From an optimization exercise on the open Yosys and OpenROAD flow, aimed at small area, a short achievable clock period and few clock cycles; shortcuts taken in it are not production practice. In this exercise RTL edits were held to simulation tests only and were not proved equivalent to the original. Some runs may be left out. An edit can pass the tests and still lose a function that they never use.

==> design/flow/design.v <==
module memory( input logic rd, wr, clk, input logic [7:0] rdaddr, wraddr,
              input logic [7:0] in, output logic [7:0] out
);
  logic [7:0] mem [0:255];
  assign out = mem[rdaddr];
  always_ff @(posedge clk) if (wr) mem[wraddr] <= in;
endmodule
module interpreter(input clk, nrst, in_valid,out_ack,start,input logic [7:0] in_data,
output logic in_ack, out_valid, ready, output logic [7:0] out_data);
const logic [2:0] READY = 0, ZERO = 1, WORK = 2, WRITE = 3, 
READ = 4, RIGHT = 5, LEFT = 6;
const logic [7:0] PLUS = 8'h2b, MINUS = 8'h2d, BRC_L = 8'h5b,
BRC_R = 8'h5d, SHIFT_L = 8'h3c, SHIFT_R = 8'h3e, DOT = 8'h2e,
COMMA = 8'h2c, EOF = 8'h00;
logic [2:0] state;
logic [7:0] program_counter,head,op,value,c,data;
logic we_code,we_tape;
always_comb begin
  out_valid = state == WRITE;
  in_ack = state == READ || in_valid && state == READY && !start;
  we_code = in_valid && state == READY && !start;
  we_tape = (state == WORK && (op == PLUS || op == MINUS)) 
  || state == READ || state == ZERO || state == READY && start;
  data = state == READ ? in_data : 
  state == WORK && op == PLUS ? value + 1 :
  state == WORK && op == MINUS ? value - 1 : 0;
end
memory code(1'b1,we_code,clk,program_counter,program_counter,in_data,op);
memory tape(1'b1,we_tape,clk,head,head,data,value);
always_ff @(posedge clk or negedge nrst)
if(!nrst) begin 
  state <= READY;
  program_counter <= 0;
  head <= 0;
  ready <= 1;
end else case(state)
READY: if (start && ready) begin
  state <= ZERO;
  head <= head + 1;
  program_counter <= 0;
  ready <= 0;
end else if(in_valid) program_counter <= program_counter + 1;
ZERO: if(head == 255) begin 
  state <= WORK;
  head <= 0;
end else begin 
  head <= head + 1;
end
WORK: begin 
  case(op)
  SHIFT_L: begin head <= head - 1; program_counter <= program_counter + 1; end
  SHIFT_R: begin head <= head + 1; program_counter <= program_counter + 1; end
  DOT: state <= WRITE;
  COMMA: state <= READ;
  BRC_L: if(value != 0) program_counter <= program_counter + 1;
  else begin program_counter <= program_counter + 1; state <= RIGHT; c <= 0;end
  BRC_R: if(value != 0) begin program_counter <= program_counter - 1; state <= LEFT; c <= 0;end
  else program_counter <= program_counter + 1;
  EOF: begin program_counter <= 0; head <= 0; state <= READY; ready <= 1; end
  PLUS: program_counter <= program_counter + 1;
  MINUS: program_counter <= program_counter + 1;
  default: begin program_counter <= 0; head <= 0; state <= READY; ready <= 1; end
  endcase
end
WRITE: if(out_ack) begin program_counter <= program_counter + 1; state <= WORK; end
READ: if(in_valid) begin program_counter <= program_counter + 1; state <= WORK; end
RIGHT: begin 
  case(op)
  BRC_L: begin c <= c + 1; program_counter <= program_counter + 1; end
  BRC_R: if(c > 0) begin c <= c - 1; program_counter <= program_counter + 1; end
  else  begin program_counter <= program_counter + 1; state <= WORK; end
  default: program_counter <= program_counter + 1;
  endcase
end
LEFT: begin 
  case (op)
    BRC_R: begin c <= c + 1; program_counter <= program_counter - 1; end
    BRC_L: if(c > 0) begin c <= c - 1; program_counter <= program_counter - 1; end
    else begin program_counter <= program_counter + 1; state <= WORK; end
    default: program_counter <= program_counter - 1;
  endcase
end
endcase
  assign out_data = value;
endmodule
module circuit(input clk, nrst, in_valid,out_ack,start,input logic [7:0] in_data,
output in_ack, out_valid, ready, output logic [7:0] out_data);
interpreter brainfk(clk,nrst,in_valid,out_ack,start,in_data,in_ack,out_valid,ready,out_data);
endmodule
==> design/flow/run.sh <==
#!/bin/bash
# synth_recipe.tcl (not shown) runs the flow's synth.tcl, then flattens the netlist and writes it again
# the make line also repeats each setting of config.mk as NAME=value (left out here)
make -C /OpenROAD-flow-scripts/flow DESIGN_CONFIG=/design/flow/config.mk WORK_HOME=/design/flow/orfs CLKGATE_MAP_FILE= SYNTH_SCRIPT=/design/flow/synth_recipe.tcl finish
==> design/flow/config.mk <==
export PLATFORM = sky130hd
export DESIGN_NAME = circuit
export DESIGN_NICKNAME = circuit
export VERILOG_FILES = /design/flow/design.v
export SDC_FILE = /design/flow/constraint.sdc
export NUM_CORES = 4
export LEC_CHECK = 0
export CAP_MARGIN = 20
export CORE_MARGIN = 2
export CORE_UTILIZATION = 40
export PLACE_DENSITY = 0.6
export SLEW_MARGIN = 20
==> design/flow/constraint.sdc <==
create_clock -name core_clock -period 10.0 [get_ports {clk}]
set_input_delay 2.0000 -clock core_clock [delete_from_list [all_inputs] [get_ports {clk}]]
set_output_delay 2.0000 -clock core_clock [all_outputs]
set_load 0.01 [all_outputs]
**Run 1: cell classes on the final placement**

(1 px per um)
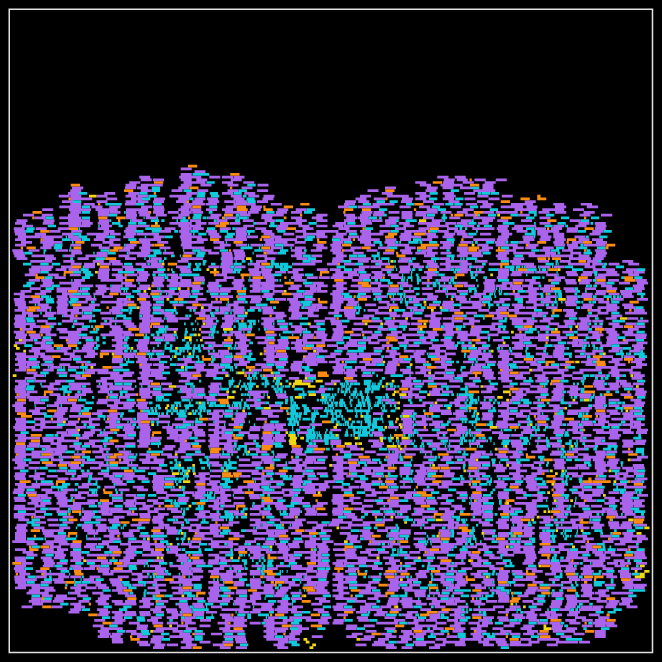
Key: orange = clock drivers and dummy loads [cells 707, share of their area 7.1%]; yellow = remaining buffers and delay cells [cells 250, share of their area 1.4%]; cyan = remaining logic cells [cells 3307, share of their area 21%]; purple = sequential cells [cells 4124, share of their area 71%]
FP Rows: 234
fin area: 182000 sq um
fin util: 44.9%
Core ar.: 406000 sq um

**Run 1: clock wires, drivers and flops**

(1 px per um)
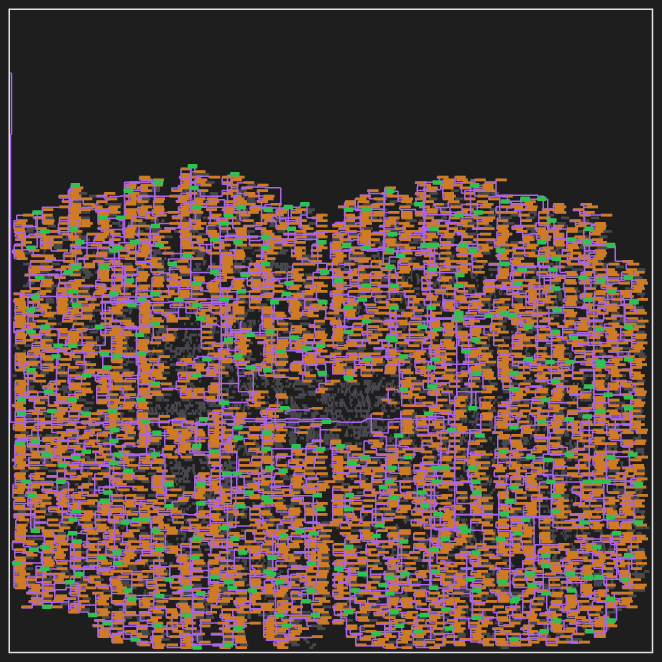
Key: purple = clock wires [length 46.0 mm]; green = clock-net drivers [count 392]; orange = flip-flops [count 4124]
There are 393 routed clock nets.

**Run 1: routing congestion map**

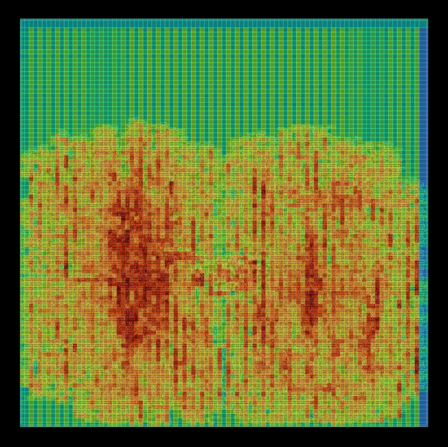
Wirelength per Cell: 33.3 um
GRT met1 Usage: 29.8%

==> out/qor.csv, run 1 <==
metric,value,unit
final-setup-viol-count,0,
firstDrtPassIters,6,
clk_latency,0.95,ns
grt_pass1_wl,647,mm
die_y,642,um
fin_ws,1.18,ns
multi_input_area_share,20.0,%
multiInputGateArea,36500,sq um
drc,0,
clk_pin_slew,0.07,ns
status,"complete, no violations",
cp-end-kind,primary output,
gp_congestion,0.930,
synth_area_leaders,"edfxtp_1, mux4_2, mux2i_1, a22oi_1, nor2_1",
cpMaxStageDelayCell,nor4b_1,
slew_violations,0,
yosys.area.top_type,edfxtp_1,
io_buffer_count,23,
rsz0062_at_grt,false,
ioPinCount,24,
htree_levels,5,
synth_top_cell_area_share,75.8,%
Testbench counts for the RTL of run 1, summed over its fixed seeds: cycles 1,483,687.
run 1: metrics by stage:
step           hold slack [ns]  utilization, %  instances
6_report                 0.578            44.9      13800
5_1_grt                  0.611            44.9      13800
4_1_cts                  0.572            44.9      13800
3_5_place_dp             0.563            41.8      13100
3_3_place_gp             0.548            41.8      13100
2_1_floorplan            0.538               -       7933
run 1: routing by layer:
layer | track usage (%) | part of all wire (%) | vias up
met5 | 0 | 0.015 | -
met4 | 9.40 | 4.9 | 12
met3 | 4.36 | 9.2 | 955
met2 | 35.0 | 47 | 4650
met1 | 29.8 | 39 | 44300
li1 | - | - | 33300
run 1: worst paths after layout:
path,endpoint,slack (ns),cells past startpoint
max reg2reg,brainfk.tape.mem[110][7],1.84,14
min,brainfk.ready,0.58,2
min reg2reg,brainfk.ready,0.58,2
max,out_data[7],1.18,8
max in group asynchronous,brainfk.program_counter[4],8.09,2
min in group asynchronous,brainfk.head[7],1.51,2
run 1: flip-flops by register name (all words and copies together) (netlist names):
name and flops:
brainfk.code.mem 2048, brainfk.tape.mem 2048, brainfk.c 8, brainfk.head 8
brainfk.program_counter 8, brainfk.state 3, brainfk.ready 1
run 1: logic make-up (layout without fill, tap and decap cells):
logic type      Yosys count  in the layout  share of synthesized area, %
flops                  4124           4124                          76.1
fa+ha+maj                15             15                         0.115
compound gates          782            782                          3.41
buf+inv                 533            988                          1.70
other cells               0              8                             0
simple gates           1156           1156                          3.29
mux                    1301           1301                          15.3
xor+xnor                 22             22                         0.118
run 1: critical path: cells and delay by family (launching register included):
kind / cells / cell delay [ns]
flip-flops: 1 / 0.90
AND/OR/NAND/NOR: 2 / 2.00
multiplexers: 2 / 1.25
AO/OA/AOI/OAI: 2 / 0.45
buffers and inverters: 2 / 1.27
run 1: layout by cell type (no fill, tap or decap), drive strengths merged, types with 19 or more instances in the layout:
master / netlist / final
a211oi: 23 / 23
mux2i: 339 / 339
clkinv: 2 / 179
mux4: 945 / 945
dfrtp: 19 / 19
a21oi: 157 / 157
a22o: 24 / 24
a22oi: 337 / 337
nand4: 36 / 36
nand3: 90 / 90
o21ai: 57 / 57
a221oi: 28 / 28
nor3: 31 / 31
nand2: 191 / 191
bufinv: 0 / 38
nor2: 609 / 609
clkbuf: 212 / 479
nor2b: 25 / 25
o22ai: 20 / 20
inv: 29 / 45
nand2b: 35 / 35
edfxtp: 4104 / 4104
buf: 290 / 227
nor4: 30 / 30
**Run 1: where the registers sit**

(1 px per um) Other sequential cells in the stronger gray, the rest of the logic in the fainter gray.
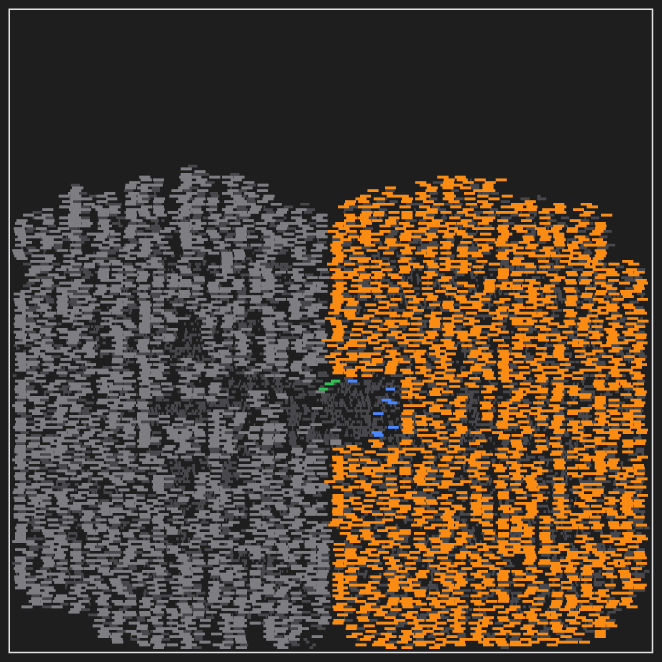

==> run 2: a larger rewrite; changed files in full <==
==> design/flow/design.v <==
module circuit(input clk, nrst, in_valid, out_ack, start, input logic [7:0] in_data,
               output logic in_ack, out_valid, ready, output logic [7:0] out_data);
  localparam logic [3:0] C_END = 4'b0000, C_DOT = 4'b0001, C_COM = 4'b0010,
                         C_LB  = 4'b0100, C_RB  = 4'b0101,
                         C_INC = 4'b1000, C_DEC = 4'b1001,
                         C_RT  = 4'b1100, C_LT  = 4'b1101;
  localparam logic [2:0] S_READY = 3'd0, S_RUN = 3'd1, S_READ = 3'd2,
                         S_SKIPF = 3'd3, S_SKIPB = 3'd4, S_FIN = 3'd5;
  localparam int NSTK = 3;     
  localparam int NLST = 3;     
  localparam int NPAIR = 10;   
  logic [2:0] state;
  logic [7:0] pc, h, sp, depth;
  logic       lv;              
  logic [3:0] lcode;
  logic [7:0] laddr;
  logic [7:0] lsp;
  logic [NLST-1:0][7:0] lstk;
  logic [3:0] enc;
  always_comb begin
    case (in_data)
      8'h2b: enc = C_INC;
      8'h2d: enc = C_DEC;
      8'h3e: enc = C_RT;
      8'h3c: enc = C_LT;
      8'h2e: enc = C_DOT;
      8'h2c: enc = C_COM;
      8'h5b: enc = C_LB;
      8'h5d: enc = C_RB;
      default: enc = C_END;
    endcase
  end
  logic [3:0][63:0][3:0] pm;        
  logic [5:0] prow, prow1;
  logic [3:0][3:0] bo;              
  logic [3:0] w [0:3];              
  assign prow  = pc[7:2];
  assign prow1 = pc[7:2] + 6'd1;
  always_comb begin
    for (int b = 0; b < 4; b++)
      bo[b] = pm[b][(b < pc[1:0]) ? prow1 : prow];
    for (int j = 0; j < 4; j++)
      w[j] = bo[(pc[1:0] + j) & 2'd3];
  end
  always_ff @(posedge clk)
    for (int b = 0; b < 4; b++)
      for (int r = 0; r < 64; r++)
        if (lv && laddr == {r[5:0], b[1:0]}) pm[b][r] <= lcode;
  logic [NPAIR-1:0]      pv;
  logic [NPAIR-1:0][7:0] pkey, ptgt;
  logic       phit;
  logic [7:0] ptarget;
  always_comb begin
    phit = 1'b0;
    ptarget = 8'd0;
    for (int i = 0; i < NPAIR; i++)
      if (pv[i] && pkey[i] == pc) begin
        phit = 1'b1;
        ptarget = ptarget | ptgt[i];
      end
  end
  logic [255:0][7:0] tape;
  logic [7:0] cur;
  logic       tclr, twe;
  logic [7:0] tdata, wdata;
  assign cur  = tape[h];
  assign tclr  = state == S_READY;
  assign twe   = state == S_RUN || state == S_READ;
  assign wdata = tclr ? 8'd0 : tdata;
  always_ff @(posedge clk)
    for (int r = 0; r < 256; r++)
      if (tclr || (twe && h == r[7:0])) tape[r] <= wdata;
  logic [3:0] isA, isM, A, M;
  logic [2:0] n;
  logic [3:0] sd, sk;         
  logic [3:0] op;             
  logic       anyM, full;
  logic [7:0] cellp;
  logic       zero;
  always_comb begin
    for (int j = 0; j < 4; j++) begin
      isA[j] = w[j][3:2] == 2'b10;
      isM[j] = w[j][3:2] == 2'b11;
    end
    A[0] = isA[0];
    M[0] = isM[0];
    for (int j = 1; j < 4; j++) begin
      A[j] = A[j-1] & isA[j];
      M[j] = isM[j] & (A[j-1] | M[j-1]);
    end
    sd = 4'd0;
    sk = 4'd0;
    for (int j = 0; j < 4; j++) begin
      if (A[j]) sd = sd + (w[j][0] ? 4'hf : 4'h1);
      if (M[j]) sk = sk + (w[j][0] ? 4'hf : 4'h1);
    end
    n = 3'd0;
    for (int j = 0; j < 4; j++)
      if (A[j] | M[j]) n = n + 3'd1;
    anyM = |M;
    full = n[2];
    op = w[n[1:0]];
    cellp = cur + {{4{sd[3]}}, sd};
    zero = cellp == 8'd0;
  end
  logic stk_ok;
  logic [NSTK-1:0][7:0] stk;
  assign stk_ok = sp != 8'd0 && sp <= NSTK;
  logic [2:0] state_n;
  logic [7:0] pc_n, h_n, sp_n, depth_n;
  logic       push, pop, dot, done;
  always_comb begin
    state_n = state;
    pc_n = pc;
    h_n = h;
    sp_n = sp;
    depth_n = depth;
    push = 1'b0;
    pop = 1'b0;
    dot = 1'b0;
    done = 1'b0;
    tdata = cellp;
    case (state)
      S_READY: if (start) begin
        state_n = S_RUN;
        pc_n = 8'd0;
        h_n = 8'd0;
        sp_n = 8'd0;
      end
      S_RUN: begin
        h_n = h + {{4{sk[3]}}, sk};
        if (full) pc_n = pc + 8'd4;
        else if (op == C_COM) begin
          pc_n = pc + n;
          state_n = S_READ;
        end else if (anyM) pc_n = pc + n;
        else case (op)
          C_DOT: if (!out_valid) begin
            pc_n = pc + n + 8'd1;
            dot = 1'b1;
          end else pc_n = pc + n;
          C_RB: if (!zero) begin
            if (stk_ok) pc_n = stk[0];
            else begin
              pc_n = pc + n;
              depth_n = 8'd0;
              state_n = S_SKIPB;
            end
          end else begin
            pc_n = pc + n + 8'd1;
            pop = 1'b1;
          end
          C_LB: if (!zero) begin
            pc_n = pc + n + 8'd1;
            push = 1'b1;
          end else if (n != 3'd0) pc_n = pc + n;
          else if (phit) pc_n = ptarget;
          else begin
            depth_n = 8'd0;
            state_n = S_SKIPF;
          end
          default: begin
            pc_n = pc + n;
            done = 1'b1;
            state_n = S_FIN;
          end
        endcase
      end
      S_READ: begin
        tdata = in_valid ? in_data : cur;
        if (in_valid) begin
          pc_n = pc + 8'd1;
          state_n = S_RUN;
        end
      end
      S_SKIPF: begin
        pc_n = pc + 8'd1;
        if (w[0] == C_LB) depth_n = depth + 8'd1;
        else if (w[0] == C_RB) begin
          depth_n = depth - 8'd1;
          if (depth == 8'd1) state_n = S_RUN;
        end
      end
      S_SKIPB: begin
        pc_n = pc - 8'd1;
        if (w[0] == C_RB) depth_n = depth + 8'd1;
        else if (w[0] == C_LB) begin
          depth_n = depth - 8'd1;
          if (depth == 8'd1) begin
            pc_n = pc + 8'd1;
            state_n = S_RUN;
          end
        end
      end
      default: ;   
    endcase
    if (push) sp_n = sp + 8'd1;
    if (pop) sp_n = sp - 8'd1;
    if (state_n == S_FIN && (!out_valid || out_ack)) state_n = S_READY;
  end
  always_ff @(posedge clk or negedge nrst)
    if (!nrst) begin
      state <= S_READY;
      ready <= 1'b1;
      in_ack <= 1'b1;
      out_valid <= 1'b0;
      pc <= 8'd0;
      h <= 8'd0;
      sp <= 8'd0;
      depth <= 8'd0;
      lv <= 1'b0;
      laddr <= 8'd0;
      lsp <= 8'd0;
      pv <= '0;
    end else begin
      state <= state_n;
      ready <= state_n == S_READY;
      in_ack <= state_n == S_READY || state_n == S_READ;
      out_valid <= (out_valid && !out_ack) || dot;
      pc <= pc_n;
      h <= h_n;
      sp <= sp_n;
      depth <= depth_n;
      lv <= state == S_READY && !start && in_valid;
      if (state == S_READY && start) begin
        laddr <= 8'd0;
        lsp <= 8'd0;
      end else if (lv) begin
        laddr <= laddr + 8'd1;
        if (lcode == C_LB) lsp <= lsp + 8'd1;
        else if (lcode == C_RB) lsp <= lsp - 8'd1;
      end
      if (lv && laddr == 8'd0) pv <= '0;
      else if (lv && lcode == C_RB && lsp != 8'd0 && lsp <= NLST)
        pv <= {pv[NPAIR-2:0], 1'b1};
    end
  always_ff @(posedge clk) begin
    if (state == S_READY && !start && in_valid) lcode <= enc;
    if (dot) out_data <= cellp;
    if (push && sp < NSTK) begin
      stk[0] <= pc_n;
      for (int i = 1; i < NSTK; i++) stk[i] <= stk[i-1];
    end else if (pop && sp <= NSTK)
      for (int i = 0; i < NSTK - 1; i++) stk[i] <= stk[i+1];
    if (lv && lcode == C_LB && lsp < NLST) begin
      lstk[0] <= laddr;
      for (int i = 1; i < NLST; i++) lstk[i] <= lstk[i-1];
    end else if (lv && lcode == C_RB && lsp != 8'd0 && lsp <= NLST)
      for (int i = 0; i < NLST - 1; i++) lstk[i] <= lstk[i+1];
    if (lv && lcode == C_RB && lsp != 8'd0 && lsp <= NLST) begin
      pkey[0] <= lstk[0];
      ptgt[0] <= laddr + 8'd1;
      for (int i = 1; i < NPAIR; i++) begin
        pkey[i] <= pkey[i-1];
        ptgt[i] <= ptgt[i-1];
      end
    end
  end
endmodule
**Run 2: where the registers sit**

(1 px per um) Other sequential cells in the stronger gray, the rest of the logic in the fainter gray.
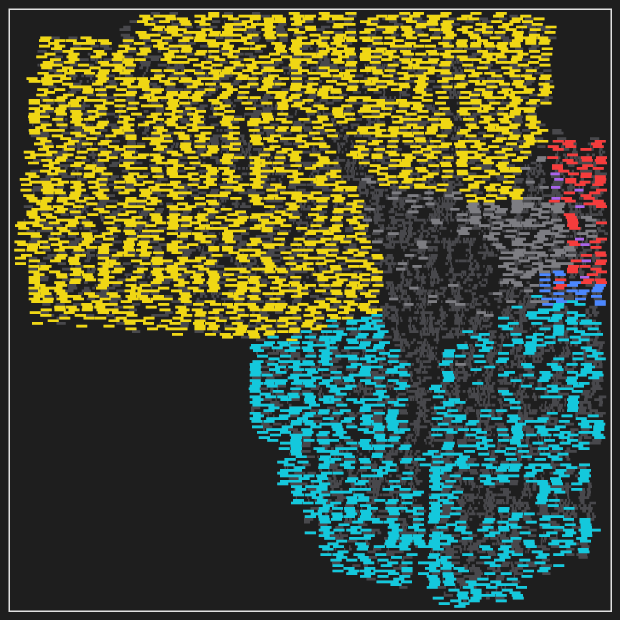
Key: yellow = tape [flops 2048]; blue = lstk [flops 24, where middle right]; red = pkey [flops 80]; purple = pv [flops 10]; cyan = pm [flops 1024]

**Run 2: zoomed window**

Window x 438 to 463, y 438 to 463 um. Cells in gray, sequential cells in the stronger gray; small squares are vias.
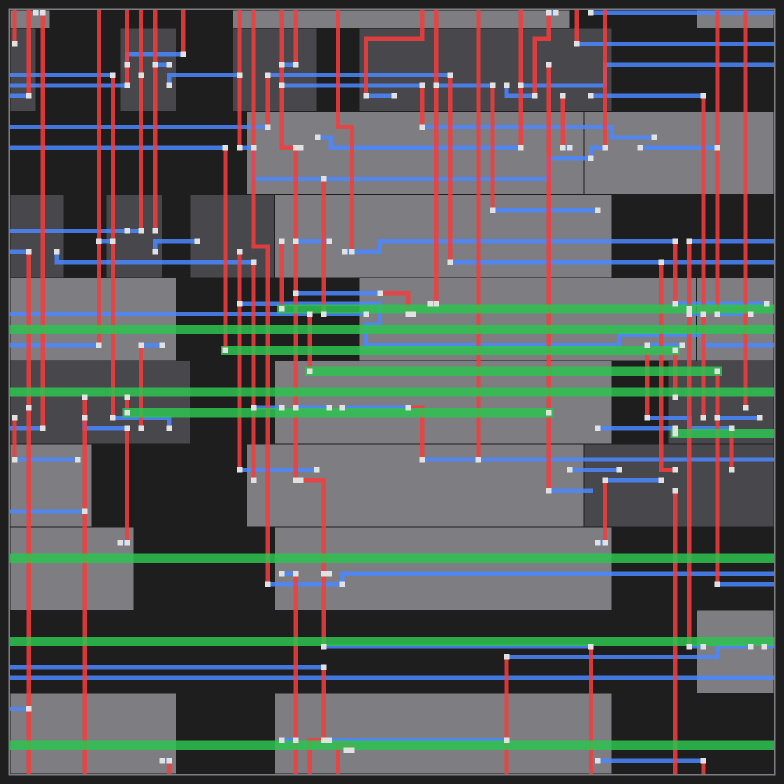
Key: green = M3; red = M2; blue = M1
15 logic cells have their middle in the window. Most frequent: edfxtp_1 (8), mux4_2 (3). Netlist names of flops here include tape (8). Sequential cells in the window: 8.

==> out/qor.csv, run 2 <==
metric,value,unit,change
status,"complete, no violations",,
synth_top_cell_area_share,69.5,%,-6.3 points
gp_congestion,0.901,,-3.2%
htree_levels,5,,unchanged
synth_compound_area_share,4.69,%,+1.3 points
row_count,219,,-6.4%
largest_register_ffs,2048,,
synth_area_leaders,"edfxtp_1, mux4_2, mux2i_1, o21ai_0, nor2_1",,
dp.cells,12400,,-5.0%
io_buffer_count,23,,unchanged
synthMuxAreaShare,17.2,%,+1.9 points
cp_top_family,compound AO/OA/AOI/OAI gates,,
grt_pass1_wl,555,mm,-14%
die_y,600,um,-6.4%
fin_ws,0.473,ns,-0.709 ns
clk_pin_slew,0.06,ns,about the same
firstDrtPassIters,6,,unchanged
layout_common_cells,"edfxtp_1, mux4_2, buf_4",,
largest_registers,"tape x2048, pm x1024",,
synth_xor_area_share,1.06,%,+0.94 points
yosys.area.top_type,edfxtp_1,,
synth_top_family_by_area,multiplexers,,
ioPinCount,24,,unchanged
synthAdderAreaFrac,0.607,%,+0.49 points
layout_commonest_cell,edfxtp_1,,
worstHoldPathCells,0,,-2
final-setup-viol-count,0,,unchanged
synthSimpleGateAreaFrac,4.00,%,+0.71 points
cp.buffers_inverters,4,,+2
cpMaxStageDelayCell,or4_1,,
regMostFlops,tape,,
Testbench counts for the RTL of run 2, summed over its fixed seeds: cycles 225,248.
**Run 2: cell classes on the final placement**

(1 px per um)
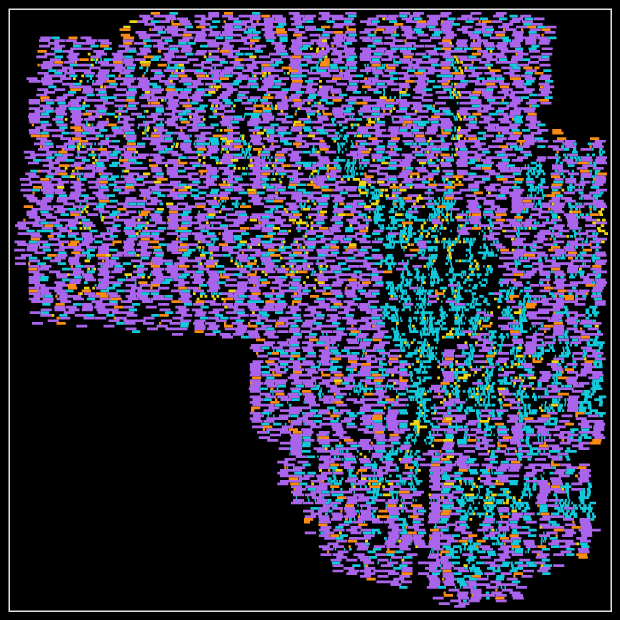
Key: cyan = remaining logic cells [cells 3795, share of their area 25%]; yellow = remaining buffers and delay cells [cells 569, share of their area 3.3%]; purple = sequential cells [cells 3357, share of their area 64%]; orange = clock drivers and dummy loads [cells 637, share of their area 7.1%]

==> run 2: layout make-up <==
| cell class | count | area, sq um | area share, % |
|---|---|---|---|
| inverter | 83 | 332 | 0.204 |
| timing repair buffer | 569 | 5240 | 3.22 |
| clock buffer | 465 | 9460 | 5.81 |
| tap | 4751 | 5940 | 3.65 |
| antenna | 7 | 17.5 | 0.0108 |
| multi-input combinational | 3712 | 39600 | 24.3 |
| clock inverter | 172 | 1630 | 1.00 |
| sequential | 3357 | 101000 | 61.8 |
==> run 2: repair_timing <==
item,4_1_cts,5_1_grt
hold buffers,0,0
endpoints found under the hold margin,0,0
endpoints found under the setup margin,0,212
gates resized for setup,0,38
setup buffers,0,18
==> run 2: cell families after synthesis <==
family                   count (synthesis)
flip-flops                            3357
multiplexers                          1282
AND/OR/NAND/NOR                       1198
AO/OA/AOI/OAI                         1004
buffers and inverters                  587
XOR/XNOR                               165
adder cells (fa/ha/maj)                 63
==> run 2: stage by stage <==
step,hold WS (ns),cell area (sq um),util (%)
after floorplan,0.420,143000,-
after global placement,0.432,151000,42.6
after detailed placement,0.433,151000,42.6
after CTS,0.430,162000,45.7
after global routing,0.446,163000,45.9
final,0.437,163000,45.9
==> run 2: worst paths after layout <==
path                           from  endpoint  slack, ns
hold / removal             ptgt[64]  ptgt[72]       0.44
setup reg to reg              pc[2]     pc[3]       0.47
setup / recovery              pc[2]     pc[3]       0.47
max in group asynchronous      nrst      h[3]       8.22
hold reg to reg            ptgt[64]  ptgt[72]       0.44
min in group asynchronous      nrst     pv[0]       1.12
==> run 2: metal layers <==
metal / GRT usage (%) / up-vias / routed length (um)
met4: 6.12 / 4 / 12000
met3: 3.39 / 620 / 30600
met2: 32.9 / 3636 / 182000
li1: - / 32400 / -
met1: 29.4 / 41600 / 159000
met5: 0 / - / 27
**Run 2: routing congestion map**

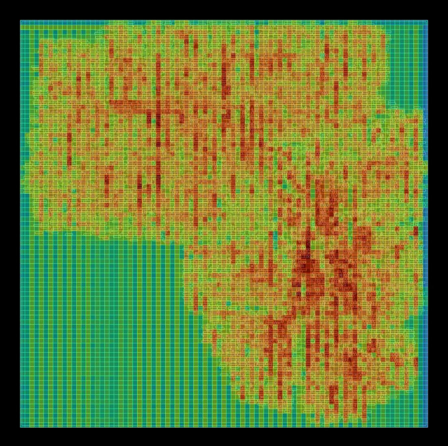

--- run 3 (changed files replaced; the others as in run 2) ---
==> design/flow/design.v <==
module circuit(input clk, nrst, in_valid, out_ack, start, input logic [7:0] in_data,
               output logic in_ack, out_valid, ready, output logic [7:0] out_data);
  localparam logic [3:0] C_END = 4'b0000, C_DOT = 4'b0001, C_COM = 4'b0010,
                         C_LB  = 4'b0100, C_RB  = 4'b0101,
                         C_INC = 4'b1000, C_DEC = 4'b1001,
                         C_RT  = 4'b1100, C_LT  = 4'b1101;
  localparam int NSTK = 3;     
  localparam int NLST = 3;     
  localparam int NPAIR = 10;   
  logic st_ready, st_run, st_read, st_skipf, st_skipb, st_fin;
  logic [7:0] pc, h, hm4, sp, depth;
  logic [7:0] acc;
  logic       wv;                   
  logic [3:0][3:0] win;             
  logic       lv;                   
  logic [3:0] lcode;
  logic [7:0] laddr;
  logic [7:0] lsp;
  logic [NLST-1:0][7:0] lstk;
  logic [3:0] enc;
  always_comb begin
    case (in_data)
      8'h2b: enc = C_INC;
      8'h2d: enc = C_DEC;
      8'h3e: enc = C_RT;
      8'h3c: enc = C_LT;
      8'h2e: enc = C_DOT;
      8'h2c: enc = C_COM;
      8'h5b: enc = C_LB;
      8'h5d: enc = C_RB;
      default: enc = C_END;
    endcase
  end
  logic [7:0][31:0][3:0] pm;        
  logic [7:0][3:0] po;              
  logic [4:0] prow1;                
  logic [7:0][4:0] pbrow;
  logic [7:0] pnext;                
  always_comb begin
    for (int b = 0; b < 8; b++) begin
      pnext[b] = 1'b0;
      for (int m = b + 1; m < 8; m++) pnext[b] = pnext[b] | (pc[2:0] == m[2:0]);
    end
    for (int b = 0; b < 8; b++) begin
      pbrow[b] = pnext[b] ? prow1 : pc[7:3];
      po[b] = pm[b][pbrow[b]];
    end
  end
  always_ff @(posedge clk)
    for (int b = 0; b < 8; b++)
      for (int r = 0; r < 32; r++)
        if (lv && laddr == {r[4:0], b[2:0]}) pm[b][r] <= lcode;
  logic [NPAIR-1:0]      pv;
  logic [NPAIR-1:0][7:0] pkey, ptgt;
  logic       phit;
  logic [7:0] ptarget;
  always_comb begin
    phit = 1'b0;
    ptarget = 8'd0;
    for (int i = 0; i < NPAIR; i++)
      if (pv[i] && pkey[i] == pc) begin
        phit = 1'b1;
        ptarget = ptarget | ptgt[i];
      end
  end
  logic [15:0][15:0][7:0] tape;     
  logic [15:0][7:0] to;             
  logic [3:0] trow1;                
  logic [15:0][3:0] tbrow;
  logic [15:0] tnext;               
  logic       twe;
  logic [7:0] twd;
  always_comb begin
    for (int b = 0; b < 16; b++) begin
      tnext[b] = 1'b0;
      for (int m = b + 1; m < 16; m++) tnext[b] = tnext[b] | (hm4[3:0] == m[3:0]);
    end
    for (int b = 0; b < 16; b++) begin
      tbrow[b] = tnext[b] ? trow1 : hm4[7:4];
      to[b] = tape[b][tbrow[b]];
    end
  end
  always_ff @(posedge clk)
    for (int b = 0; b < 16; b++)
      for (int r = 0; r < 16; r++)
        if (st_ready || (twe && h == {r[3:0], b[3:0]}))
          tape[b][r] <= st_ready ? 8'd0 : twd;
  logic [3:0] isA, isM, A, M, act, stp;
  logic [4:0] noh;                  
  logic [8:0] dsel, ksel;           
  logic       anyM, full;
  logic       opDOT, opCOM, opLB, opRB;
  logic [8:0][7:0] acck, hk, hkm4, hkp8;
  logic [8:0] zk;
  logic [7:0] cellp, hmove, hm4move;
  logic [3:0] trow1move;
  logic [15:0] hoh16, toh;          
  logic [7:0] tsel;
  logic       zero;
  always_comb begin
    for (int j = 0; j < 4; j++) begin
      isA[j] = win[j][3:2] == 2'b10;
      isM[j] = win[j][3:2] == 2'b11;
    end
    A[0] = isA[0];
    M[0] = isM[0];
    for (int j = 1; j < 4; j++) begin
      A[j] = A[j-1] & isA[j];
      M[j] = isM[j] & (A[j-1] | M[j-1]);
    end
    act = A | M;
    stp[0] = !act[0];
    for (int j = 1; j < 4; j++) stp[j] = act[j-1] & !act[j];
    noh = {act[3], stp};
    full = act[3];
    anyM = |M;
    opDOT = 1'b0; opCOM = 1'b0; opLB = 1'b0; opRB = 1'b0;
    for (int j = 0; j < 4; j++) begin
      opDOT = opDOT | (stp[j] && win[j] == C_DOT);
      opCOM = opCOM | (stp[j] && win[j] == C_COM);
      opLB  = opLB  | (stp[j] && win[j] == C_LB);
      opRB  = opRB  | (stp[j] && win[j] == C_RB);
    end
    dsel = 9'b000010000;
    ksel = 9'b000010000;
    for (int j = 0; j < 4; j++) begin
      if (A[j]) dsel = win[j][0] ? (dsel >> 1) : (dsel << 1);
      if (M[j]) ksel = win[j][0] ? (ksel >> 1) : (ksel << 1);
    end
    for (int k = 0; k < 9; k++) begin
      acck[k] = acc + 8'(k - 4);
      hk[k] = h + 8'(k - 4);
      hkm4[k] = h + 8'(k - 8);
      hkp8[k] = h + 8'(k + 8);
      zk[k] = acc == 8'(4 - k);
    end
    cellp = 8'd0;
    hmove = 8'd0;
    hm4move = 8'd0;
    trow1move = 4'd0;
    zero = 1'b0;
    for (int k = 0; k < 9; k++) begin
      cellp = cellp | ({8{dsel[k]}} & acck[k]);
      hmove = hmove | ({8{ksel[k]}} & hk[k]);
      hm4move = hm4move | ({8{ksel[k]}} & hkm4[k]);
      trow1move = trow1move | ({4{ksel[k]}} & hkp8[k][7:4]);
      zero = zero | (dsel[k] & zk[k]);
    end
    for (int b = 0; b < 16; b++) hoh16[b] = h[3:0] == b[3:0];
    toh = 16'd0;
    for (int k = 0; k < 9; k++)
      for (int b = 0; b < 16; b++)
        if (ksel[k]) toh[b] = toh[b] | hoh16[(b - k + 4) & 15];
    tsel = 8'd0;
    for (int b = 0; b < 16; b++) tsel = tsel | ({8{toh[b]}} & to[b]);
  end
  logic stk_ok;
  logic [NSTK-1:0][7:0] stka;
  logic [NSTK-1:0][3:0][3:0] stkw;
  assign stk_ok = sp != 8'd0 && sp <= NSTK;
  logic [4:0][7:0] pck;
  logic [4:0] adv;                  
  logic [7:0] pcoh8, soh;           
  logic [4:0][4:0] pck1;            
  logic [4:0] prow1_n;
  logic [7:0] hm4_n;
  logic [3:0] trow1_n;
  logic [3:0][3:0] wnext;           
  logic [7:0] pc_n, h_n, acc_n, depth_n;
  logic [3:0][3:0] win_n;
  logic       wv_n;
  logic       ex, plain, use1, useS, useT, skipf, skipb, endrun;
  logic       push, pop, dot;
  logic       fin_n, run_n, read_n, skipf_n, skipb_n, ready_n;
  always_comb begin
    for (int j = 0; j < 5; j++) pck[j] = pc + 8'(j);
    ex    = st_run && wv;
    plain = full | anyM;
    use1  = !plain && ((opDOT && !out_valid) || (opRB && zero) || (opLB && !zero));
    useS  = !plain && opRB && !zero && stk_ok;
    useT  = !plain && opLB && zero && stp[0] && phit;
    skipb = !plain && opRB && !zero && !stk_ok;
    skipf = !plain && opLB && zero && stp[0] && !phit;
    endrun = !plain && !opDOT && !opCOM && !opLB && !opRB;
    push  = ex && !plain && opLB && !zero;
    pop   = ex && !plain && opRB && zero;
    dot   = ex && !plain && opDOT && !out_valid;
    adv = 5'b00001;
    if (ex) adv = use1 ? {noh[3:0], 1'b0} : noh;
    if ((st_read && in_valid) || (st_skipf && wv)) adv = 5'b00010;
    for (int m = 0; m < 8; m++) pcoh8[m] = pc[2:0] == m[2:0];
    soh = 8'd0;
    for (int a = 0; a < 5; a++)
      for (int m = 0; m < 8; m++)
        if (adv[a]) soh[m] = soh[m] | pcoh8[(m - a) & 7];
    for (int j = 0; j < 4; j++) begin
      wnext[j] = 4'd0;
      for (int m = 0; m < 8; m++)
        wnext[j] = wnext[j] | ({4{soh[m]}} & po[(m + j) & 7]);
    end
    for (int a = 0; a < 5; a++) pck1[a] = pck[a][7:3] + 5'd1;
    pc_n = 8'd0;
    prow1_n = 5'd0;
    for (int a = 0; a < 5; a++) begin
      pc_n = pc_n | ({8{adv[a]}} & pck[a]);
      prow1_n = prow1_n | ({5{adv[a]}} & pck1[a]);
    end
    hm4_n = hm4;
    trow1_n = trow1;
    win_n = wnext;
    wv_n = 1'b1;
    h_n = h;
    acc_n = acc;
    depth_n = depth;
    run_n = st_run;
    read_n = 1'b0;
    skipf_n = st_skipf;
    skipb_n = st_skipb;
    fin_n = st_fin;
    twe = ex;
    twd = cellp;
    if (st_ready) begin
      wv_n = 1'b0;
      acc_n = 8'd0;
      if (start) begin
        run_n = 1'b1;
        pc_n = 8'd0;
        prow1_n = 5'd1;
        h_n = 8'd0;
        hm4_n = 8'd252;
        trow1_n = 4'd0;
      end
    end
    if (ex) begin
      h_n = hmove;
      hm4_n = hm4move;
      trow1_n = trow1move;
      acc_n = ksel[4] ? cellp : tsel;
      depth_n = 8'd0;
      if (useS) begin
        pc_n = stka[0];
        prow1_n = stka[0][7:3] + 5'd1;
        win_n = stkw[0];
      end else if (useT) begin
        pc_n = ptarget;
        prow1_n = ptarget[7:3] + 5'd1;
        wv_n = 1'b0;
      end
      if (opCOM) begin run_n = 1'b0; read_n = 1'b1; end
      else if (plain) ;
      else if (skipb) begin run_n = 1'b0; skipb_n = 1'b1; wv_n = 1'b0; end
      else if (skipf) begin run_n = 1'b0; skipf_n = 1'b1; end
      else if (endrun) begin run_n = 1'b0; fin_n = 1'b1; end
    end
    if (st_read) begin
      if (in_valid) begin
        acc_n = in_data;
        run_n = 1'b1;
      end else read_n = 1'b1;
    end
    if (st_skipf && wv) begin
      if (win[0] == C_LB) depth_n = depth + 8'd1;
      else if (win[0] == C_RB) begin
        depth_n = depth - 8'd1;
        if (depth == 8'd1) begin skipf_n = 1'b0; run_n = 1'b1; end
      end
    end
    if (st_skipb && wv) begin
      wv_n = 1'b0;
      pc_n = pc - 8'd1;
      prow1_n = pc_n[7:3] + 5'd1;
      if (win[0] == C_RB) depth_n = depth + 8'd1;
      else if (win[0] == C_LB) begin
        depth_n = depth - 8'd1;
        if (depth == 8'd1) begin
          pc_n = pck[1];
          prow1_n = pck1[1];
          skipb_n = 1'b0;
          run_n = 1'b1;
        end
      end
    end
    ready_n = st_ready && !start;
    if (fin_n && (!out_valid || out_ack)) begin
      fin_n = 1'b0;
      ready_n = 1'b1;
    end
  end
  always_ff @(posedge clk or negedge nrst)
    if (!nrst) begin
      st_ready <= 1'b1;
      st_run <= 1'b0;
      st_read <= 1'b0;
      st_skipf <= 1'b0;
      st_skipb <= 1'b0;
      st_fin <= 1'b0;
      ready <= 1'b1;
      in_ack <= 1'b1;
      out_valid <= 1'b0;
      wv <= 1'b0;
      pc <= 8'd0;
      prow1 <= 5'd1;
      h <= 8'd0;
      hm4 <= 8'd252;
      trow1 <= 4'd0;
      acc <= 8'd0;
      sp <= 8'd0;
      depth <= 8'd0;
      lv <= 1'b0;
      laddr <= 8'd0;
      lsp <= 8'd0;
      pv <= '0;
    end else begin
      st_ready <= ready_n;
      st_run <= run_n;
      st_read <= read_n;
      st_skipf <= skipf_n;
      st_skipb <= skipb_n;
      st_fin <= fin_n;
      ready <= ready_n;
      in_ack <= ready_n || read_n;
      out_valid <= (out_valid && !out_ack) || dot;
      wv <= wv_n;
      pc <= pc_n;
      prow1 <= prow1_n;
      h <= h_n;
      hm4 <= hm4_n;
      trow1 <= trow1_n;
      acc <= acc_n;
      depth <= depth_n;
      if (st_ready) sp <= 8'd0;
      else if (push) sp <= sp + 8'd1;
      else if (pop) sp <= sp - 8'd1;
      lv <= st_ready && !start && in_valid;
      if (st_ready && start) begin
        laddr <= 8'd0;
        lsp <= 8'd0;
      end else if (lv) begin
        laddr <= laddr + 8'd1;
        if (lcode == C_LB) lsp <= lsp + 8'd1;
        else if (lcode == C_RB) lsp <= lsp - 8'd1;
      end
      if (lv && laddr == 8'd0) pv <= '0;
      else if (lv && lcode == C_RB && lsp != 8'd0 && lsp <= NLST)
        pv <= {pv[NPAIR-2:0], 1'b1};
    end
  always_ff @(posedge clk) begin
    win <= win_n;
    if (st_ready && !start && in_valid) lcode <= enc;
    if (dot) out_data <= cellp;
    if (push && sp < NSTK) begin
      stka[0] <= pc_n;
      stkw[0] <= win_n;
      for (int i = 1; i < NSTK; i++) begin
        stka[i] <= stka[i-1];
        stkw[i] <= stkw[i-1];
      end
    end else if (pop && sp <= NSTK)
      for (int i = 0; i < NSTK - 1; i++) begin
        stka[i] <= stka[i+1];
        stkw[i] <= stkw[i+1];
      end
    if (lv && lcode == C_LB && lsp < NLST) begin
      lstk[0] <= laddr;
      for (int i = 1; i < NLST; i++) lstk[i] <= lstk[i-1];
    end else if (lv && lcode == C_RB && lsp != 8'd0 && lsp <= NLST)
      for (int i = 0; i < NLST - 1; i++) lstk[i] <= lstk[i+1];
    if (lv && lcode == C_RB && lsp != 8'd0 && lsp <= NLST) begin
      pkey[0] <= lstk[0];
      ptgt[0] <= laddr + 8'd1;
      for (int i = 1; i < NPAIR; i++) begin
        pkey[i] <= pkey[i-1];
        ptgt[i] <= ptgt[i-1];
      end
    end
  end
endmodule
==> design/flow/config.mk <==
export PLATFORM = sky130hd
export DESIGN_NAME = circuit
export DESIGN_NICKNAME = circuit
export VERILOG_FILES = /design/flow/design.v
export SDC_FILE = /design/flow/constraint.sdc
export NUM_CORES = 4
export LEC_CHECK = 0
export CAP_MARGIN = 20
export CORE_MARGIN = 2
export CORE_UTILIZATION = 55
export PLACE_DENSITY = 0.7
export SETUP_SLACK_MARGIN = 5
export SLEW_MARGIN = 20
**Run 3: routing congestion map**

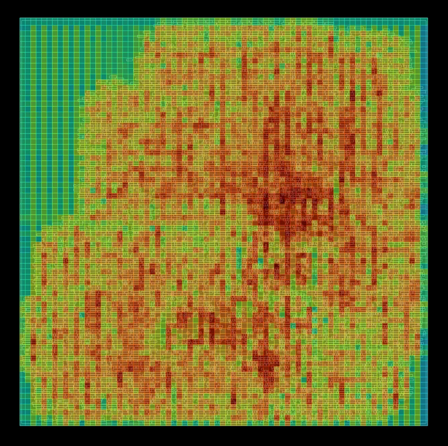
GR Layer Usage met3: 7.22%
GR peak layer: met2
global-route usage over all layers: 28.8%
fin util: 62.8%

**Run 3: where the registers sit**

(1.5 px per um) Other sequential cells in the stronger gray, the rest of the logic in the fainter gray.
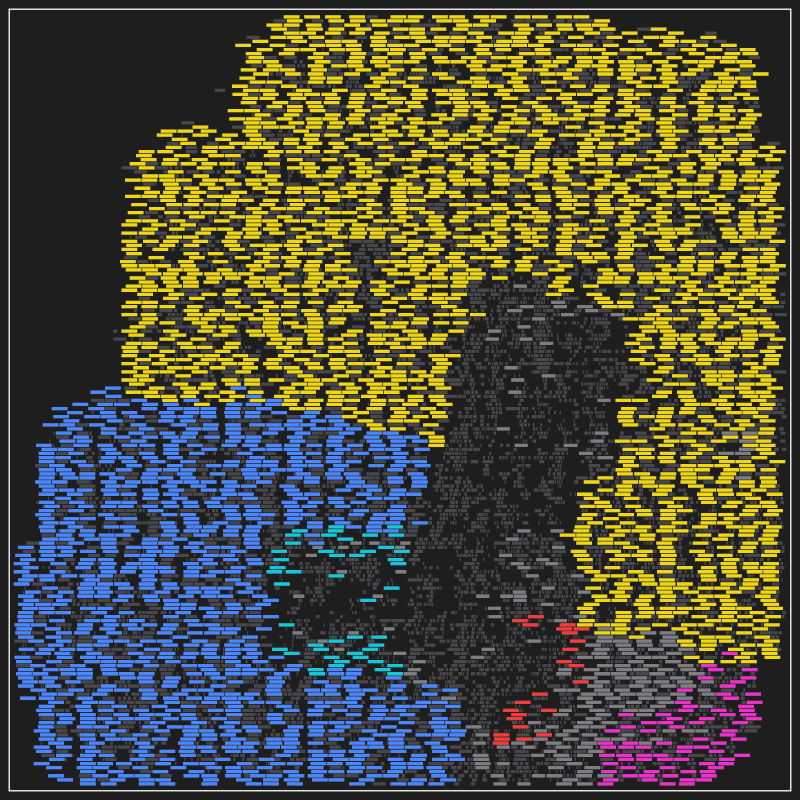
Key: blue = pm [flops 1024]; magenta = pkey [flops 80, where lower right]; cyan = stkw [flops 48, where bottom center]; red = stka [flops 24]; yellow = tape [flops 2048]
Another 223 sequential cells are not colored.

**Run 3: clock wires, drivers and flops**

(1 px per um)
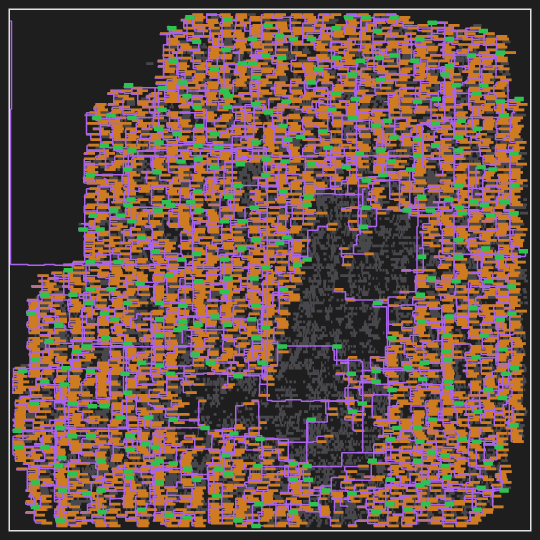
Key: orange = flip-flops [count 3447]; purple = clock wires [length 38.1 mm]; green = clock-net drivers [count 346]
There are 347 routed clock nets.

==> out/qor.csv, run 3 <==
metric,value,unit,change
reg2reg_from,h[2],,
cp_max_fo,18,,
gp_congestion,0.972,,+7.9%
yosys.area.top_type,edfxtp_1,,
path_cells,"inv_1, ha_1, nand2_1, o22ai_1, nand2_1, o221ai_1, nor3_1, o221ai_1, buf_4, o211ai_1, nand4_1, nor4_4, o22ai_1",,
layout_commonest_cell,edfxtp_1,,
die_w,520,um,
die_y,520,um,-13%
grt_pass1_wl,577,mm,+3.9%
reg2reg_slack,4.97,ns,+4.50 ns
cp-end-kind,register,,
dp.cells,12300,,-1.4%
regMostFlops,tape,,
critPathMaxStageDelay,0.75,ns,
antenna_left,0,,
root_buffer,clkbuf_16,,
final-setup-viol-count,0,,unchanged
hold_path_end,ptgt[29],,
worstHoldPathCells,0,,unchanged
fin_ws,4.97,ns,+4.50 ns
clk_pin_slew,0.08,ns,+0.02 ns
post_dp_cell_area,153000,sq um,+1.4%
cpMaxStageDelayCell,dfrtp_1,,
ioPinCount,24,,unchanged
synthAdderAreaFrac,0.677,%,+0.070 points
hold_start,ptgt[21],,
largest_register_ffs,2048,,unchanged
holdBufCountCts,0,,unchanged
synth_top_family_by_area,multiplexers,,
io_buffer_count,23,,unchanged
status,"complete, no violations",,
synth_top_cell_area_share,68.5,%,-0.99 points
largest_registers,"tape x2048, pm x1024",,
drive_gt1_share,22.6,%,
reg2reg_to,acc[5],,
synthSimpleGateAreaFrac,5.61,%,+1.6 points
final_nets,9267,,
htree_levels,5,,unchanged
final_area,166000,sq um,+2.3%
row_count,189,,-14%
wl_per_cell,30.4,um,
layout_common_cells,"edfxtp_1, mux4_2, nand2_1",,
synth_xor_area_share,1.05,%,-0.0052 points
slew_violations,0,,
synth_compound_area_share,7.28,%,+2.6 points
firstDrtPassIters,21,,+15
synth_area_leaders,"edfxtp_1, mux4_2, mux2i_1, nand2_1, dfrtp_1",,
hold-worst-slack,0.448,ns,+0.0108 ns
rr_worst_depth,13,,
clockBufferDepth,4,,
hold_violations,0,,
synthMuxAreaShare,13.4,%,-3.7 points
Testbench counts for the RTL of run 3, summed over its fixed seeds: cycles 234,471.
run 3: cell count changes after synthesis, moves of 80 or more:
| cell | change |
|---|---|
| a211oi_1 | +228 |
| a21oi_1 | +215 |
| clkbuf_1 | +189 |
| mux4_2 | -235 |
| nand2_1 | +369 |
| nor2_1 | +80 |
run 3: cell families after synthesis:
logic type,count (synthesis)
adders and majority gates,78
DFF,3447
AOI/OAI and AO/OA,1632
xor gates and xnor gates,175
and+or+nand+nor,1780
buffers and inverters,641
muxes,1095
run 3: timing repair:
item	CTS	global route
pin swaps	12	10
setup buffers	42	24
cloned	5	6
resized for setup	147	70
setup endpoints to repair	286	566
run 3: metal layers:
metal	up-vias	share of wire, %	track usage (%)
met1	44500	39	41.0
met3	742	11	7.22
met5	-	0.0028	0
met4	2	3.6	9.77
li1	36200	-	-
met2	4827	46	43.9
run 3: cell type report:
| class | count | area, sq um |
|---|---|---|
| diodes | 21 | 52.6 |
| clock buffers | 425 | 9050 |
| clock inverters | 199 | 2150 |
| fillers | 18300 | 98600 |
| inverters | 74 | 314 |
| multi-input cells | 4766 | 42800 |
| flip-flops and latches | 3447 | 103000 |
| well taps | 3533 | 4420 |
| repair buffers | 541 | 4720 |
run 3: how the worst max path moves through the flow:
stage / slack [ns] / cells after the start / to / start
CTS: 4.89 / 16 / stkw[4] / pc[0]
finish: 4.97 / 13 / acc[5] / h[2]
global route: 4.88 / 13 / stkw[7] / win[11]
floorplan: 4.24 / 14 / lsp[7] / lcode[3]
global placement: 3.19 / 15 / stkw[4] / pc[1]
detailed placement: 3.10 / 15 / stkw[4] / pc[0]
run 3: worst max-delay path: cells and delay by family, from the launching register on:
| kind | cells | cell delay [ns] |
|---|---|---|
| buf+inv | 2 | 0.73 |
| simple gates | 5 | 1.55 |
| fa+ha+maj | 1 | 0.63 |
| compound gates | 5 | 1.18 |
| flops | 1 | 0.75 |
**Run 3: zoomed window**

Window x 378 to 403, y 378 to 403 um. Cells in gray, sequential cells in the stronger gray; small squares are vias.
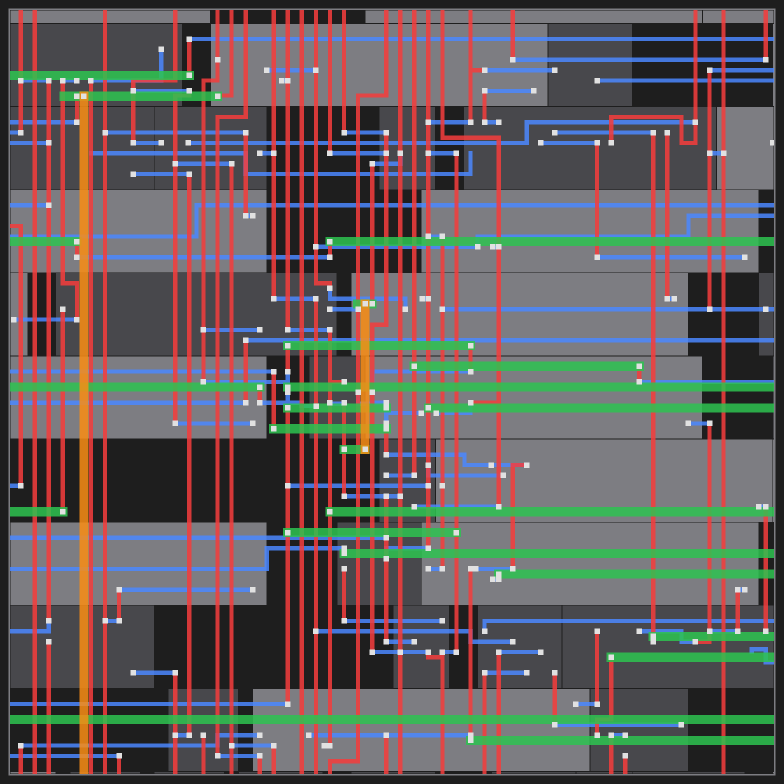

## Run 4: files that changed since run 3, shown whole
removed: design/flow/run.sh
==> design/flow/design.v <==
module circuit(input clk, nrst, in_valid, out_ack, start, input logic [7:0] in_data,
               output logic in_ack, out_valid, ready, output logic [7:0] out_data);
  localparam logic [3:0] C_END = 4'b0000, C_DOT = 4'b0001, C_COM = 4'b0010,
                         C_LB  = 4'b0100, C_RB  = 4'b0101,
                         C_INC = 4'b1000, C_DEC = 4'b1001,
                         C_RT  = 4'b1100, C_LT  = 4'b1101;
  localparam int NSTK = 3;     
  localparam int NLST = 3;     
  localparam int NPAIR = 10;   
  logic st_ready, st_run, st_read, st_skipf, st_skipb, st_fin;
  logic [7:0] pc, h, sp, depth;
  logic [7:0] acc;
  logic       wv;                   
  logic [3:0][3:0] win;             
  logic       lv;                   
  logic [3:0] lcode;
  logic [7:0] laddr;
  logic [7:0] lsp;
  logic [NLST-1:0][7:0] lstk;
  logic [3:0] enc;
  always_comb begin
    case (in_data)
      8'h2b: enc = C_INC;
      8'h2d: enc = C_DEC;
      8'h3e: enc = C_RT;
      8'h3c: enc = C_LT;
      8'h2e: enc = C_DOT;
      8'h2c: enc = C_COM;
      8'h5b: enc = C_LB;
      8'h5d: enc = C_RB;
      default: enc = C_END;
    endcase
  end
  logic [7:0][31:0][3:0] pm;        
  logic [7:0][3:0] po;              
  logic [7:0][4:0] pbrow;           
  always_comb
    for (int b = 0; b < 8; b++) po[b] = pm[b][pbrow[b]];
  always_ff @(posedge clk)
    for (int b = 0; b < 8; b++)
      for (int r = 0; r < 32; r++)
        if (lv && laddr == {r[4:0], b[2:0]}) pm[b][r] <= lcode;
  logic [NPAIR-1:0]      pv;
  logic [NPAIR-1:0][7:0] pkey, ptgt;
  logic       phit;
  logic [7:0] ptarget;
  always_comb begin
    phit = 1'b0;
    ptarget = 8'd0;
    for (int i = 0; i < NPAIR; i++)
      if (pv[i] && pkey[i] == pc) begin
        phit = 1'b1;
        ptarget = ptarget | ptgt[i];
      end
  end
  logic [15:0][15:0][7:0] tape;     
  logic [15:0][7:0] to;             
  logic [15:0][3:0] tbrow;          
  logic       twe;
  logic [7:0] twd;
  always_comb
    for (int b = 0; b < 16; b++) to[b] = tape[b][tbrow[b]];
  always_ff @(posedge clk)
    for (int b = 0; b < 16; b++)
      for (int r = 0; r < 16; r++)
        if (st_ready || (twe && h == {r[3:0], b[3:0]}))
          tape[b][r] <= st_ready ? 8'd0 : twd;
  logic [3:0] isA, isM, A, M, act, stp;
  logic [4:0] noh;                  
  logic [8:0] dsel, ksel;           
  logic       anyM, full;
  logic       opDOT, opCOM, opLB, opRB;
  logic [8:0][7:0] acck, hk, hkm4, hkp8;
  logic [8:0] zk;
  logic [7:0] cellp, hmove, hm4move;
  logic [3:0] trow1move;
  logic [15:0] hoh16, toh;          
  logic [7:0] tsel;
  logic       zero;
  always_comb begin
    for (int j = 0; j < 4; j++) begin
      isA[j] = win[j][3:2] == 2'b10;
      isM[j] = win[j][3:2] == 2'b11;
    end
    A[0] = isA[0];
    M[0] = isM[0];
    for (int j = 1; j < 4; j++) begin
      A[j] = A[j-1] & isA[j];
      M[j] = isM[j] & (A[j-1] | M[j-1]);
    end
    act = A | M;
    stp[0] = !act[0];
    for (int j = 1; j < 4; j++) stp[j] = act[j-1] & !act[j];
    noh = {act[3], stp};
    full = act[3];
    anyM = |M;
    opDOT = 1'b0; opCOM = 1'b0; opLB = 1'b0; opRB = 1'b0;
    for (int j = 0; j < 4; j++) begin
      opDOT = opDOT | (stp[j] && win[j] == C_DOT);
      opCOM = opCOM | (stp[j] && win[j] == C_COM);
      opLB  = opLB  | (stp[j] && win[j] == C_LB);
      opRB  = opRB  | (stp[j] && win[j] == C_RB);
    end
    dsel = 9'b000010000;
    ksel = 9'b000010000;
    for (int j = 0; j < 4; j++) begin
      if (A[j]) dsel = win[j][0] ? (dsel >> 1) : (dsel << 1);
      if (M[j]) ksel = win[j][0] ? (ksel >> 1) : (ksel << 1);
    end
    for (int k = 0; k < 9; k++) begin
      acck[k] = acc + 8'(k - 4);
      hk[k] = h + 8'(k - 4);
      hkm4[k] = h + 8'(k - 8);
      hkp8[k] = h + 8'(k + 8);
      zk[k] = acc == 8'(4 - k);
    end
    cellp = 8'd0;
    hmove = 8'd0;
    hm4move = 8'd0;
    trow1move = 4'd0;
    zero = 1'b0;
    for (int k = 0; k < 9; k++) begin
      cellp = cellp | ({8{dsel[k]}} & acck[k]);
      hmove = hmove | ({8{ksel[k]}} & hk[k]);
      hm4move = hm4move | ({8{ksel[k]}} & hkm4[k]);
      trow1move = trow1move | ({4{ksel[k]}} & hkp8[k][7:4]);
      zero = zero | (dsel[k] & zk[k]);
    end
    for (int b = 0; b < 16; b++) hoh16[b] = h[3:0] == b[3:0];
    toh = 16'd0;
    for (int k = 0; k < 9; k++)
      for (int b = 0; b < 16; b++)
        if (ksel[k]) toh[b] = toh[b] | hoh16[(b - k + 4) & 15];
    tsel = 8'd0;
    for (int b = 0; b < 16; b++) tsel = tsel | ({8{toh[b]}} & to[b]);
  end
  logic stk_ok;
  logic [NSTK-1:0][7:0] stka;
  logic [NSTK-1:0][3:0][3:0] stkw;
  assign stk_ok = sp != 8'd0 && sp <= NSTK;
  logic [5:0][7:0] pck;
  logic [5:0][4:0] pck1;            
  logic [4:0] nsel;                 
  logic [7:0] pcoh8, soh;           
  logic [4:0][3:0] w5;              
  logic [7:0] pcA, pcB;             
  logic [4:0] prA, prB;
  logic [7:0] pcX;                  
  logic [4:0] prX;
  logic [7:0][4:0] pbA, pbB, pbX, pbrow_n;
  logic [15:0][3:0] tbrow_n;
  logic [7:0] pc_n, h_n, acc_n, depth_n;
  logic [3:0][3:0] win_n;
  logic       wv_n;
  logic       ex, plain, use1, useS, useT, skipf, skipb, endrun, takeB;
  logic       push, pop, dot;
  logic       fin_n, run_n, read_n, skipf_n, skipb_n, ready_n;
  always_comb begin
    for (int j = 0; j < 6; j++) begin
      pck[j] = pc + 8'(j);
      pck1[j] = pck[j][7:3] + 5'd1;
    end
    pcX = st_skipb ? pc - 8'd1 : opRB ? stka[0] : ptarget;
    prX = pcX[7:3] + 5'd1;
    ex    = st_run && wv;
    plain = full | anyM;
    use1  = opCOM || (!plain && ((opDOT && !out_valid) || (opRB && zero) || (opLB && !zero)));
    useS  = !plain && opRB && !zero && stk_ok;
    useT  = !plain && opLB && zero && stp[0] && phit;
    skipb = !plain && opRB && !zero && !stk_ok;
    skipf = !plain && opLB && zero && stp[0] && !phit;
    endrun = !plain && !opDOT && !opCOM && !opLB && !opRB;
    push  = ex && !plain && opLB && !zero;
    pop   = ex && !plain && opRB && zero;
    dot   = ex && !plain && opDOT && !out_valid;
    takeB = (ex && use1) || (st_skipf && wv);
    nsel = ex ? noh : 5'b00001;
    for (int m = 0; m < 8; m++) pcoh8[m] = pc[2:0] == m[2:0];
    soh = 8'd0;
    for (int a = 0; a < 5; a++)
      for (int m = 0; m < 8; m++)
        if (nsel[a]) soh[m] = soh[m] | pcoh8[(m - a) & 7];
    for (int j = 0; j < 5; j++) begin
      w5[j] = 4'd0;
      for (int m = 0; m < 8; m++)
        w5[j] = w5[j] | ({4{soh[m]}} & po[(m + j) & 7]);
    end
    pcA = 8'd0; pcB = 8'd0; prA = 5'd0; prB = 5'd0;
    for (int a = 0; a < 5; a++) begin
      pcA = pcA | ({8{nsel[a]}} & pck[a]);
      pcB = pcB | ({8{nsel[a]}} & pck[a+1]);
      prA = prA | ({5{nsel[a]}} & pck1[a]);
      prB = prB | ({5{nsel[a]}} & pck1[a+1]);
    end
    for (int b = 0; b < 8; b++) begin
      pbA[b] = pcA[7:3];
      pbB[b] = pcB[7:3];
      pbX[b] = pcX[7:3];
      for (int m = b + 1; m < 8; m++) begin
        if (pcA[2:0] == m[2:0]) pbA[b] = prA;
        if (pcB[2:0] == m[2:0]) pbB[b] = prB;
        if (pcX[2:0] == m[2:0]) pbX[b] = prX;
      end
    end
    if (takeB) begin
      pc_n = pcB;
      pbrow_n = pbB;
      win_n = w5[4:1];
    end else begin
      pc_n = pcA;
      pbrow_n = pbA;
      win_n = w5[3:0];
    end
    tbrow_n = tbrow;
    wv_n = 1'b1;
    h_n = h;
    acc_n = acc;
    depth_n = depth;
    run_n = st_run;
    read_n = st_read;
    skipf_n = st_skipf;
    skipb_n = st_skipb;
    fin_n = st_fin;
    twe = ex;
    twd = cellp;
    if (st_ready) begin
      pc_n = 8'd0;
      pbrow_n = '0;
      h_n = 8'd0;
      for (int b = 0; b < 16; b++) tbrow_n[b] = (b >= 12) ? 4'd15 : 4'd0;
      acc_n = 8'd0;
      wv_n = 1'b0;
      run_n = start;
    end
    if (ex) begin
      h_n = hmove;
      for (int b = 0; b < 16; b++) begin
        tbrow_n[b] = hm4move[7:4];
        for (int m = b + 1; m < 16; m++)
          if (hm4move[3:0] == m[3:0]) tbrow_n[b] = trow1move;
      end
      acc_n = ksel[4] ? cellp : tsel;
      depth_n = 8'd0;
      if (useS) begin
        pc_n = pcX;
        pbrow_n = pbX;
        win_n = stkw[0];
      end else if (useT) begin
        pc_n = pcX;
        pbrow_n = pbX;
        wv_n = 1'b0;
      end
      if (opCOM) begin run_n = 1'b0; read_n = 1'b1; end
      else if (plain) ;
      else if (skipb) begin run_n = 1'b0; skipb_n = 1'b1; wv_n = 1'b0; end
      else if (skipf) begin run_n = 1'b0; skipf_n = 1'b1; end
      else if (endrun) begin run_n = 1'b0; fin_n = 1'b1; end
    end
    if (st_read && in_valid) begin
      acc_n = in_data;
      read_n = 1'b0;
      run_n = 1'b1;
    end
    if (st_skipf && wv) begin
      if (win[0] == C_LB) depth_n = depth + 8'd1;
      else if (win[0] == C_RB) begin
        depth_n = depth - 8'd1;
        if (depth == 8'd1) begin skipf_n = 1'b0; run_n = 1'b1; end
      end
    end
    if (st_skipb && wv) begin
      wv_n = 1'b0;
      pc_n = pcX;
      pbrow_n = pbX;
      if (win[0] == C_RB) depth_n = depth + 8'd1;
      else if (win[0] == C_LB) begin
        depth_n = depth - 8'd1;
        if (depth == 8'd1) begin
          pc_n = pcB;
          pbrow_n = pbB;
          skipb_n = 1'b0;
          run_n = 1'b1;
        end
      end
    end
    ready_n = st_ready && !start;
    if (fin_n && (!out_valid || out_ack)) begin
      fin_n = 1'b0;
      ready_n = 1'b1;
    end
  end
  always_ff @(posedge clk or negedge nrst)
    if (!nrst) begin
      st_ready <= 1'b1;
      st_run <= 1'b0;
      st_read <= 1'b0;
      st_skipf <= 1'b0;
      st_skipb <= 1'b0;
      st_fin <= 1'b0;
      ready <= 1'b1;
      in_ack <= 1'b1;
      out_valid <= 1'b0;
      wv <= 1'b0;
      pc <= 8'd0;
      h <= 8'd0;
      acc <= 8'd0;
      sp <= 8'd0;
      depth <= 8'd0;
      lv <= 1'b0;
      laddr <= 8'd0;
      lsp <= 8'd0;
      pv <= '0;
    end else begin
      st_ready <= ready_n;
      st_run <= run_n;
      st_read <= read_n;
      st_skipf <= skipf_n;
      st_skipb <= skipb_n;
      st_fin <= fin_n;
      ready <= ready_n;
      in_ack <= ready_n || read_n;
      out_valid <= (out_valid && !out_ack) || dot;
      wv <= wv_n;
      pc <= pc_n;
      h <= h_n;
      acc <= acc_n;
      depth <= depth_n;
      if (st_ready) sp <= 8'd0;
      else if (push) sp <= sp + 8'd1;
      else if (pop) sp <= sp - 8'd1;
      lv <= st_ready && in_valid;
      if (!st_ready) begin
        laddr <= 8'd0;
        lsp <= 8'd0;
      end else if (lv) begin
        laddr <= laddr + 8'd1;
        if (lcode == C_LB) lsp <= lsp + 8'd1;
        else if (lcode == C_RB) lsp <= lsp - 8'd1;
      end
      if (lv && laddr == 8'd0) pv <= '0;
      else if (lv && lcode == C_RB && lsp != 8'd0 && lsp <= NLST)
        pv <= {pv[NPAIR-2:0], 1'b1};
    end
  always_ff @(posedge clk) begin
    win <= win_n;
    pbrow <= pbrow_n;
    tbrow <= tbrow_n;
    lcode <= enc;
    if (dot) out_data <= cellp;
    if (push && sp < NSTK) begin
      stka[0] <= pcB;
      stkw[0] <= w5[4:1];
      for (int i = 1; i < NSTK; i++) begin
        stka[i] <= stka[i-1];
        stkw[i] <= stkw[i-1];
      end
    end else if (pop && sp <= NSTK)
      for (int i = 0; i < NSTK - 1; i++) begin
        stka[i] <= stka[i+1];
        stkw[i] <= stkw[i+1];
      end
    if (lv && lcode == C_LB && lsp < NLST) begin
      lstk[0] <= laddr;
      for (int i = 1; i < NLST; i++) lstk[i] <= lstk[i-1];
    end else if (lv && lcode == C_RB && lsp != 8'd0 && lsp <= NLST)
      for (int i = 0; i < NLST - 1; i++) lstk[i] <= lstk[i+1];
    if (lv && lcode == C_RB && lsp != 8'd0 && lsp <= NLST) begin
      pkey[0] <= lstk[0];
      ptgt[0] <= laddr + 8'd1;
      for (int i = 1; i < NPAIR; i++) begin
        pkey[i] <= pkey[i-1];
        ptgt[i] <= ptgt[i-1];
      end
    end
  end
endmodule
==> design/flow/flow/run.sh <==
#!/bin/bash
# The standard layout (standard.sh, unchanged synthesis and steps), with timing
# repair asked to leave 6 ns of setup slack at the design's clock period.
set -euo pipefail
bash standard.sh SETUP_SLACK_MARGIN=6 finish > standard_make.log 2>&1
==> design/flow/standard.sh <==
#!/bin/bash
# synth_recipe.tcl (not shown) runs the flow's synth.tcl, then flattens the netlist and writes it again
# the make line also repeats each setting of config.mk as NAME=value (left out here)
make -C /OpenROAD-flow-scripts/flow DESIGN_CONFIG=/design/flow/config.mk WORK_HOME=/design/flow/orfs CLKGATE_MAP_FILE= SYNTH_SCRIPT=/design/flow/synth_recipe.tcl "${@:-finish}"
==> design/flow/config.mk <==
export PLATFORM = sky130hd
export DESIGN_NAME = circuit
export DESIGN_NICKNAME = circuit
export VERILOG_FILES = /design/flow/design.v
export SDC_FILE = /design/flow/constraint.sdc
export NUM_CORES = 4
export LEC_CHECK = 0
export CAP_MARGIN = 20
export CORE_MARGIN = 2
export CORE_UTILIZATION = 55
export PLACE_DENSITY = 0.7
export SLEW_MARGIN = 20
**Run 4: zoomed window**

Window x 382 to 407, y 382 to 407 um. Cells in gray, sequential cells in the stronger gray; small squares are vias.
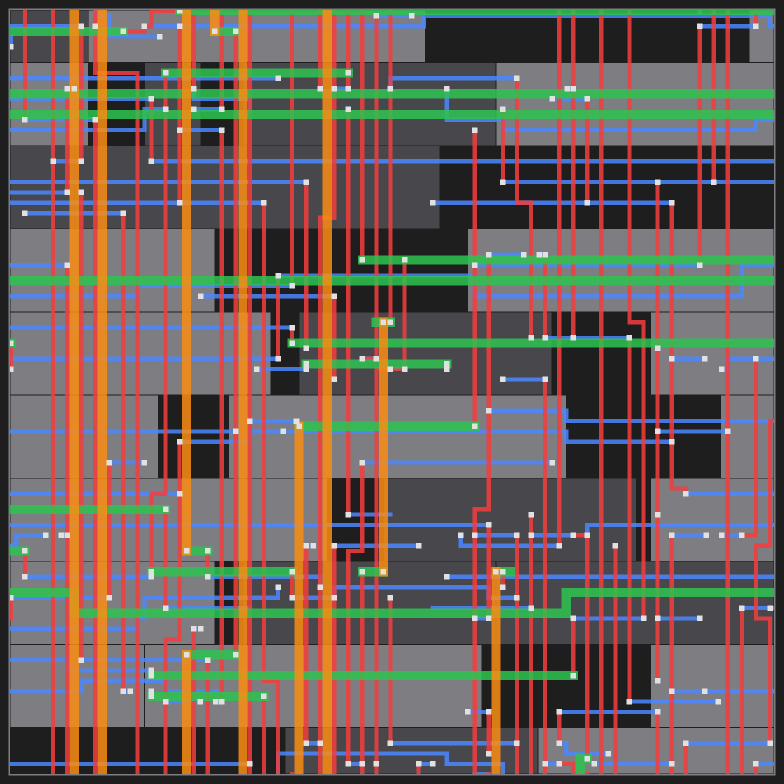
Key: red = M2; green = M3; orange = M4; blue = M1
Most frequent: edfxtp_1 (10), mux4_2 (5). 18 logic cells have their middle in the window. Netlist names of flops here include tape (10). Sequential cells in the window: 10.

**Run 4: cell classes on the final placement**

(1 px per um)
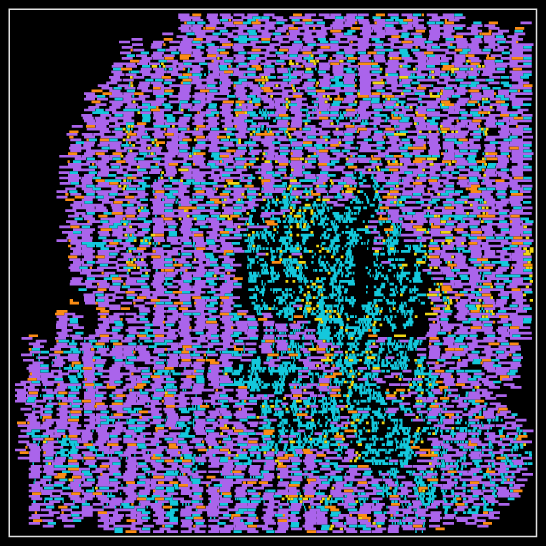
Key: yellow = remaining buffers and delay cells [cells 509, share of their area 2.7%]; purple = sequential cells [cells 3536, share of their area 64%]; orange = clock drivers and dummy loads [cells 651, share of their area 7.1%]; cyan = remaining logic cells [cells 4377, share of their area 26%]

**Run 4: routing congestion map**

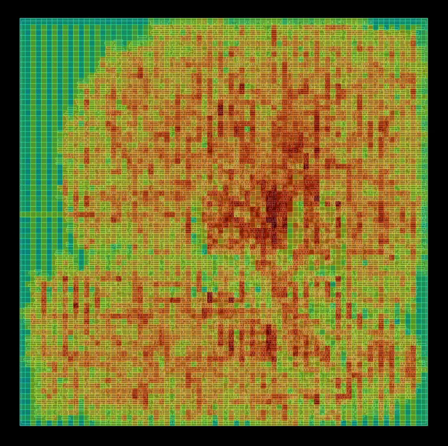
GR Layer Usage met3: 7.19%
global-route usage over all layers: 28.7%

==> out/qor.csv, run 4 <==
metric,value,unit,change
regMostFlops,tape,,
synth_top_cell_area_share,68.2,%,-0.27 points
status,"complete, no violations",,
layout_common_cells,"edfxtp_1, mux4_2, nor2_1",,
cp-end-kind,register,,
layout_commonest_cell,edfxtp_1,,
cp.buffers_inverters,3,,+1
ioPinCount,24,,unchanged
largest_registers,"tape x2048, pm x1024",,
cp_top_family,simple AND/OR/NAND/NOR gates,,
reg2reg_slack,5.96,ns,+0.99 ns
slew_violations,0,,unchanged
fill_cells,18600,,+1.5%
endpoint,acc[4],,
firstDrtPassIters,15,,-29%
critPathMaxStageDelay,0.60,ns,-0.15 ns
cpMaxStageDelayCell,or4_1,,
largest_register_ffs,2048,,unchanged
io_buffer_count,23,,unchanged
die_y,526,um,+1.1%
drive_gt1_share,25.6,%,+3.1 points
path_depth,13,,unchanged
cp_max_fo,17,,-1
gp_congestion,0.964,,-0.86%
wl_per_cell,31.7,um,+4.3%
row_count,191,,+1.1%
clockBufferDepth,4,,unchanged
grt_pass1_wl,584,mm,+1.3%
final-setup-viol-count,0,,unchanged
antenna_left,0,,unchanged
die_w,526,um,+1.1%
synth_area_leaders,"edfxtp_1, mux4_2, nor2_1, nand2_1, o21ai_0",,
root_buffer,clkbuf_16,,
htree_levels,5,,unchanged
reg2reg_to,acc[4],,
reg2reg_from,win[0],,
rr_worst_depth,13,,unchanged
Testbench counts for the RTL of run 4, summed over its fixed seeds: cycles 234,471.
run 4: logic make-up (layout without fill, tap and decap cells):
family / after synthesis / count (layout) / synth area share [%]
multiplexers: 1094 / 1094 / 15.4
adder cells (fa/ha/maj): 83 / 83 / 0.704
flip-flops: 3536 / 3536 / 70.3
buffers and inverters: 650 / 1230 / 1.69
other: 0 / 19 / 0
AO/OA/AOI/OAI: 1226 / 1226 / 5.42
XOR/XNOR: 233 / 233 / 1.36
AND/OR/NAND/NOR: 1668 / 1671 / 5.13
run 4: cell type report:
cell class	count	share of cell area, %
clock buffers	424	5.45
flip-flops and latches	3536	62.2
repair buffers	509	2.58
clock inverters	227	1.43
multi-input cells	4307	25.5
diodes	19	0.0281
inverters	70	0.177
well taps	3570	2.64
run 4: how the worst min path moves through the flow:
stage                     startpoint       end  slack (ns)  depth (start not counted)
after floorplan              ptgt[9]  ptgt[17]        0.42                          0
after global placement      ptgt[18]  ptgt[26]        0.42                          0
after detailed placement    ptgt[58]  ptgt[66]        0.43                          0
after CTS                   ptgt[21]  ptgt[29]        0.43                          0
after global routing        ptgt[15]  ptgt[23]        0.45                          0
final                       ptgt[58]  ptgt[66]        0.44                          0
run 4: stage by stage:
step,utilization [%],instance area (sq um),hold WS [ns],cells,setup slack (ns)
after floorplan,-,150000,0.417,8490,3.63
after global placement,57.4,155000,0.423,11900,4.39
after detailed placement,57.4,155000,0.428,11900,4.19
after CTS,62.2,168000,0.433,12600,5.94
after global routing,62.5,169000,0.448,12600,5.81
final,62.5,169000,0.443,12700,5.96
run 4: what timing repair did:
item,4_1_cts,5_1_grt
setup endpoints to repair,2199,1109
pin swaps,19,24
buffers inserted,46,39
gates resized for setup,217,111
cloned,6,5
run 4: layer usage:
| layer | global-route usage (%) | wire (um) |
|---|---|---|
| met5 | 0 | 72 |
| met3 | 7.19 | 46400 |
| met4 | 7.50 | 11100 |
| met2 | 42.9 | 183000 |
| met1 | 42.6 | 161000 |
**Run 4: clock wires, drivers and flops**

(1 px per um)
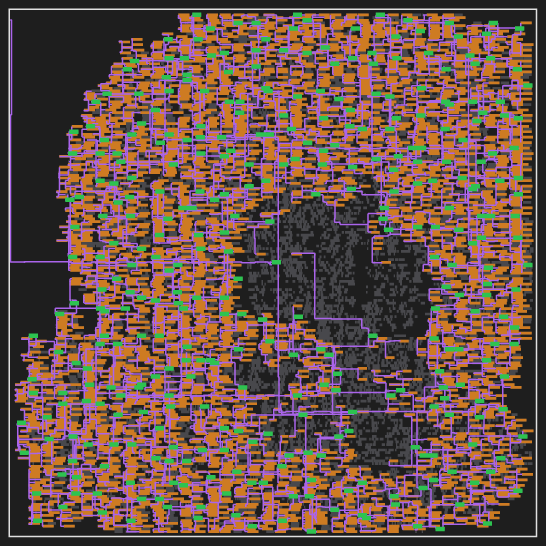

--- run 5 (diff from run 4) ---
==> design/flow/flow/run.sh (replaced) <==
#!/bin/bash
# The standard layout (standard.sh, unchanged synthesis and steps), with timing
# repair asked to leave 6.5 ns of setup slack at the design's clock period.
set -euo pipefail
bash standard.sh SETUP_SLACK_MARGIN=6.5 finish > standard_make.log 2>&1
--- a/design/flow/config.mk
+++ b/design/flow/config.mk
@@ -7,6 +7,8 @@
 export LEC_CHECK = 0
 export CAP_MARGIN = 20
 export CORE_MARGIN = 2
-export CORE_UTILIZATION = 55
-export PLACE_DENSITY = 0.7
+export CORE_UTILIZATION = 60
+export CTS_CLUSTER_DIAMETER = 70
+export CTS_CLUSTER_SIZE = 24
+export PLACE_DENSITY = 0.72
 export SLEW_MARGIN = 20
**Run 5: clock wires, drivers and flops**

(1 px per um)
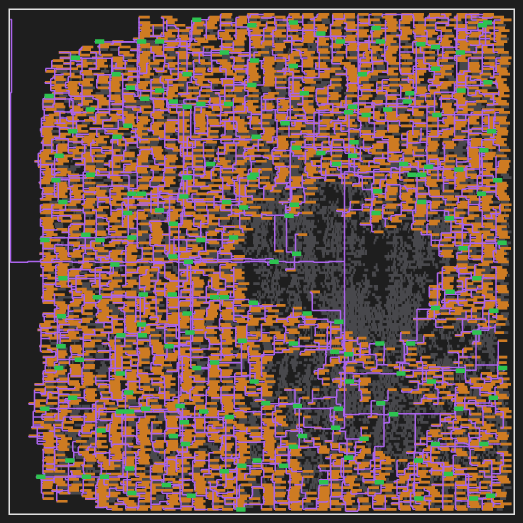
Key: orange = flip-flops [count 3536]; green = clock-net drivers [count 183]; purple = clock wires [length 33.8 mm]
There are 184 routed clock nets.

**Run 5: zoomed window**

Window x 365 to 390, y 365 to 390 um. Cells in gray, sequential cells in the stronger gray; small squares are vias.
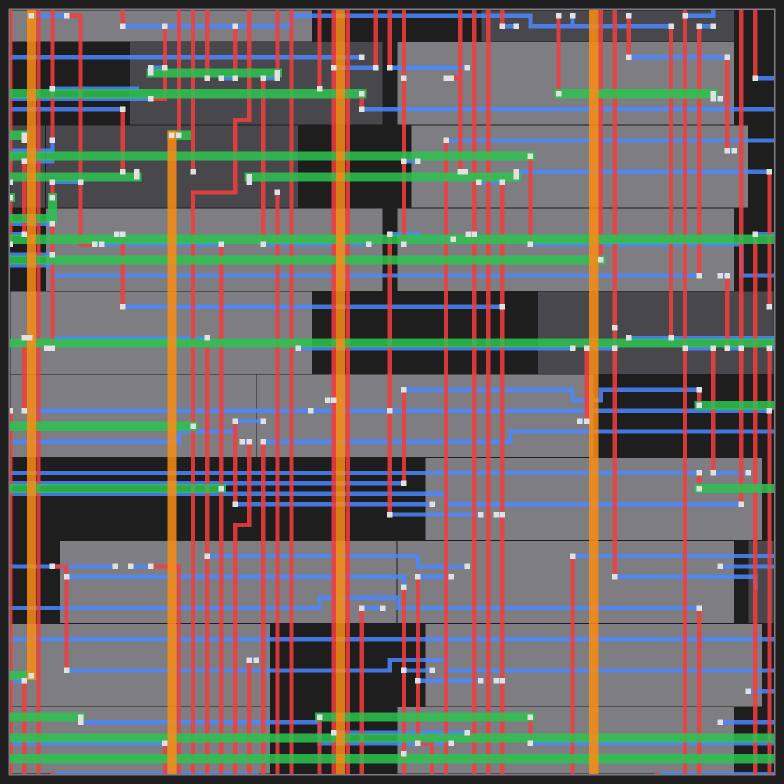
Key: orange = M4; green = M3; red = M2; blue = M1
17 logic cells have their middle in the window. Most frequent: edfxtp_1 (14), mux4_2 (3). Sequential cells in the window: 14. Netlist names of flops here include tape (14).

==> out/qor.csv, run 5 <==
metric,value,unit,change
fmax,256,MHz,
final-setup-viol-count,0,,unchanged
synth_top_cell_area_share,68.2,%,unchanged
largest_register_ffs,2048,,unchanged
post_cts_buffers,205,,+350%
gp_congestion,0.981,,+1.8%
grt_usage,32.9,%,+4.2 points
reg2reg_slack,6.10,ns,+0.14 ns
worst_slew_pin_slew,1.25,ns,
htree_levels,4,,-1
endpoint,acc[1],,
status,"complete, no violations",,
regMostFlops,tape,,
reg2reg_to,acc[1],,
slew_violations,0,,unchanged
row_count,183,,-4.2%
grt_pass1_wl,598,mm,+2.5%
cp-end-kind,register,,
ioPinCount,24,,unchanged
num_vias,88800,,
drive_gt1_share,29.7,%,+4.0 points
dr_wl_met2,196,mm,+7.2%
grt_pass1_vias,84000,,
cp_max_fo,10,,-7
layout_commonest_cell,edfxtp_1,,
syn-num-nets,8586,,
drt-met1-wl,161,mm,about the same
antenna_left,0,,unchanged
layout_common_cells,"edfxtp_1, mux4_2, buf_4",,
worstPathRequired,10.77,ns,
path_class,register to register,,
firstDrtPassIters,14,,-1
post-route-period-util,39.0,%,
clockBufferDepth,3,,-1
die_y,503,um,-4.2%
die_w,503,um,-4.2%
hold-worst-slack,0.445,ns,+0.00182 ns
largest_registers,"tape x2048, pm x1024",,
routed.top_layer,met5,,
cts_resized,693,,+220%
synth_area,150000,sq um,
**Run 5: where the registers sit**

(1.5 px per um) Other sequential cells in the stronger gray, the rest of the logic in the fainter gray.
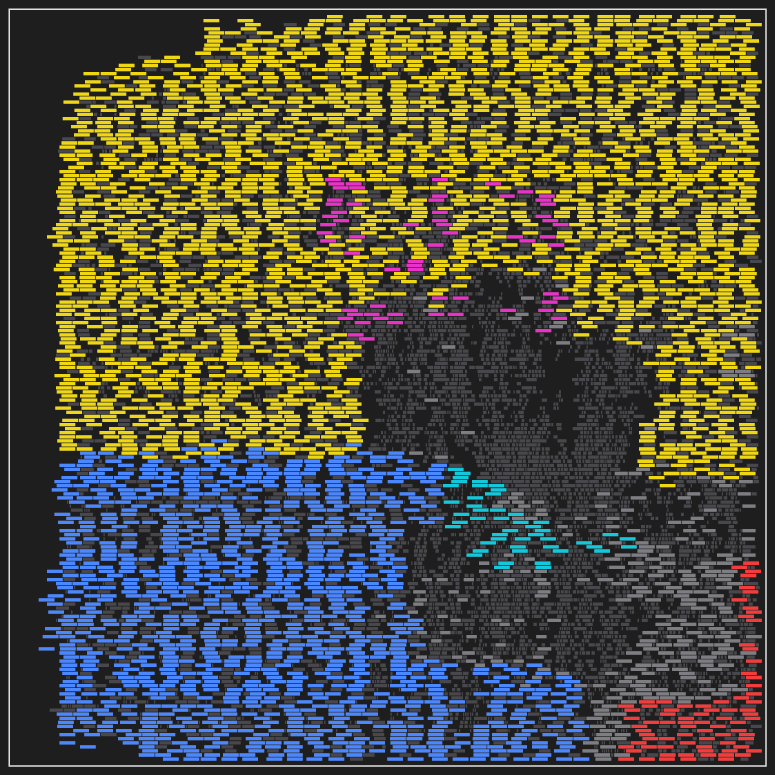
Key: yellow = tape [flops 2048]; blue = pm [flops 1024]; magenta = tbrow [flops 64]; cyan = stkw [flops 48]; red = pkey [flops 80, where lower right]

run 5: cell counts after synthesis:
Identical to the previous run, type by type.
run 5: final cells by class:
| type | instances | area, sq um |
|---|---|---|
| Antenna cell | 18 | 45.0 |
| Multi-Input combinational cell | 4314 | 45200 |
| Fill cell | 15600 | 78200 |
| Clock buffer | 209 | 4840 |
| Timing Repair Buffer | 857 | 9450 |
| Inverter | 70 | 314 |
| Sequential cell | 3536 | 105000 |
| Clock inverter | 66 | 837 |
| Tap cell | 3330 | 4170 |
run 5: worst max-delay path, stage by stage, from the launching register on:
cell	delay [ns]
dfxtp_4	0.40
buf_4	0.18
and3_4	0.23
a2111oi_4	0.36
buf_4	0.19
buf_6	0.11
nor3_4	0.03
o21ai_2	0.16
buf_6	0.13
buf_12	0.11
o22ai_2	0.06
or4_4	0.49
or4_4	0.60
a22o_1	0.27
a211o_1	0.26
o31a_1	0.24
run 5: how the worst min path moves through the flow:
| stage | startpoint | endpoint | depth (start not counted) |
|---|---|---|---|
| after global routing | ptgt[23] | ptgt[31] | 0 |
| after detailed placement | ptgt[26] | ptgt[34] | 0 |
| final | ptgt[23] | ptgt[31] | 0 |
| after floorplan | ptgt[9] | ptgt[17] | 0 |
| after CTS | ptgt[23] | ptgt[31] | 0 |
| after global placement | ptgt[26] | ptgt[34] | 0 |
run 5: routing by layer:
layer | track usage (%) | up-vias
met2 | 49.0 | 6641
met4 | 9.70 | 26
li1 | - | 35300
met5 | 0 | -
met1 | 48.1 | 45800
met3 | 9.00 | 1056
run 5: per-stage QoR:
| step | cell area (sq um) | setup WS (ns) | instances | utilization, % |
|---|---|---|---|---|
| 2_1_floorplan | 150000 | 3.63 | 8490 | - |
| 3_3_place_gp | 155000 | 4.48 | 11700 | 62.5 |
| 3_5_place_dp | 155000 | 4.32 | 11700 | 62.5 |
| 4_1_cts | 166000 | 6.21 | 12200 | 66.8 |
| 5_1_grt | 170000 | 6.01 | 12400 | 68.5 |
| 6_report | 170000 | 6.10 | 12400 | 68.5 |
run 5: cell families after synthesis:
kind of cell / count (synthesis) / share of synthesized area, %
muxes: 1094 / 15.4
buffers and inverters: 650 / 1.69
adders and majority gates: 83 / 0.704
and+or+nand+nor: 1668 / 5.13
xor gates and xnor gates: 233 / 1.36
AOI/OAI and AO/OA: 1226 / 5.42
DFF: 3536 / 70.3
**Run 5: routing congestion map**

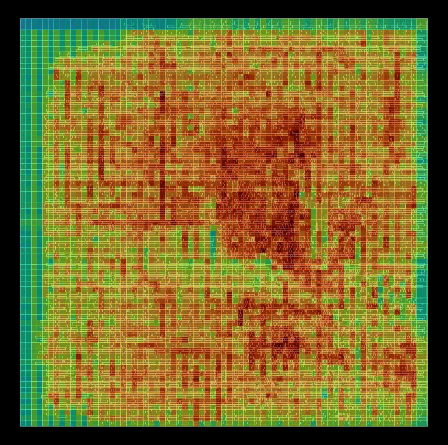

--- run 6 (diff from run 5) ---
--- a/design/flow/design.v
+++ b/design/flow/design.v
@@ -153,7 +153,7 @@
   logic [3:0][3:0] win_n;
   logic       wv_n;
   logic       ex, plain, use1, useS, useT, skipf, skipb, endrun, takeB;
-  logic       push, pop, dot;
+  logic       push, pop, popb, dot;
   logic       fin_n, run_n, read_n, skipf_n, skipb_n, ready_n;
   always_comb begin
     for (int j = 0; j < 6; j++) begin
@@ -173,6 +173,7 @@
     push  = ex && !plain && opLB && !zero;
     pop   = ex && !plain && opRB && zero;
     dot   = ex && !plain && opDOT && !out_valid;
+    popb  = st_skipb && wv && win[0] == C_LB && depth == 8'd1;
     takeB = (ex && use1) || (st_skipf && wv);
     nsel = ex ? noh : 5'b00001;
     for (int m = 0; m < 8; m++) pcoh8[m] = pc[2:0] == m[2:0];
@@ -268,18 +269,20 @@
         if (depth == 8'd1) begin skipf_n = 1'b0; run_n = 1'b1; end
       end
     end
-    if (st_skipb && wv) begin
-      wv_n = 1'b0;
+    if (st_skipb) begin
       pc_n = pcX;
       pbrow_n = pbX;
-      if (win[0] == C_RB) depth_n = depth + 8'd1;
-      else if (win[0] == C_LB) begin
-        depth_n = depth - 8'd1;
-        if (depth == 8'd1) begin
-          pc_n = pcB;
-          pbrow_n = pbB;
-          skipb_n = 1'b0;
-          run_n = 1'b1;
+      if (wv) begin
+        if (win[0] == C_RB) depth_n = depth + 8'd1;
+        else if (win[0] == C_LB) begin
+          depth_n = depth - 8'd1;
+          if (depth == 8'd1) begin
+            pc_n = pcB;
+            pbrow_n = pbB;
+            wv_n = 1'b0;
+            skipb_n = 1'b0;
+            run_n = 1'b1;
+          end
         end
       end
     end
@@ -327,7 +330,7 @@
       depth <= depth_n;
       if (st_ready) sp <= 8'd0;
       else if (push) sp <= sp + 8'd1;
-      else if (pop) sp <= sp - 8'd1;
+      else if (pop || popb) sp <= sp - 8'd1;
       lv <= st_ready && in_valid;
       if (!st_ready) begin
         laddr <= 8'd0;
**Run 6: routing congestion map**

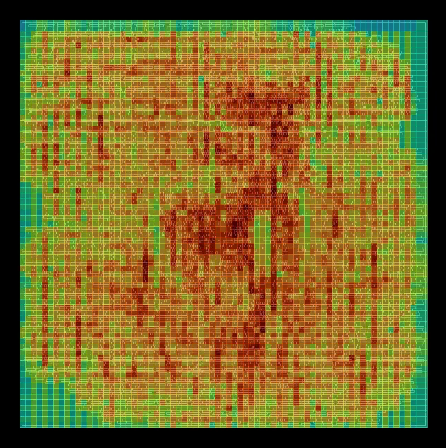
routing usage on met2: 47.4%
fin util: 68.1%
GRT met1 Usage: 47.1%
global-route usage over all layers: 31.7%
Wirelength per Cell: 34.8 um

**Run 6: cell classes on the final placement**

(1 px per um)
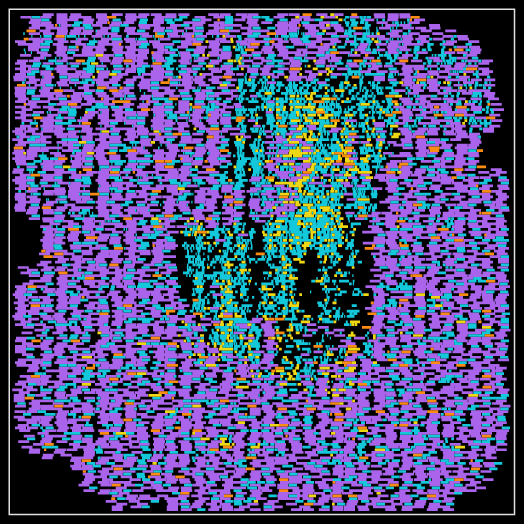
Key: yellow = remaining buffers and delay cells [cells 655, share of their area 4.4%]; purple = sequential cells [cells 3536, share of their area 64%]; orange = clock drivers and dummy loads [cells 300, share of their area 3.6%]; cyan = remaining logic cells [cells 4241, share of their area 28%]

==> out/qor.csv, run 6 <==
metric,value,unit,change
status,"complete, no violations",,
grt_pass1_vias,81000,,-3.6%
largest_registers,"tape x2048, pm x1024",,
largest_register_ffs,2048,,unchanged
worstHoldPathCells,0,,unchanged
slew_violations,0,,unchanged
antenna_left,0,,unchanged
seqCellArea,105000,sq um,about the same
gp_congestion,0.953,,-2.9%
start_util,60.3,%,
hold_path_end,ptgt[45],,
cp_top_family,compound AO/OA/AOI/OAI gates,,
root_buffer,clkbuf_16,,
synth_top_cell_area_share,68.2,%,about the same
dp_slack,4.10,ns,-0.221 ns
synth_edf_count,3400,,
cp.buffers_inverters,4,,-1
multiInputGateArea,46200,sq um,+2.0%
cp-end-kind,register,,
path_common_cell,buf_6,,
synth_area,150000,sq um,about the same
die_y,504,um,about the same
reg2reg_to,tbrow[57],,
hold_start,ptgt[37],,
row_count,183,,unchanged
post_dp_cell_area,154000,sq um,-0.83%
synthTopCellsByCount,"edfxtp_1, mux4_2, nor2_1",,
htree_levels,4,,unchanged
regMostFlops,tape,,
path_cells,"buf_12, xor2_4, buf_6, nand3_2, o311a_4, buf_6, a211oi_4, buf_4, o21ai_4, o211ai_1, nand3_4, and2_4, nor3_4, mux2_2",,
firstDrtPassIters,6,,-8
reg2reg_slack,6.16,ns,+0.06 ns
fmax,261,MHz,+1.6%
num_vias,85600,,-3.5%
maxCapViolations,0,,
critPathMaxStageDelay,0.58,ns,-0.02 ns
worstPathRequired,10.61,ns,-0.16 ns
final_area,169000,sq um,-0.65%
fin_cells,12100,,-2.7%
layout_commonest_cell,edfxtp_1,,
fill_cells,15700,,+0.54%
layout_common_cells,"edfxtp_1, mux4_2, nor2_1",,
dp.cells,11300,,-2.9%
path_depth,14,,-1
clockBufferDepth,3,,unchanged
post-route-period-util,38.4,%,-0.63 points
ioPinCount,24,,unchanged
hold-worst-slack,0.447,ns,+0.00230 ns
worst_slew_pin_slew,1.33,ns,+0.0764 ns
path_class,register to register,,
cp_max_fo,5,,-5
drive_gt1_share,30.0,%,+0.38 points
cpMaxStageDelayCell,a211oi_4,,
grt_pass1_wl,578,mm,-3.4%
fin_ws,6.16,ns,+0.0627 ns
Testbench counts for the RTL of run 6, summed over its fixed seeds: cycles 234,471.
**Run 6: zoomed window**

Window x 365 to 390, y 365 to 390 um. Cells in gray, sequential cells in the stronger gray; small squares are vias.
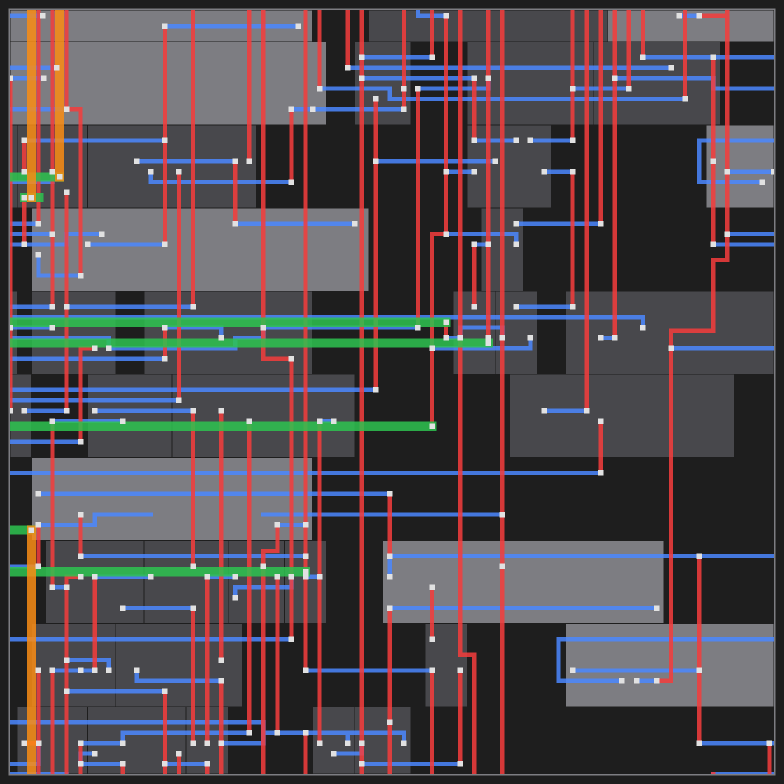
Key: red = M2; green = M3; orange = M4; blue = M1
Netlist names of flops here include sp (2), stka (2). Sequential cells in the window: 5. 32 logic cells have their middle in the window. Most frequent: nor2_1 (4).

==> run 6: kinds of logic (layout without fill, tap and decap cells) <==
group | after synthesis | count (layout) | share of synthesized area, %
adders and majority gates | 83 | 83 | 0.703
muxes | 1120 | 1120 | 15.6
xor gates and xnor gates | 231 | 231 | 1.35
DFF | 3536 | 3536 | 70.2
other | 0 | 8 | 0
and+or+nand+nor | 1439 | 1453 | 4.41
AOI/OAI and AO/OA | 1267 | 1267 | 6.03
buffers and inverters | 650 | 1042 | 1.71
==> run 6: layout make-up <==
| cell class | instances | share of cell area [%] |
|---|---|---|
| Clock buffer | 233 | 2.94 |
| Sequential cell | 3536 | 62.3 |
| Inverter | 87 | 0.219 |
| Clock inverter | 67 | 0.544 |
| Antenna cell | 8 | 0.0118 |
| Timing Repair Buffer | 655 | 4.25 |
| Multi-Input combinational cell | 4154 | 27.3 |
| Tap cell | 3330 | 2.46 |
==> run 6: timing repair <==
action	in CTS	in global routing
pin swaps	41	114
gates resized for setup	569	610
setup buffers	122	238
endpoints found under the setup margin	4259	2702
cloned	22	49
==> run 6: worst max path at each step <==
stage	from	endpoint	slack (ns)
2_1_floorplan	lcode[2]	lstk[0]	3.59
3_3_place_gp	win[7]	tape[629]	3.98
3_5_place_dp	win[7]	tape[1269]	4.10
4_1_cts	win[7]	acc[5]	6.14
5_1_grt	win[0]	sp[7]	6.14
6_report	win[0]	tbrow[57]	6.16
==> run 6: metal layers <==
metal / share of wire [%] / vias to the layer above / global-route usage (%)
li1: - / 34500 / -
met4: 4.0 / 0 / 9.87
met2: 45 / 5459 / 47.4
met1: 39 / 44800 / 47.1
met3: 12 / 946 / 7.51
met5: 0 / - / 0
**Run 6: clock wires, drivers and flops**

(1 px per um)
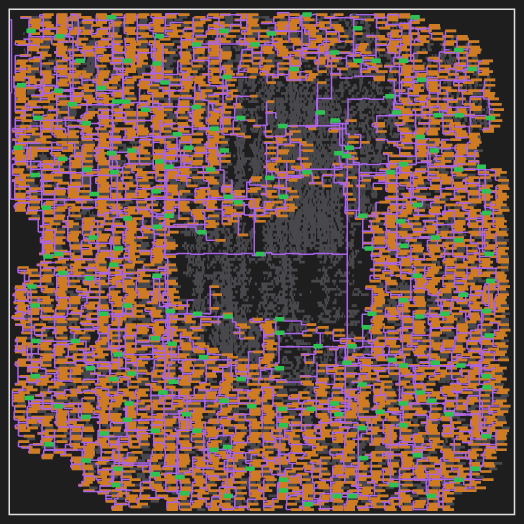

--- run 7 (diff from run 6) ---
--- a/design/flow/config.mk
+++ b/design/flow/config.mk
@@ -5,10 +5,10 @@
 export SDC_FILE = /design/flow/constraint.sdc
 export NUM_CORES = 4
 export LEC_CHECK = 0
-export CAP_MARGIN = 20
+export CAP_MARGIN = 10
 export CORE_MARGIN = 2
 export CORE_UTILIZATION = 60
 export CTS_CLUSTER_DIAMETER = 70
 export CTS_CLUSTER_SIZE = 24
 export PLACE_DENSITY = 0.72
-export SLEW_MARGIN = 20
+export SLEW_MARGIN = 10
**Run 7: clock wires, drivers and flops**

(1 px per um)
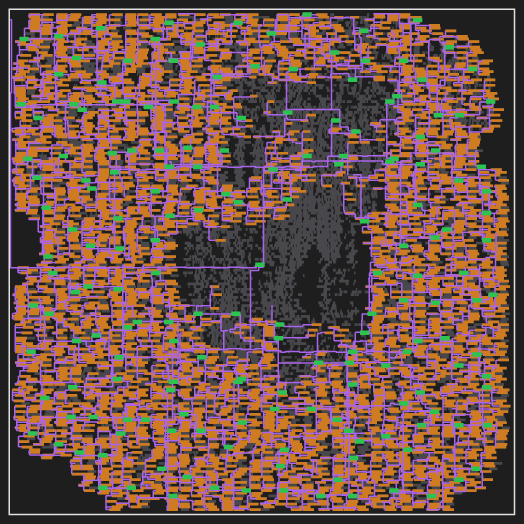
Key: green = clock-net drivers [count 185]; purple = clock wires [length 34.1 mm]; orange = flip-flops [count 3536]
There are 186 routed clock nets. Position of the flops: spread over the die.
Worst Skew: 0.0426 ns

**Run 7: zoomed window**

Window x 365 to 390, y 365 to 390 um. Cells in gray, sequential cells in the stronger gray; small squares are vias.
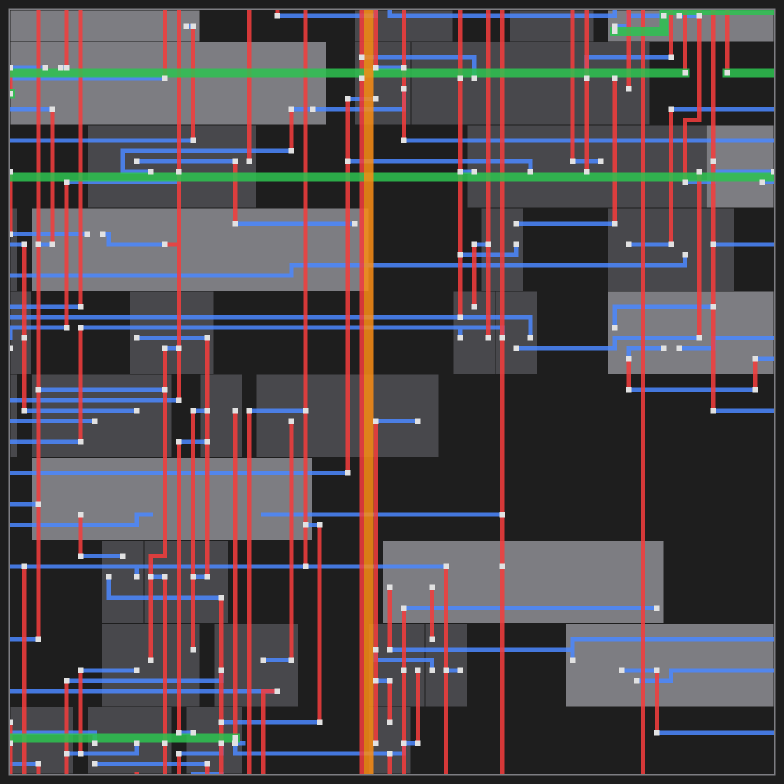
Key: green = M3; orange = M4; blue = M1; red = M2
Sequential cells in the window: 5. 27 logic cells have their middle in the window. Netlist names of flops here include sp (2), stka (2). Most frequent: nor2_1 (4).

**Run 7: where the registers sit**

(1.5 px per um) Other sequential cells in the stronger gray, the rest of the logic in the fainter gray.
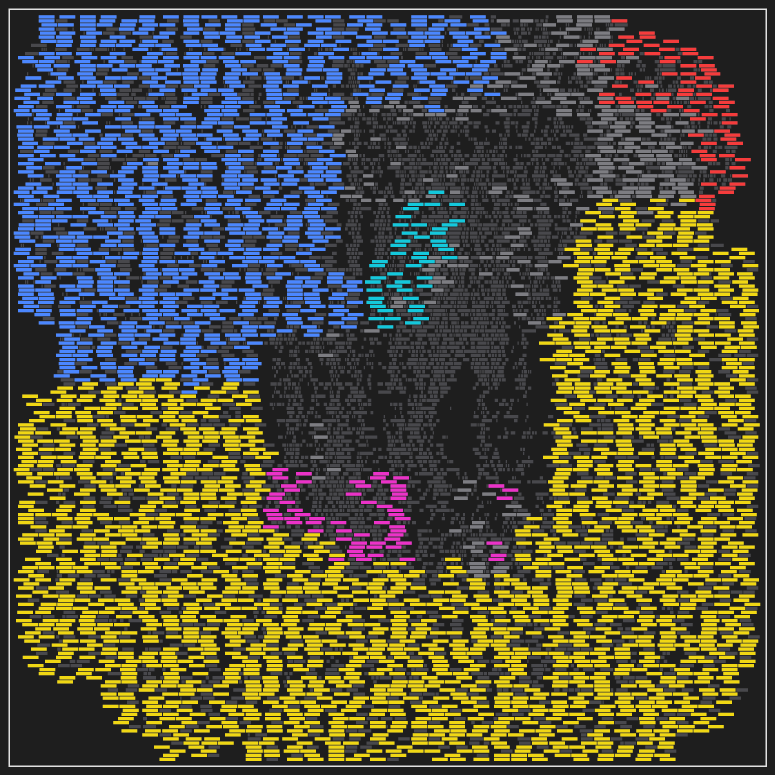
Key: cyan = stkw [flops 48]; red = pkey [flops 80, where upper right]; magenta = tbrow [flops 64]; blue = pm [flops 1024]; yellow = tape [flops 2048]
Seq/total area: 62.5%
FF+latch area: 105000 sq um

==> out/qor.csv, run 7 <==
metric,value,unit,change
drive_gt1_share,29.3,%,-0.72 points
synthMuxAreaShare,15.6,%,unchanged
coreArea,248000,sq um,
synth_edf_count,3400,,unchanged
cp_data_arrival_time,4.40,ns,
post-route-period-util,37.7,%,-0.63 points
gr-usage-met2,47.4,%,about the same
layout_common_cells,"edfxtp_1, mux4_2, nor2_1",,
die_w,504,um,
synth_compound_area_share,6.03,%,unchanged
largest_register_ffs,2048,,unchanged
path_cells,"buf_6, buf_6, nand4_1, o311a_4, mux4_2, a21o_4, buf_12, nand4_1, xnor2_2, or2_4, nor3_4, mux2_4",,
critPathMaxStageDelay,0.56,ns,-0.02 ns
gp_congestion,0.953,,unchanged
cpMaxStageDelayCell,mux4_2,,
fmax,265,MHz,+1.7%
worstHoldPathCells,0,,unchanged
synth_top_family_by_area,multiplexers,,
grt_max_degree,113,,
synth_top_cell_area_share,68.2,%,unchanged
slew_violations,0,,unchanged
row_count,183,,unchanged
synth_warnings,1,,
ioPinCount,24,,unchanged
antenna_left,0,,unchanged
dieArea,254000,sq um,
root_buffer,clkbuf_16,,
worst_slew_pin_slew,1.26,ns,-0.0656 ns
worstPathRequired,10.63,ns,+0.02 ns
start_util,60.3,%,unchanged
drc,0,,
grt_usage,31.7,%,about the same
clockBufferDepth,3,,unchanged
largest_registers,"tape x2048, pm x1024",,
use_met1,47.1,%,+0.047 points
grt_pass1_wl,577,mm,-0.18%
busiest_layer,met2,,
regMostFlops,tape,,
num_vias,85100,,-0.64%
io_buffer_count,23,,
path_class,register to register,,
synth_area,150000,sq um,unchanged
firstDrtPassIters,7,,+1
use_met3,7.68,%,+0.17 points
htree_levels,4,,unchanged
status,"complete, no violations",,
maxCapViolations,0,,unchanged
synth_xor_area_share,1.35,%,unchanged
synthTopCellsByCount,"edfxtp_1, mux4_2, nor2_1",,
synthSimpleGateAreaFrac,4.41,%,unchanged
layout_commonest_cell,edfxtp_1,,
die_y,504,um,unchanged
area_growth,12.5,%,
cp_max_fo,7,,+2
wl_per_cell,34.7,um,-0.26%
grt_pass1_vias,80600,,-0.44%
cp-end-kind,register,,
synthAdderAreaFrac,0.703,%,unchanged
-- run 7: layout make-up --
type                    instances  area, sq um
flip-flops and latches       3536       105000
fillers                     15800        79900
multi-input cells            4154        46100
repair buffers                619         6790
clock buffers                 216         4860
well taps                    3330         4170
clock inverters                76         1010
inverters                      87          368
diodes                          6         15.0
-- run 7: worst paths after layout --
kind	from	end	slack [ns]
setup / recovery	win[2]	tbrow[59]	6.23
hold / removal	ptgt[11]	ptgt[19]	0.45
setup reg to reg	win[2]	tbrow[59]	6.23
hold reg to reg	ptgt[11]	ptgt[19]	0.45
max in group asynchronous	nrst	acc[2]	7.54
min in group asynchronous	nrst	lsp[2]	1.04
-- run 7: kinds of logic (layout without fill, tap and decap cells) --
group                      count (synthesis)  in the layout
muxes                                   1120           1120
and+or+nand+nor                         1439           1452
DFF                                     3536           3536
AOI/OAI and AO/OA                       1267           1268
adders and majority gates                 83             83
other                                      0              6
xor gates and xnor gates                 231            231
buffers and inverters                    650            998
-- run 7: worst max-delay path, delay by kind of cell (launching register included) --
kind | cells | cell delay, ns
AND/OR/NAND/NOR | 4 | 0.98
multiplexers | 2 | 0.90
AO/OA/AOI/OAI | 2 | 0.72
flip-flops | 1 | 0.42
buffers and inverters | 3 | 0.36
XOR/XNOR | 1 | 0.13
-- run 7: layer usage --
layer  routed length [um]  up-vias
met1               162000    44500
met4                15300       12
met3                49500      847
met2               190000     5309
met5                   75        -
li1                     -    34400
-- run 7: stage by stage --
step / utilization [%] / setup WS, ns / std cells / instance area (sq um) / hold WS, ns
floorplan: - / 3.59 / 8326 / 150000 / 0.422
global placement: 62.0 / 3.98 / 11300 / 154000 / 0.429
CTS: 65.7 / 6.24 / 11800 / 163000 / 0.448
finish: 67.9 / 6.23 / 12000 / 169000 / 0.447
detailed placement: 62.0 / 3.70 / 11300 / 154000 / 0.434
global route: 67.9 / 6.02 / 12000 / 169000 / 0.458
-- run 7: what timing repair did --
action                                  4_1_cts  5_1_grt
pin swaps                                    33      145
cloned                                       20       42
endpoints found under the setup margin     4328     2541
buffers inserted                            115      219
gates resized for setup                     554      541
**Run 7: routing congestion map**

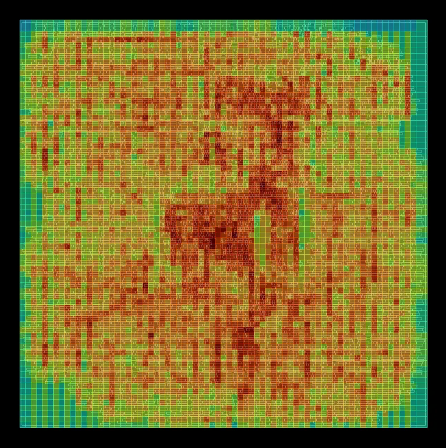

--- run 8 (diff from run 7) ---
==> design/flow/flow/run.sh (replaced) <==
#!/bin/bash
# The standard layout (standard.sh, unchanged synthesis and steps), with timing
# repair asked to leave 6.75 ns of setup slack at the design's clock period.
set -euo pipefail
bash standard.sh SETUP_SLACK_MARGIN=6.75 finish > standard_make.log 2>&1
--- a/design/flow/config.mk
+++ b/design/flow/config.mk
@@ -5,10 +5,10 @@
 export SDC_FILE = /design/flow/constraint.sdc
 export NUM_CORES = 4
 export LEC_CHECK = 0
-export CAP_MARGIN = 10
+export CAP_MARGIN = 20
 export CORE_MARGIN = 2
 export CORE_UTILIZATION = 60
 export CTS_CLUSTER_DIAMETER = 70
 export CTS_CLUSTER_SIZE = 24
 export PLACE_DENSITY = 0.72
-export SLEW_MARGIN = 10
+export SLEW_MARGIN = 20
**Run 8: routing congestion map**

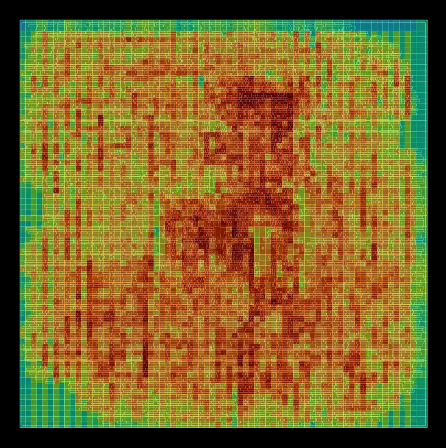
routing usage on met2: 51.4%
global-route usage over all layers: 34.4%

**Run 8: cell classes on the final placement**

(1 px per um)
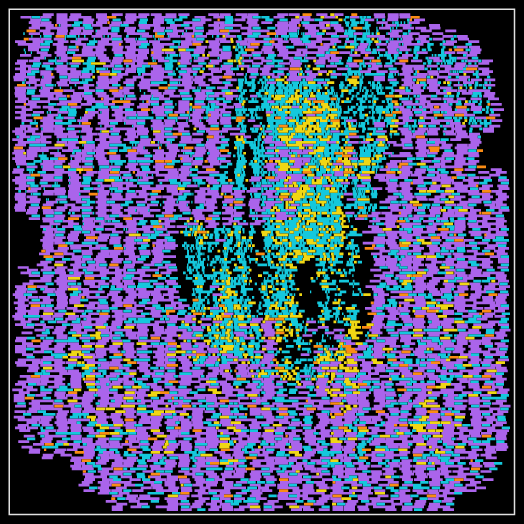
Key: orange = clock drivers and dummy loads [cells 300, share of their area 3.4%]; purple = sequential cells [cells 3536, share of their area 61%]; cyan = remaining logic cells [cells 4247, share of their area 28%]; yellow = remaining buffers and delay cells [cells 994, share of their area 7.9%]

==> out/qor.csv, run 8 <==
metric,value,unit,change
cts_resized,1439,,+160%
synthTopCellsByCount,"edfxtp_1, mux4_2, nor2_1",,
row_count,183,,unchanged
wl_per_cell,37.3,um,+7.6%
grt_max_degree,113,,unchanged
dieArea,254000,sq um,unchanged
layout_commonest_cell,edfxtp_1,,
io_buffer_count,23,,unchanged
num_vias,90000,,+5.7%
htree_levels,4,,unchanged
path_class,register to register,,
post_dp_cell_area,154000,sq um,about the same
grt_pass1_wl,621,mm,+7.7%
maxCapViolations,0,,unchanged
regMostFlops,tape,,
cp_data_arrival_time,4.74,ns,+0.34 ns
post-route-period-util,40.2,%,+2.5 points
fill_cells,14500,,-8.2%
die_w,504,um,unchanged
worst_slew_pin_slew,1.33,ns,+0.0685 ns
start_util,60.3,%,unchanged
slew_violations,0,,unchanged
synth_edf_count,3400,,unchanged
status,"complete, no violations",,
root_buffer,clkbuf_16,,
drive_gt1_share,35.8,%,+6.5 points
largest_register_ffs,2048,,unchanged
fin_ws,5.98,ns,-0.250 ns
grt_pass1_vias,84600,,+4.9%
fin_cells,12400,,+3.3%
gp_congestion,0.953,,unchanged
firstDrtPassIters,10,,+3
fmax,249,MHz,-6.2%
**Run 8: clock wires, drivers and flops**

(1 px per um)
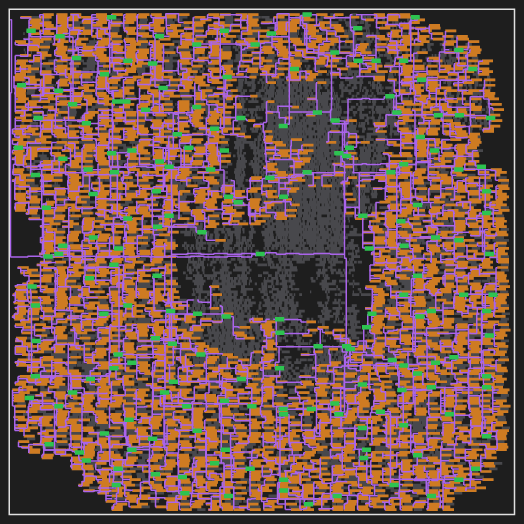
Key: orange = flip-flops [count 3536]; green = clock-net drivers [count 186]; purple = clock wires [length 34.3 mm]
Position of the flops: spread over the die. There are 187 routed clock nets.

-- run 8: final timing paths --
path | from | end | slack [ns] | depth (start not counted)
min | ptgt[11] | ptgt[19] | 0.44 | 0
max | win[4] | pbrow[19] | 5.98 | 19
min reg2reg | ptgt[11] | ptgt[19] | 0.44 | 0
min in group asynchronous | nrst | lsp[2] | 1.05 | 1
max reg2reg | win[4] | pbrow[19] | 5.98 | 19
max in group asynchronous | nrst | acc[2] | 7.51 | 2
-- run 8: final cells by class --
| type | count | area, sq um | area share [%] |
|---|---|---|---|
| Clock buffer | 233 | 4980 | 2.81 |
| Clock inverter | 67 | 920 | 0.518 |
| Multi-Input combinational cell | 4160 | 48000 | 27.0 |
| Timing Repair Buffer | 994 | 13700 | 7.71 |
| Sequential cell | 3536 | 105000 | 59.3 |
| Tap cell | 3330 | 4170 | 2.35 |
| Antenna cell | 12 | 30.0 | 0.0169 |
| Inverter | 87 | 374 | 0.211 |
-- run 8: logic make-up (layout without fill, tap and decap cells) --
family	count (synthesis)	count (layout)	share of synthesized area, %
XOR/XNOR	231	231	1.35
AO/OA/AOI/OAI	1267	1268	6.03
buffers and inverters	650	1381	1.71
other	0	12	0
adder cells (fa/ha/maj)	83	83	0.703
flip-flops	3536	3536	70.2
multiplexers	1120	1120	15.6
AND/OR/NAND/NOR	1439	1458	4.41
-- run 8: routing by layer --
| metal | share of wire, % | global-route usage [%] | vias up | wire length (um) |
|---|---|---|---|---|
| li1 | - | - | 35200 | - |
| met1 | 36 | 50.0 | 46600 | 168000 |
| met2 | 45 | 51.4 | 6786 | 209000 |
| met3 | 13 | 8.87 | 1296 | 61500 |
| met4 | 5.3 | 12.0 | 14 | 24500 |
| met5 | 0.060 | 0 | - | 277 |
-- run 8: critical path, cell delays in order (launching register included) --
cell	delay [ns]
dfxtp_4	0.38
buf_12	0.14
xor2_4	0.19
a211o_1	0.32
a31o_4	0.27
buf_6	0.12
buf_6	0.11
buf_6	0.10
buf_6	0.11
a32oi_1	0.20
nand4_1	0.13
buf_6	0.15
buf_4	0.13
nor3_4	0.21
buf_12	0.20
buf_6	0.11
or2_4	0.14
nor2_4	0.06
o31a_1	0.15
a211oi_2	0.61

## Gallery

Where the registers sit.
(1.5 px per um) Other sequential cells in the stronger gray, the rest of the logic in the fainter gray.
Plate I
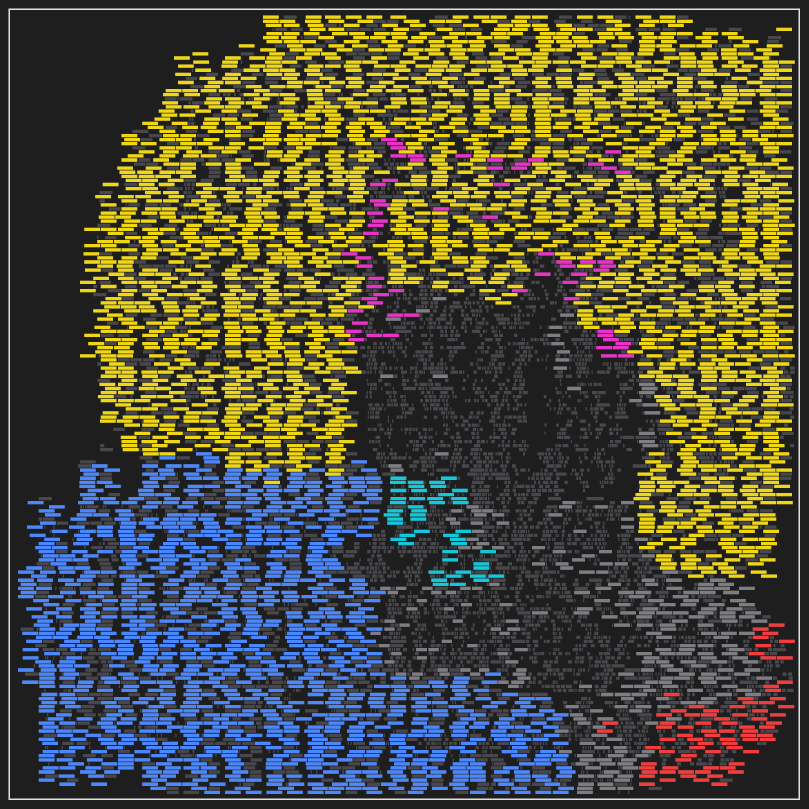
Plate II
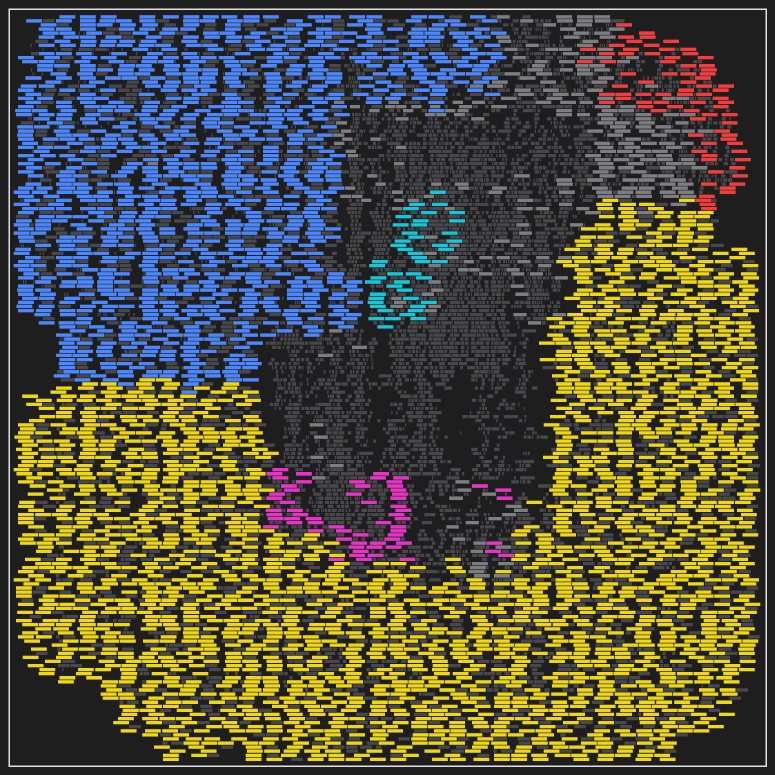
Plate II comes from run 6.
Plate I comes from run 4.

Key to Plate I:
Key: magenta = tbrow [flops 64]; blue = pm [flops 1024]; red = pkey [flops 80, where lower right]; cyan = stkw [flops 48]; yellow = tape [flops 2048]


==> notes/layouts.md <==
Pictures saved along the way, in no particular order.

Cell classes on the final placement.
(1 px per um)
image #1
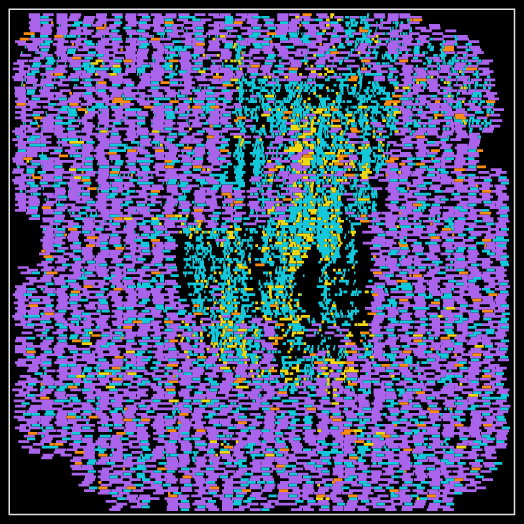
image #2
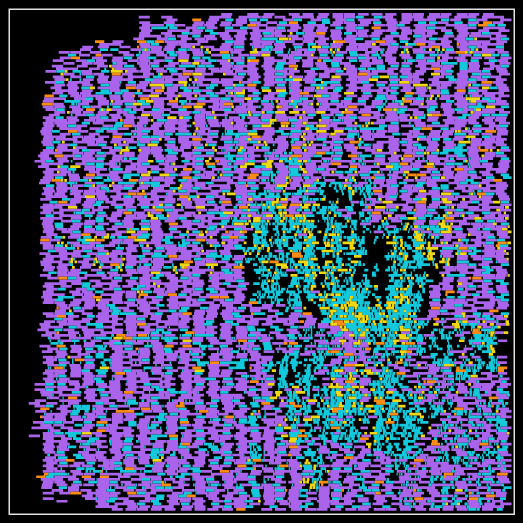
image #3
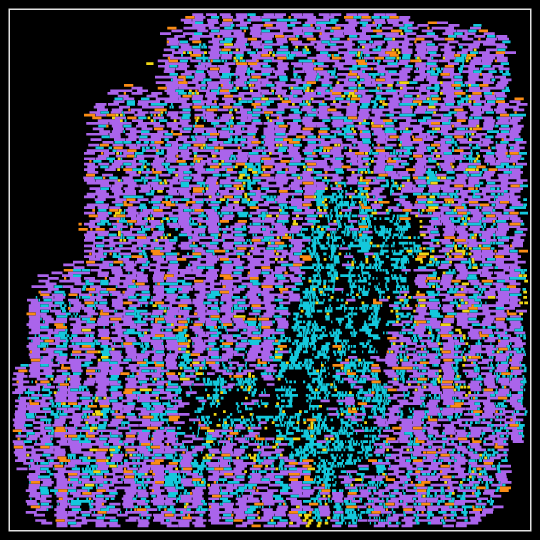
For run 5, see image #2.
For run 3, see image #3.
For run 7, see image #1.

Key to image #3:
Key: yellow = remaining buffers and delay cells [cells 541, share of their area 2.9%]; cyan = remaining logic cells [cells 4840, share of their area 27%]; orange = clock drivers and dummy loads [cells 624, share of their area 6.9%]; purple = sequential cells [cells 3447, share of their area 64%]

==> re-timing with driven ports <==
The results above use ideal ports. As a check the final layouts listed here were re-extracted and re-timed, cells and wires unchanged. Step 1 sets driving cells, clkbuf_16 on the clock port and buf_2 on the other inputs (assumed; they add their load-dependent delay and slew). Step 2, shift: input delay + t, output delay - t, t = (earliest + latest rising clock arrival at the registers) / 2. This alone moves slack from input paths to output paths. Slacks: no drivers / after step 1 / after step 2; pairs: no drivers / after step 1.
run	t, ns	setup slack, ns	worst setup path after step 2	worst slew at a driven data input, ns	cell pins on the clock port's net
run 1	1.038	1.182 / 1.067 / 1.844	register to register	0.17	1
run 2	1.014	0.473 / 0.473 / 0.473	register to register	0.19	1
run 3	1.006	4.969 / 4.969 / 4.329	input to register	0.05	1
run 4	1.023	5.960 / 5.960 / 5.290	input to register	0.06	1
run 5	0.966	6.101 / 6.101 / 5.536	input to register	0.08	1
run 6	0.972	6.164 / 6.164 / 5.389	input to register	0.16	1
run 7	0.977	6.226 / 6.226 / 5.448	input to register	0.15	1
run 8	0.970	5.976 / 5.976 / 5.597	input to register	0.15	1
After both steps setup and hold are still met in every run listed. The setup slack of run 7, which loses most, moves by 0.000 ns with the drivers and by -0.778 ns with both steps.
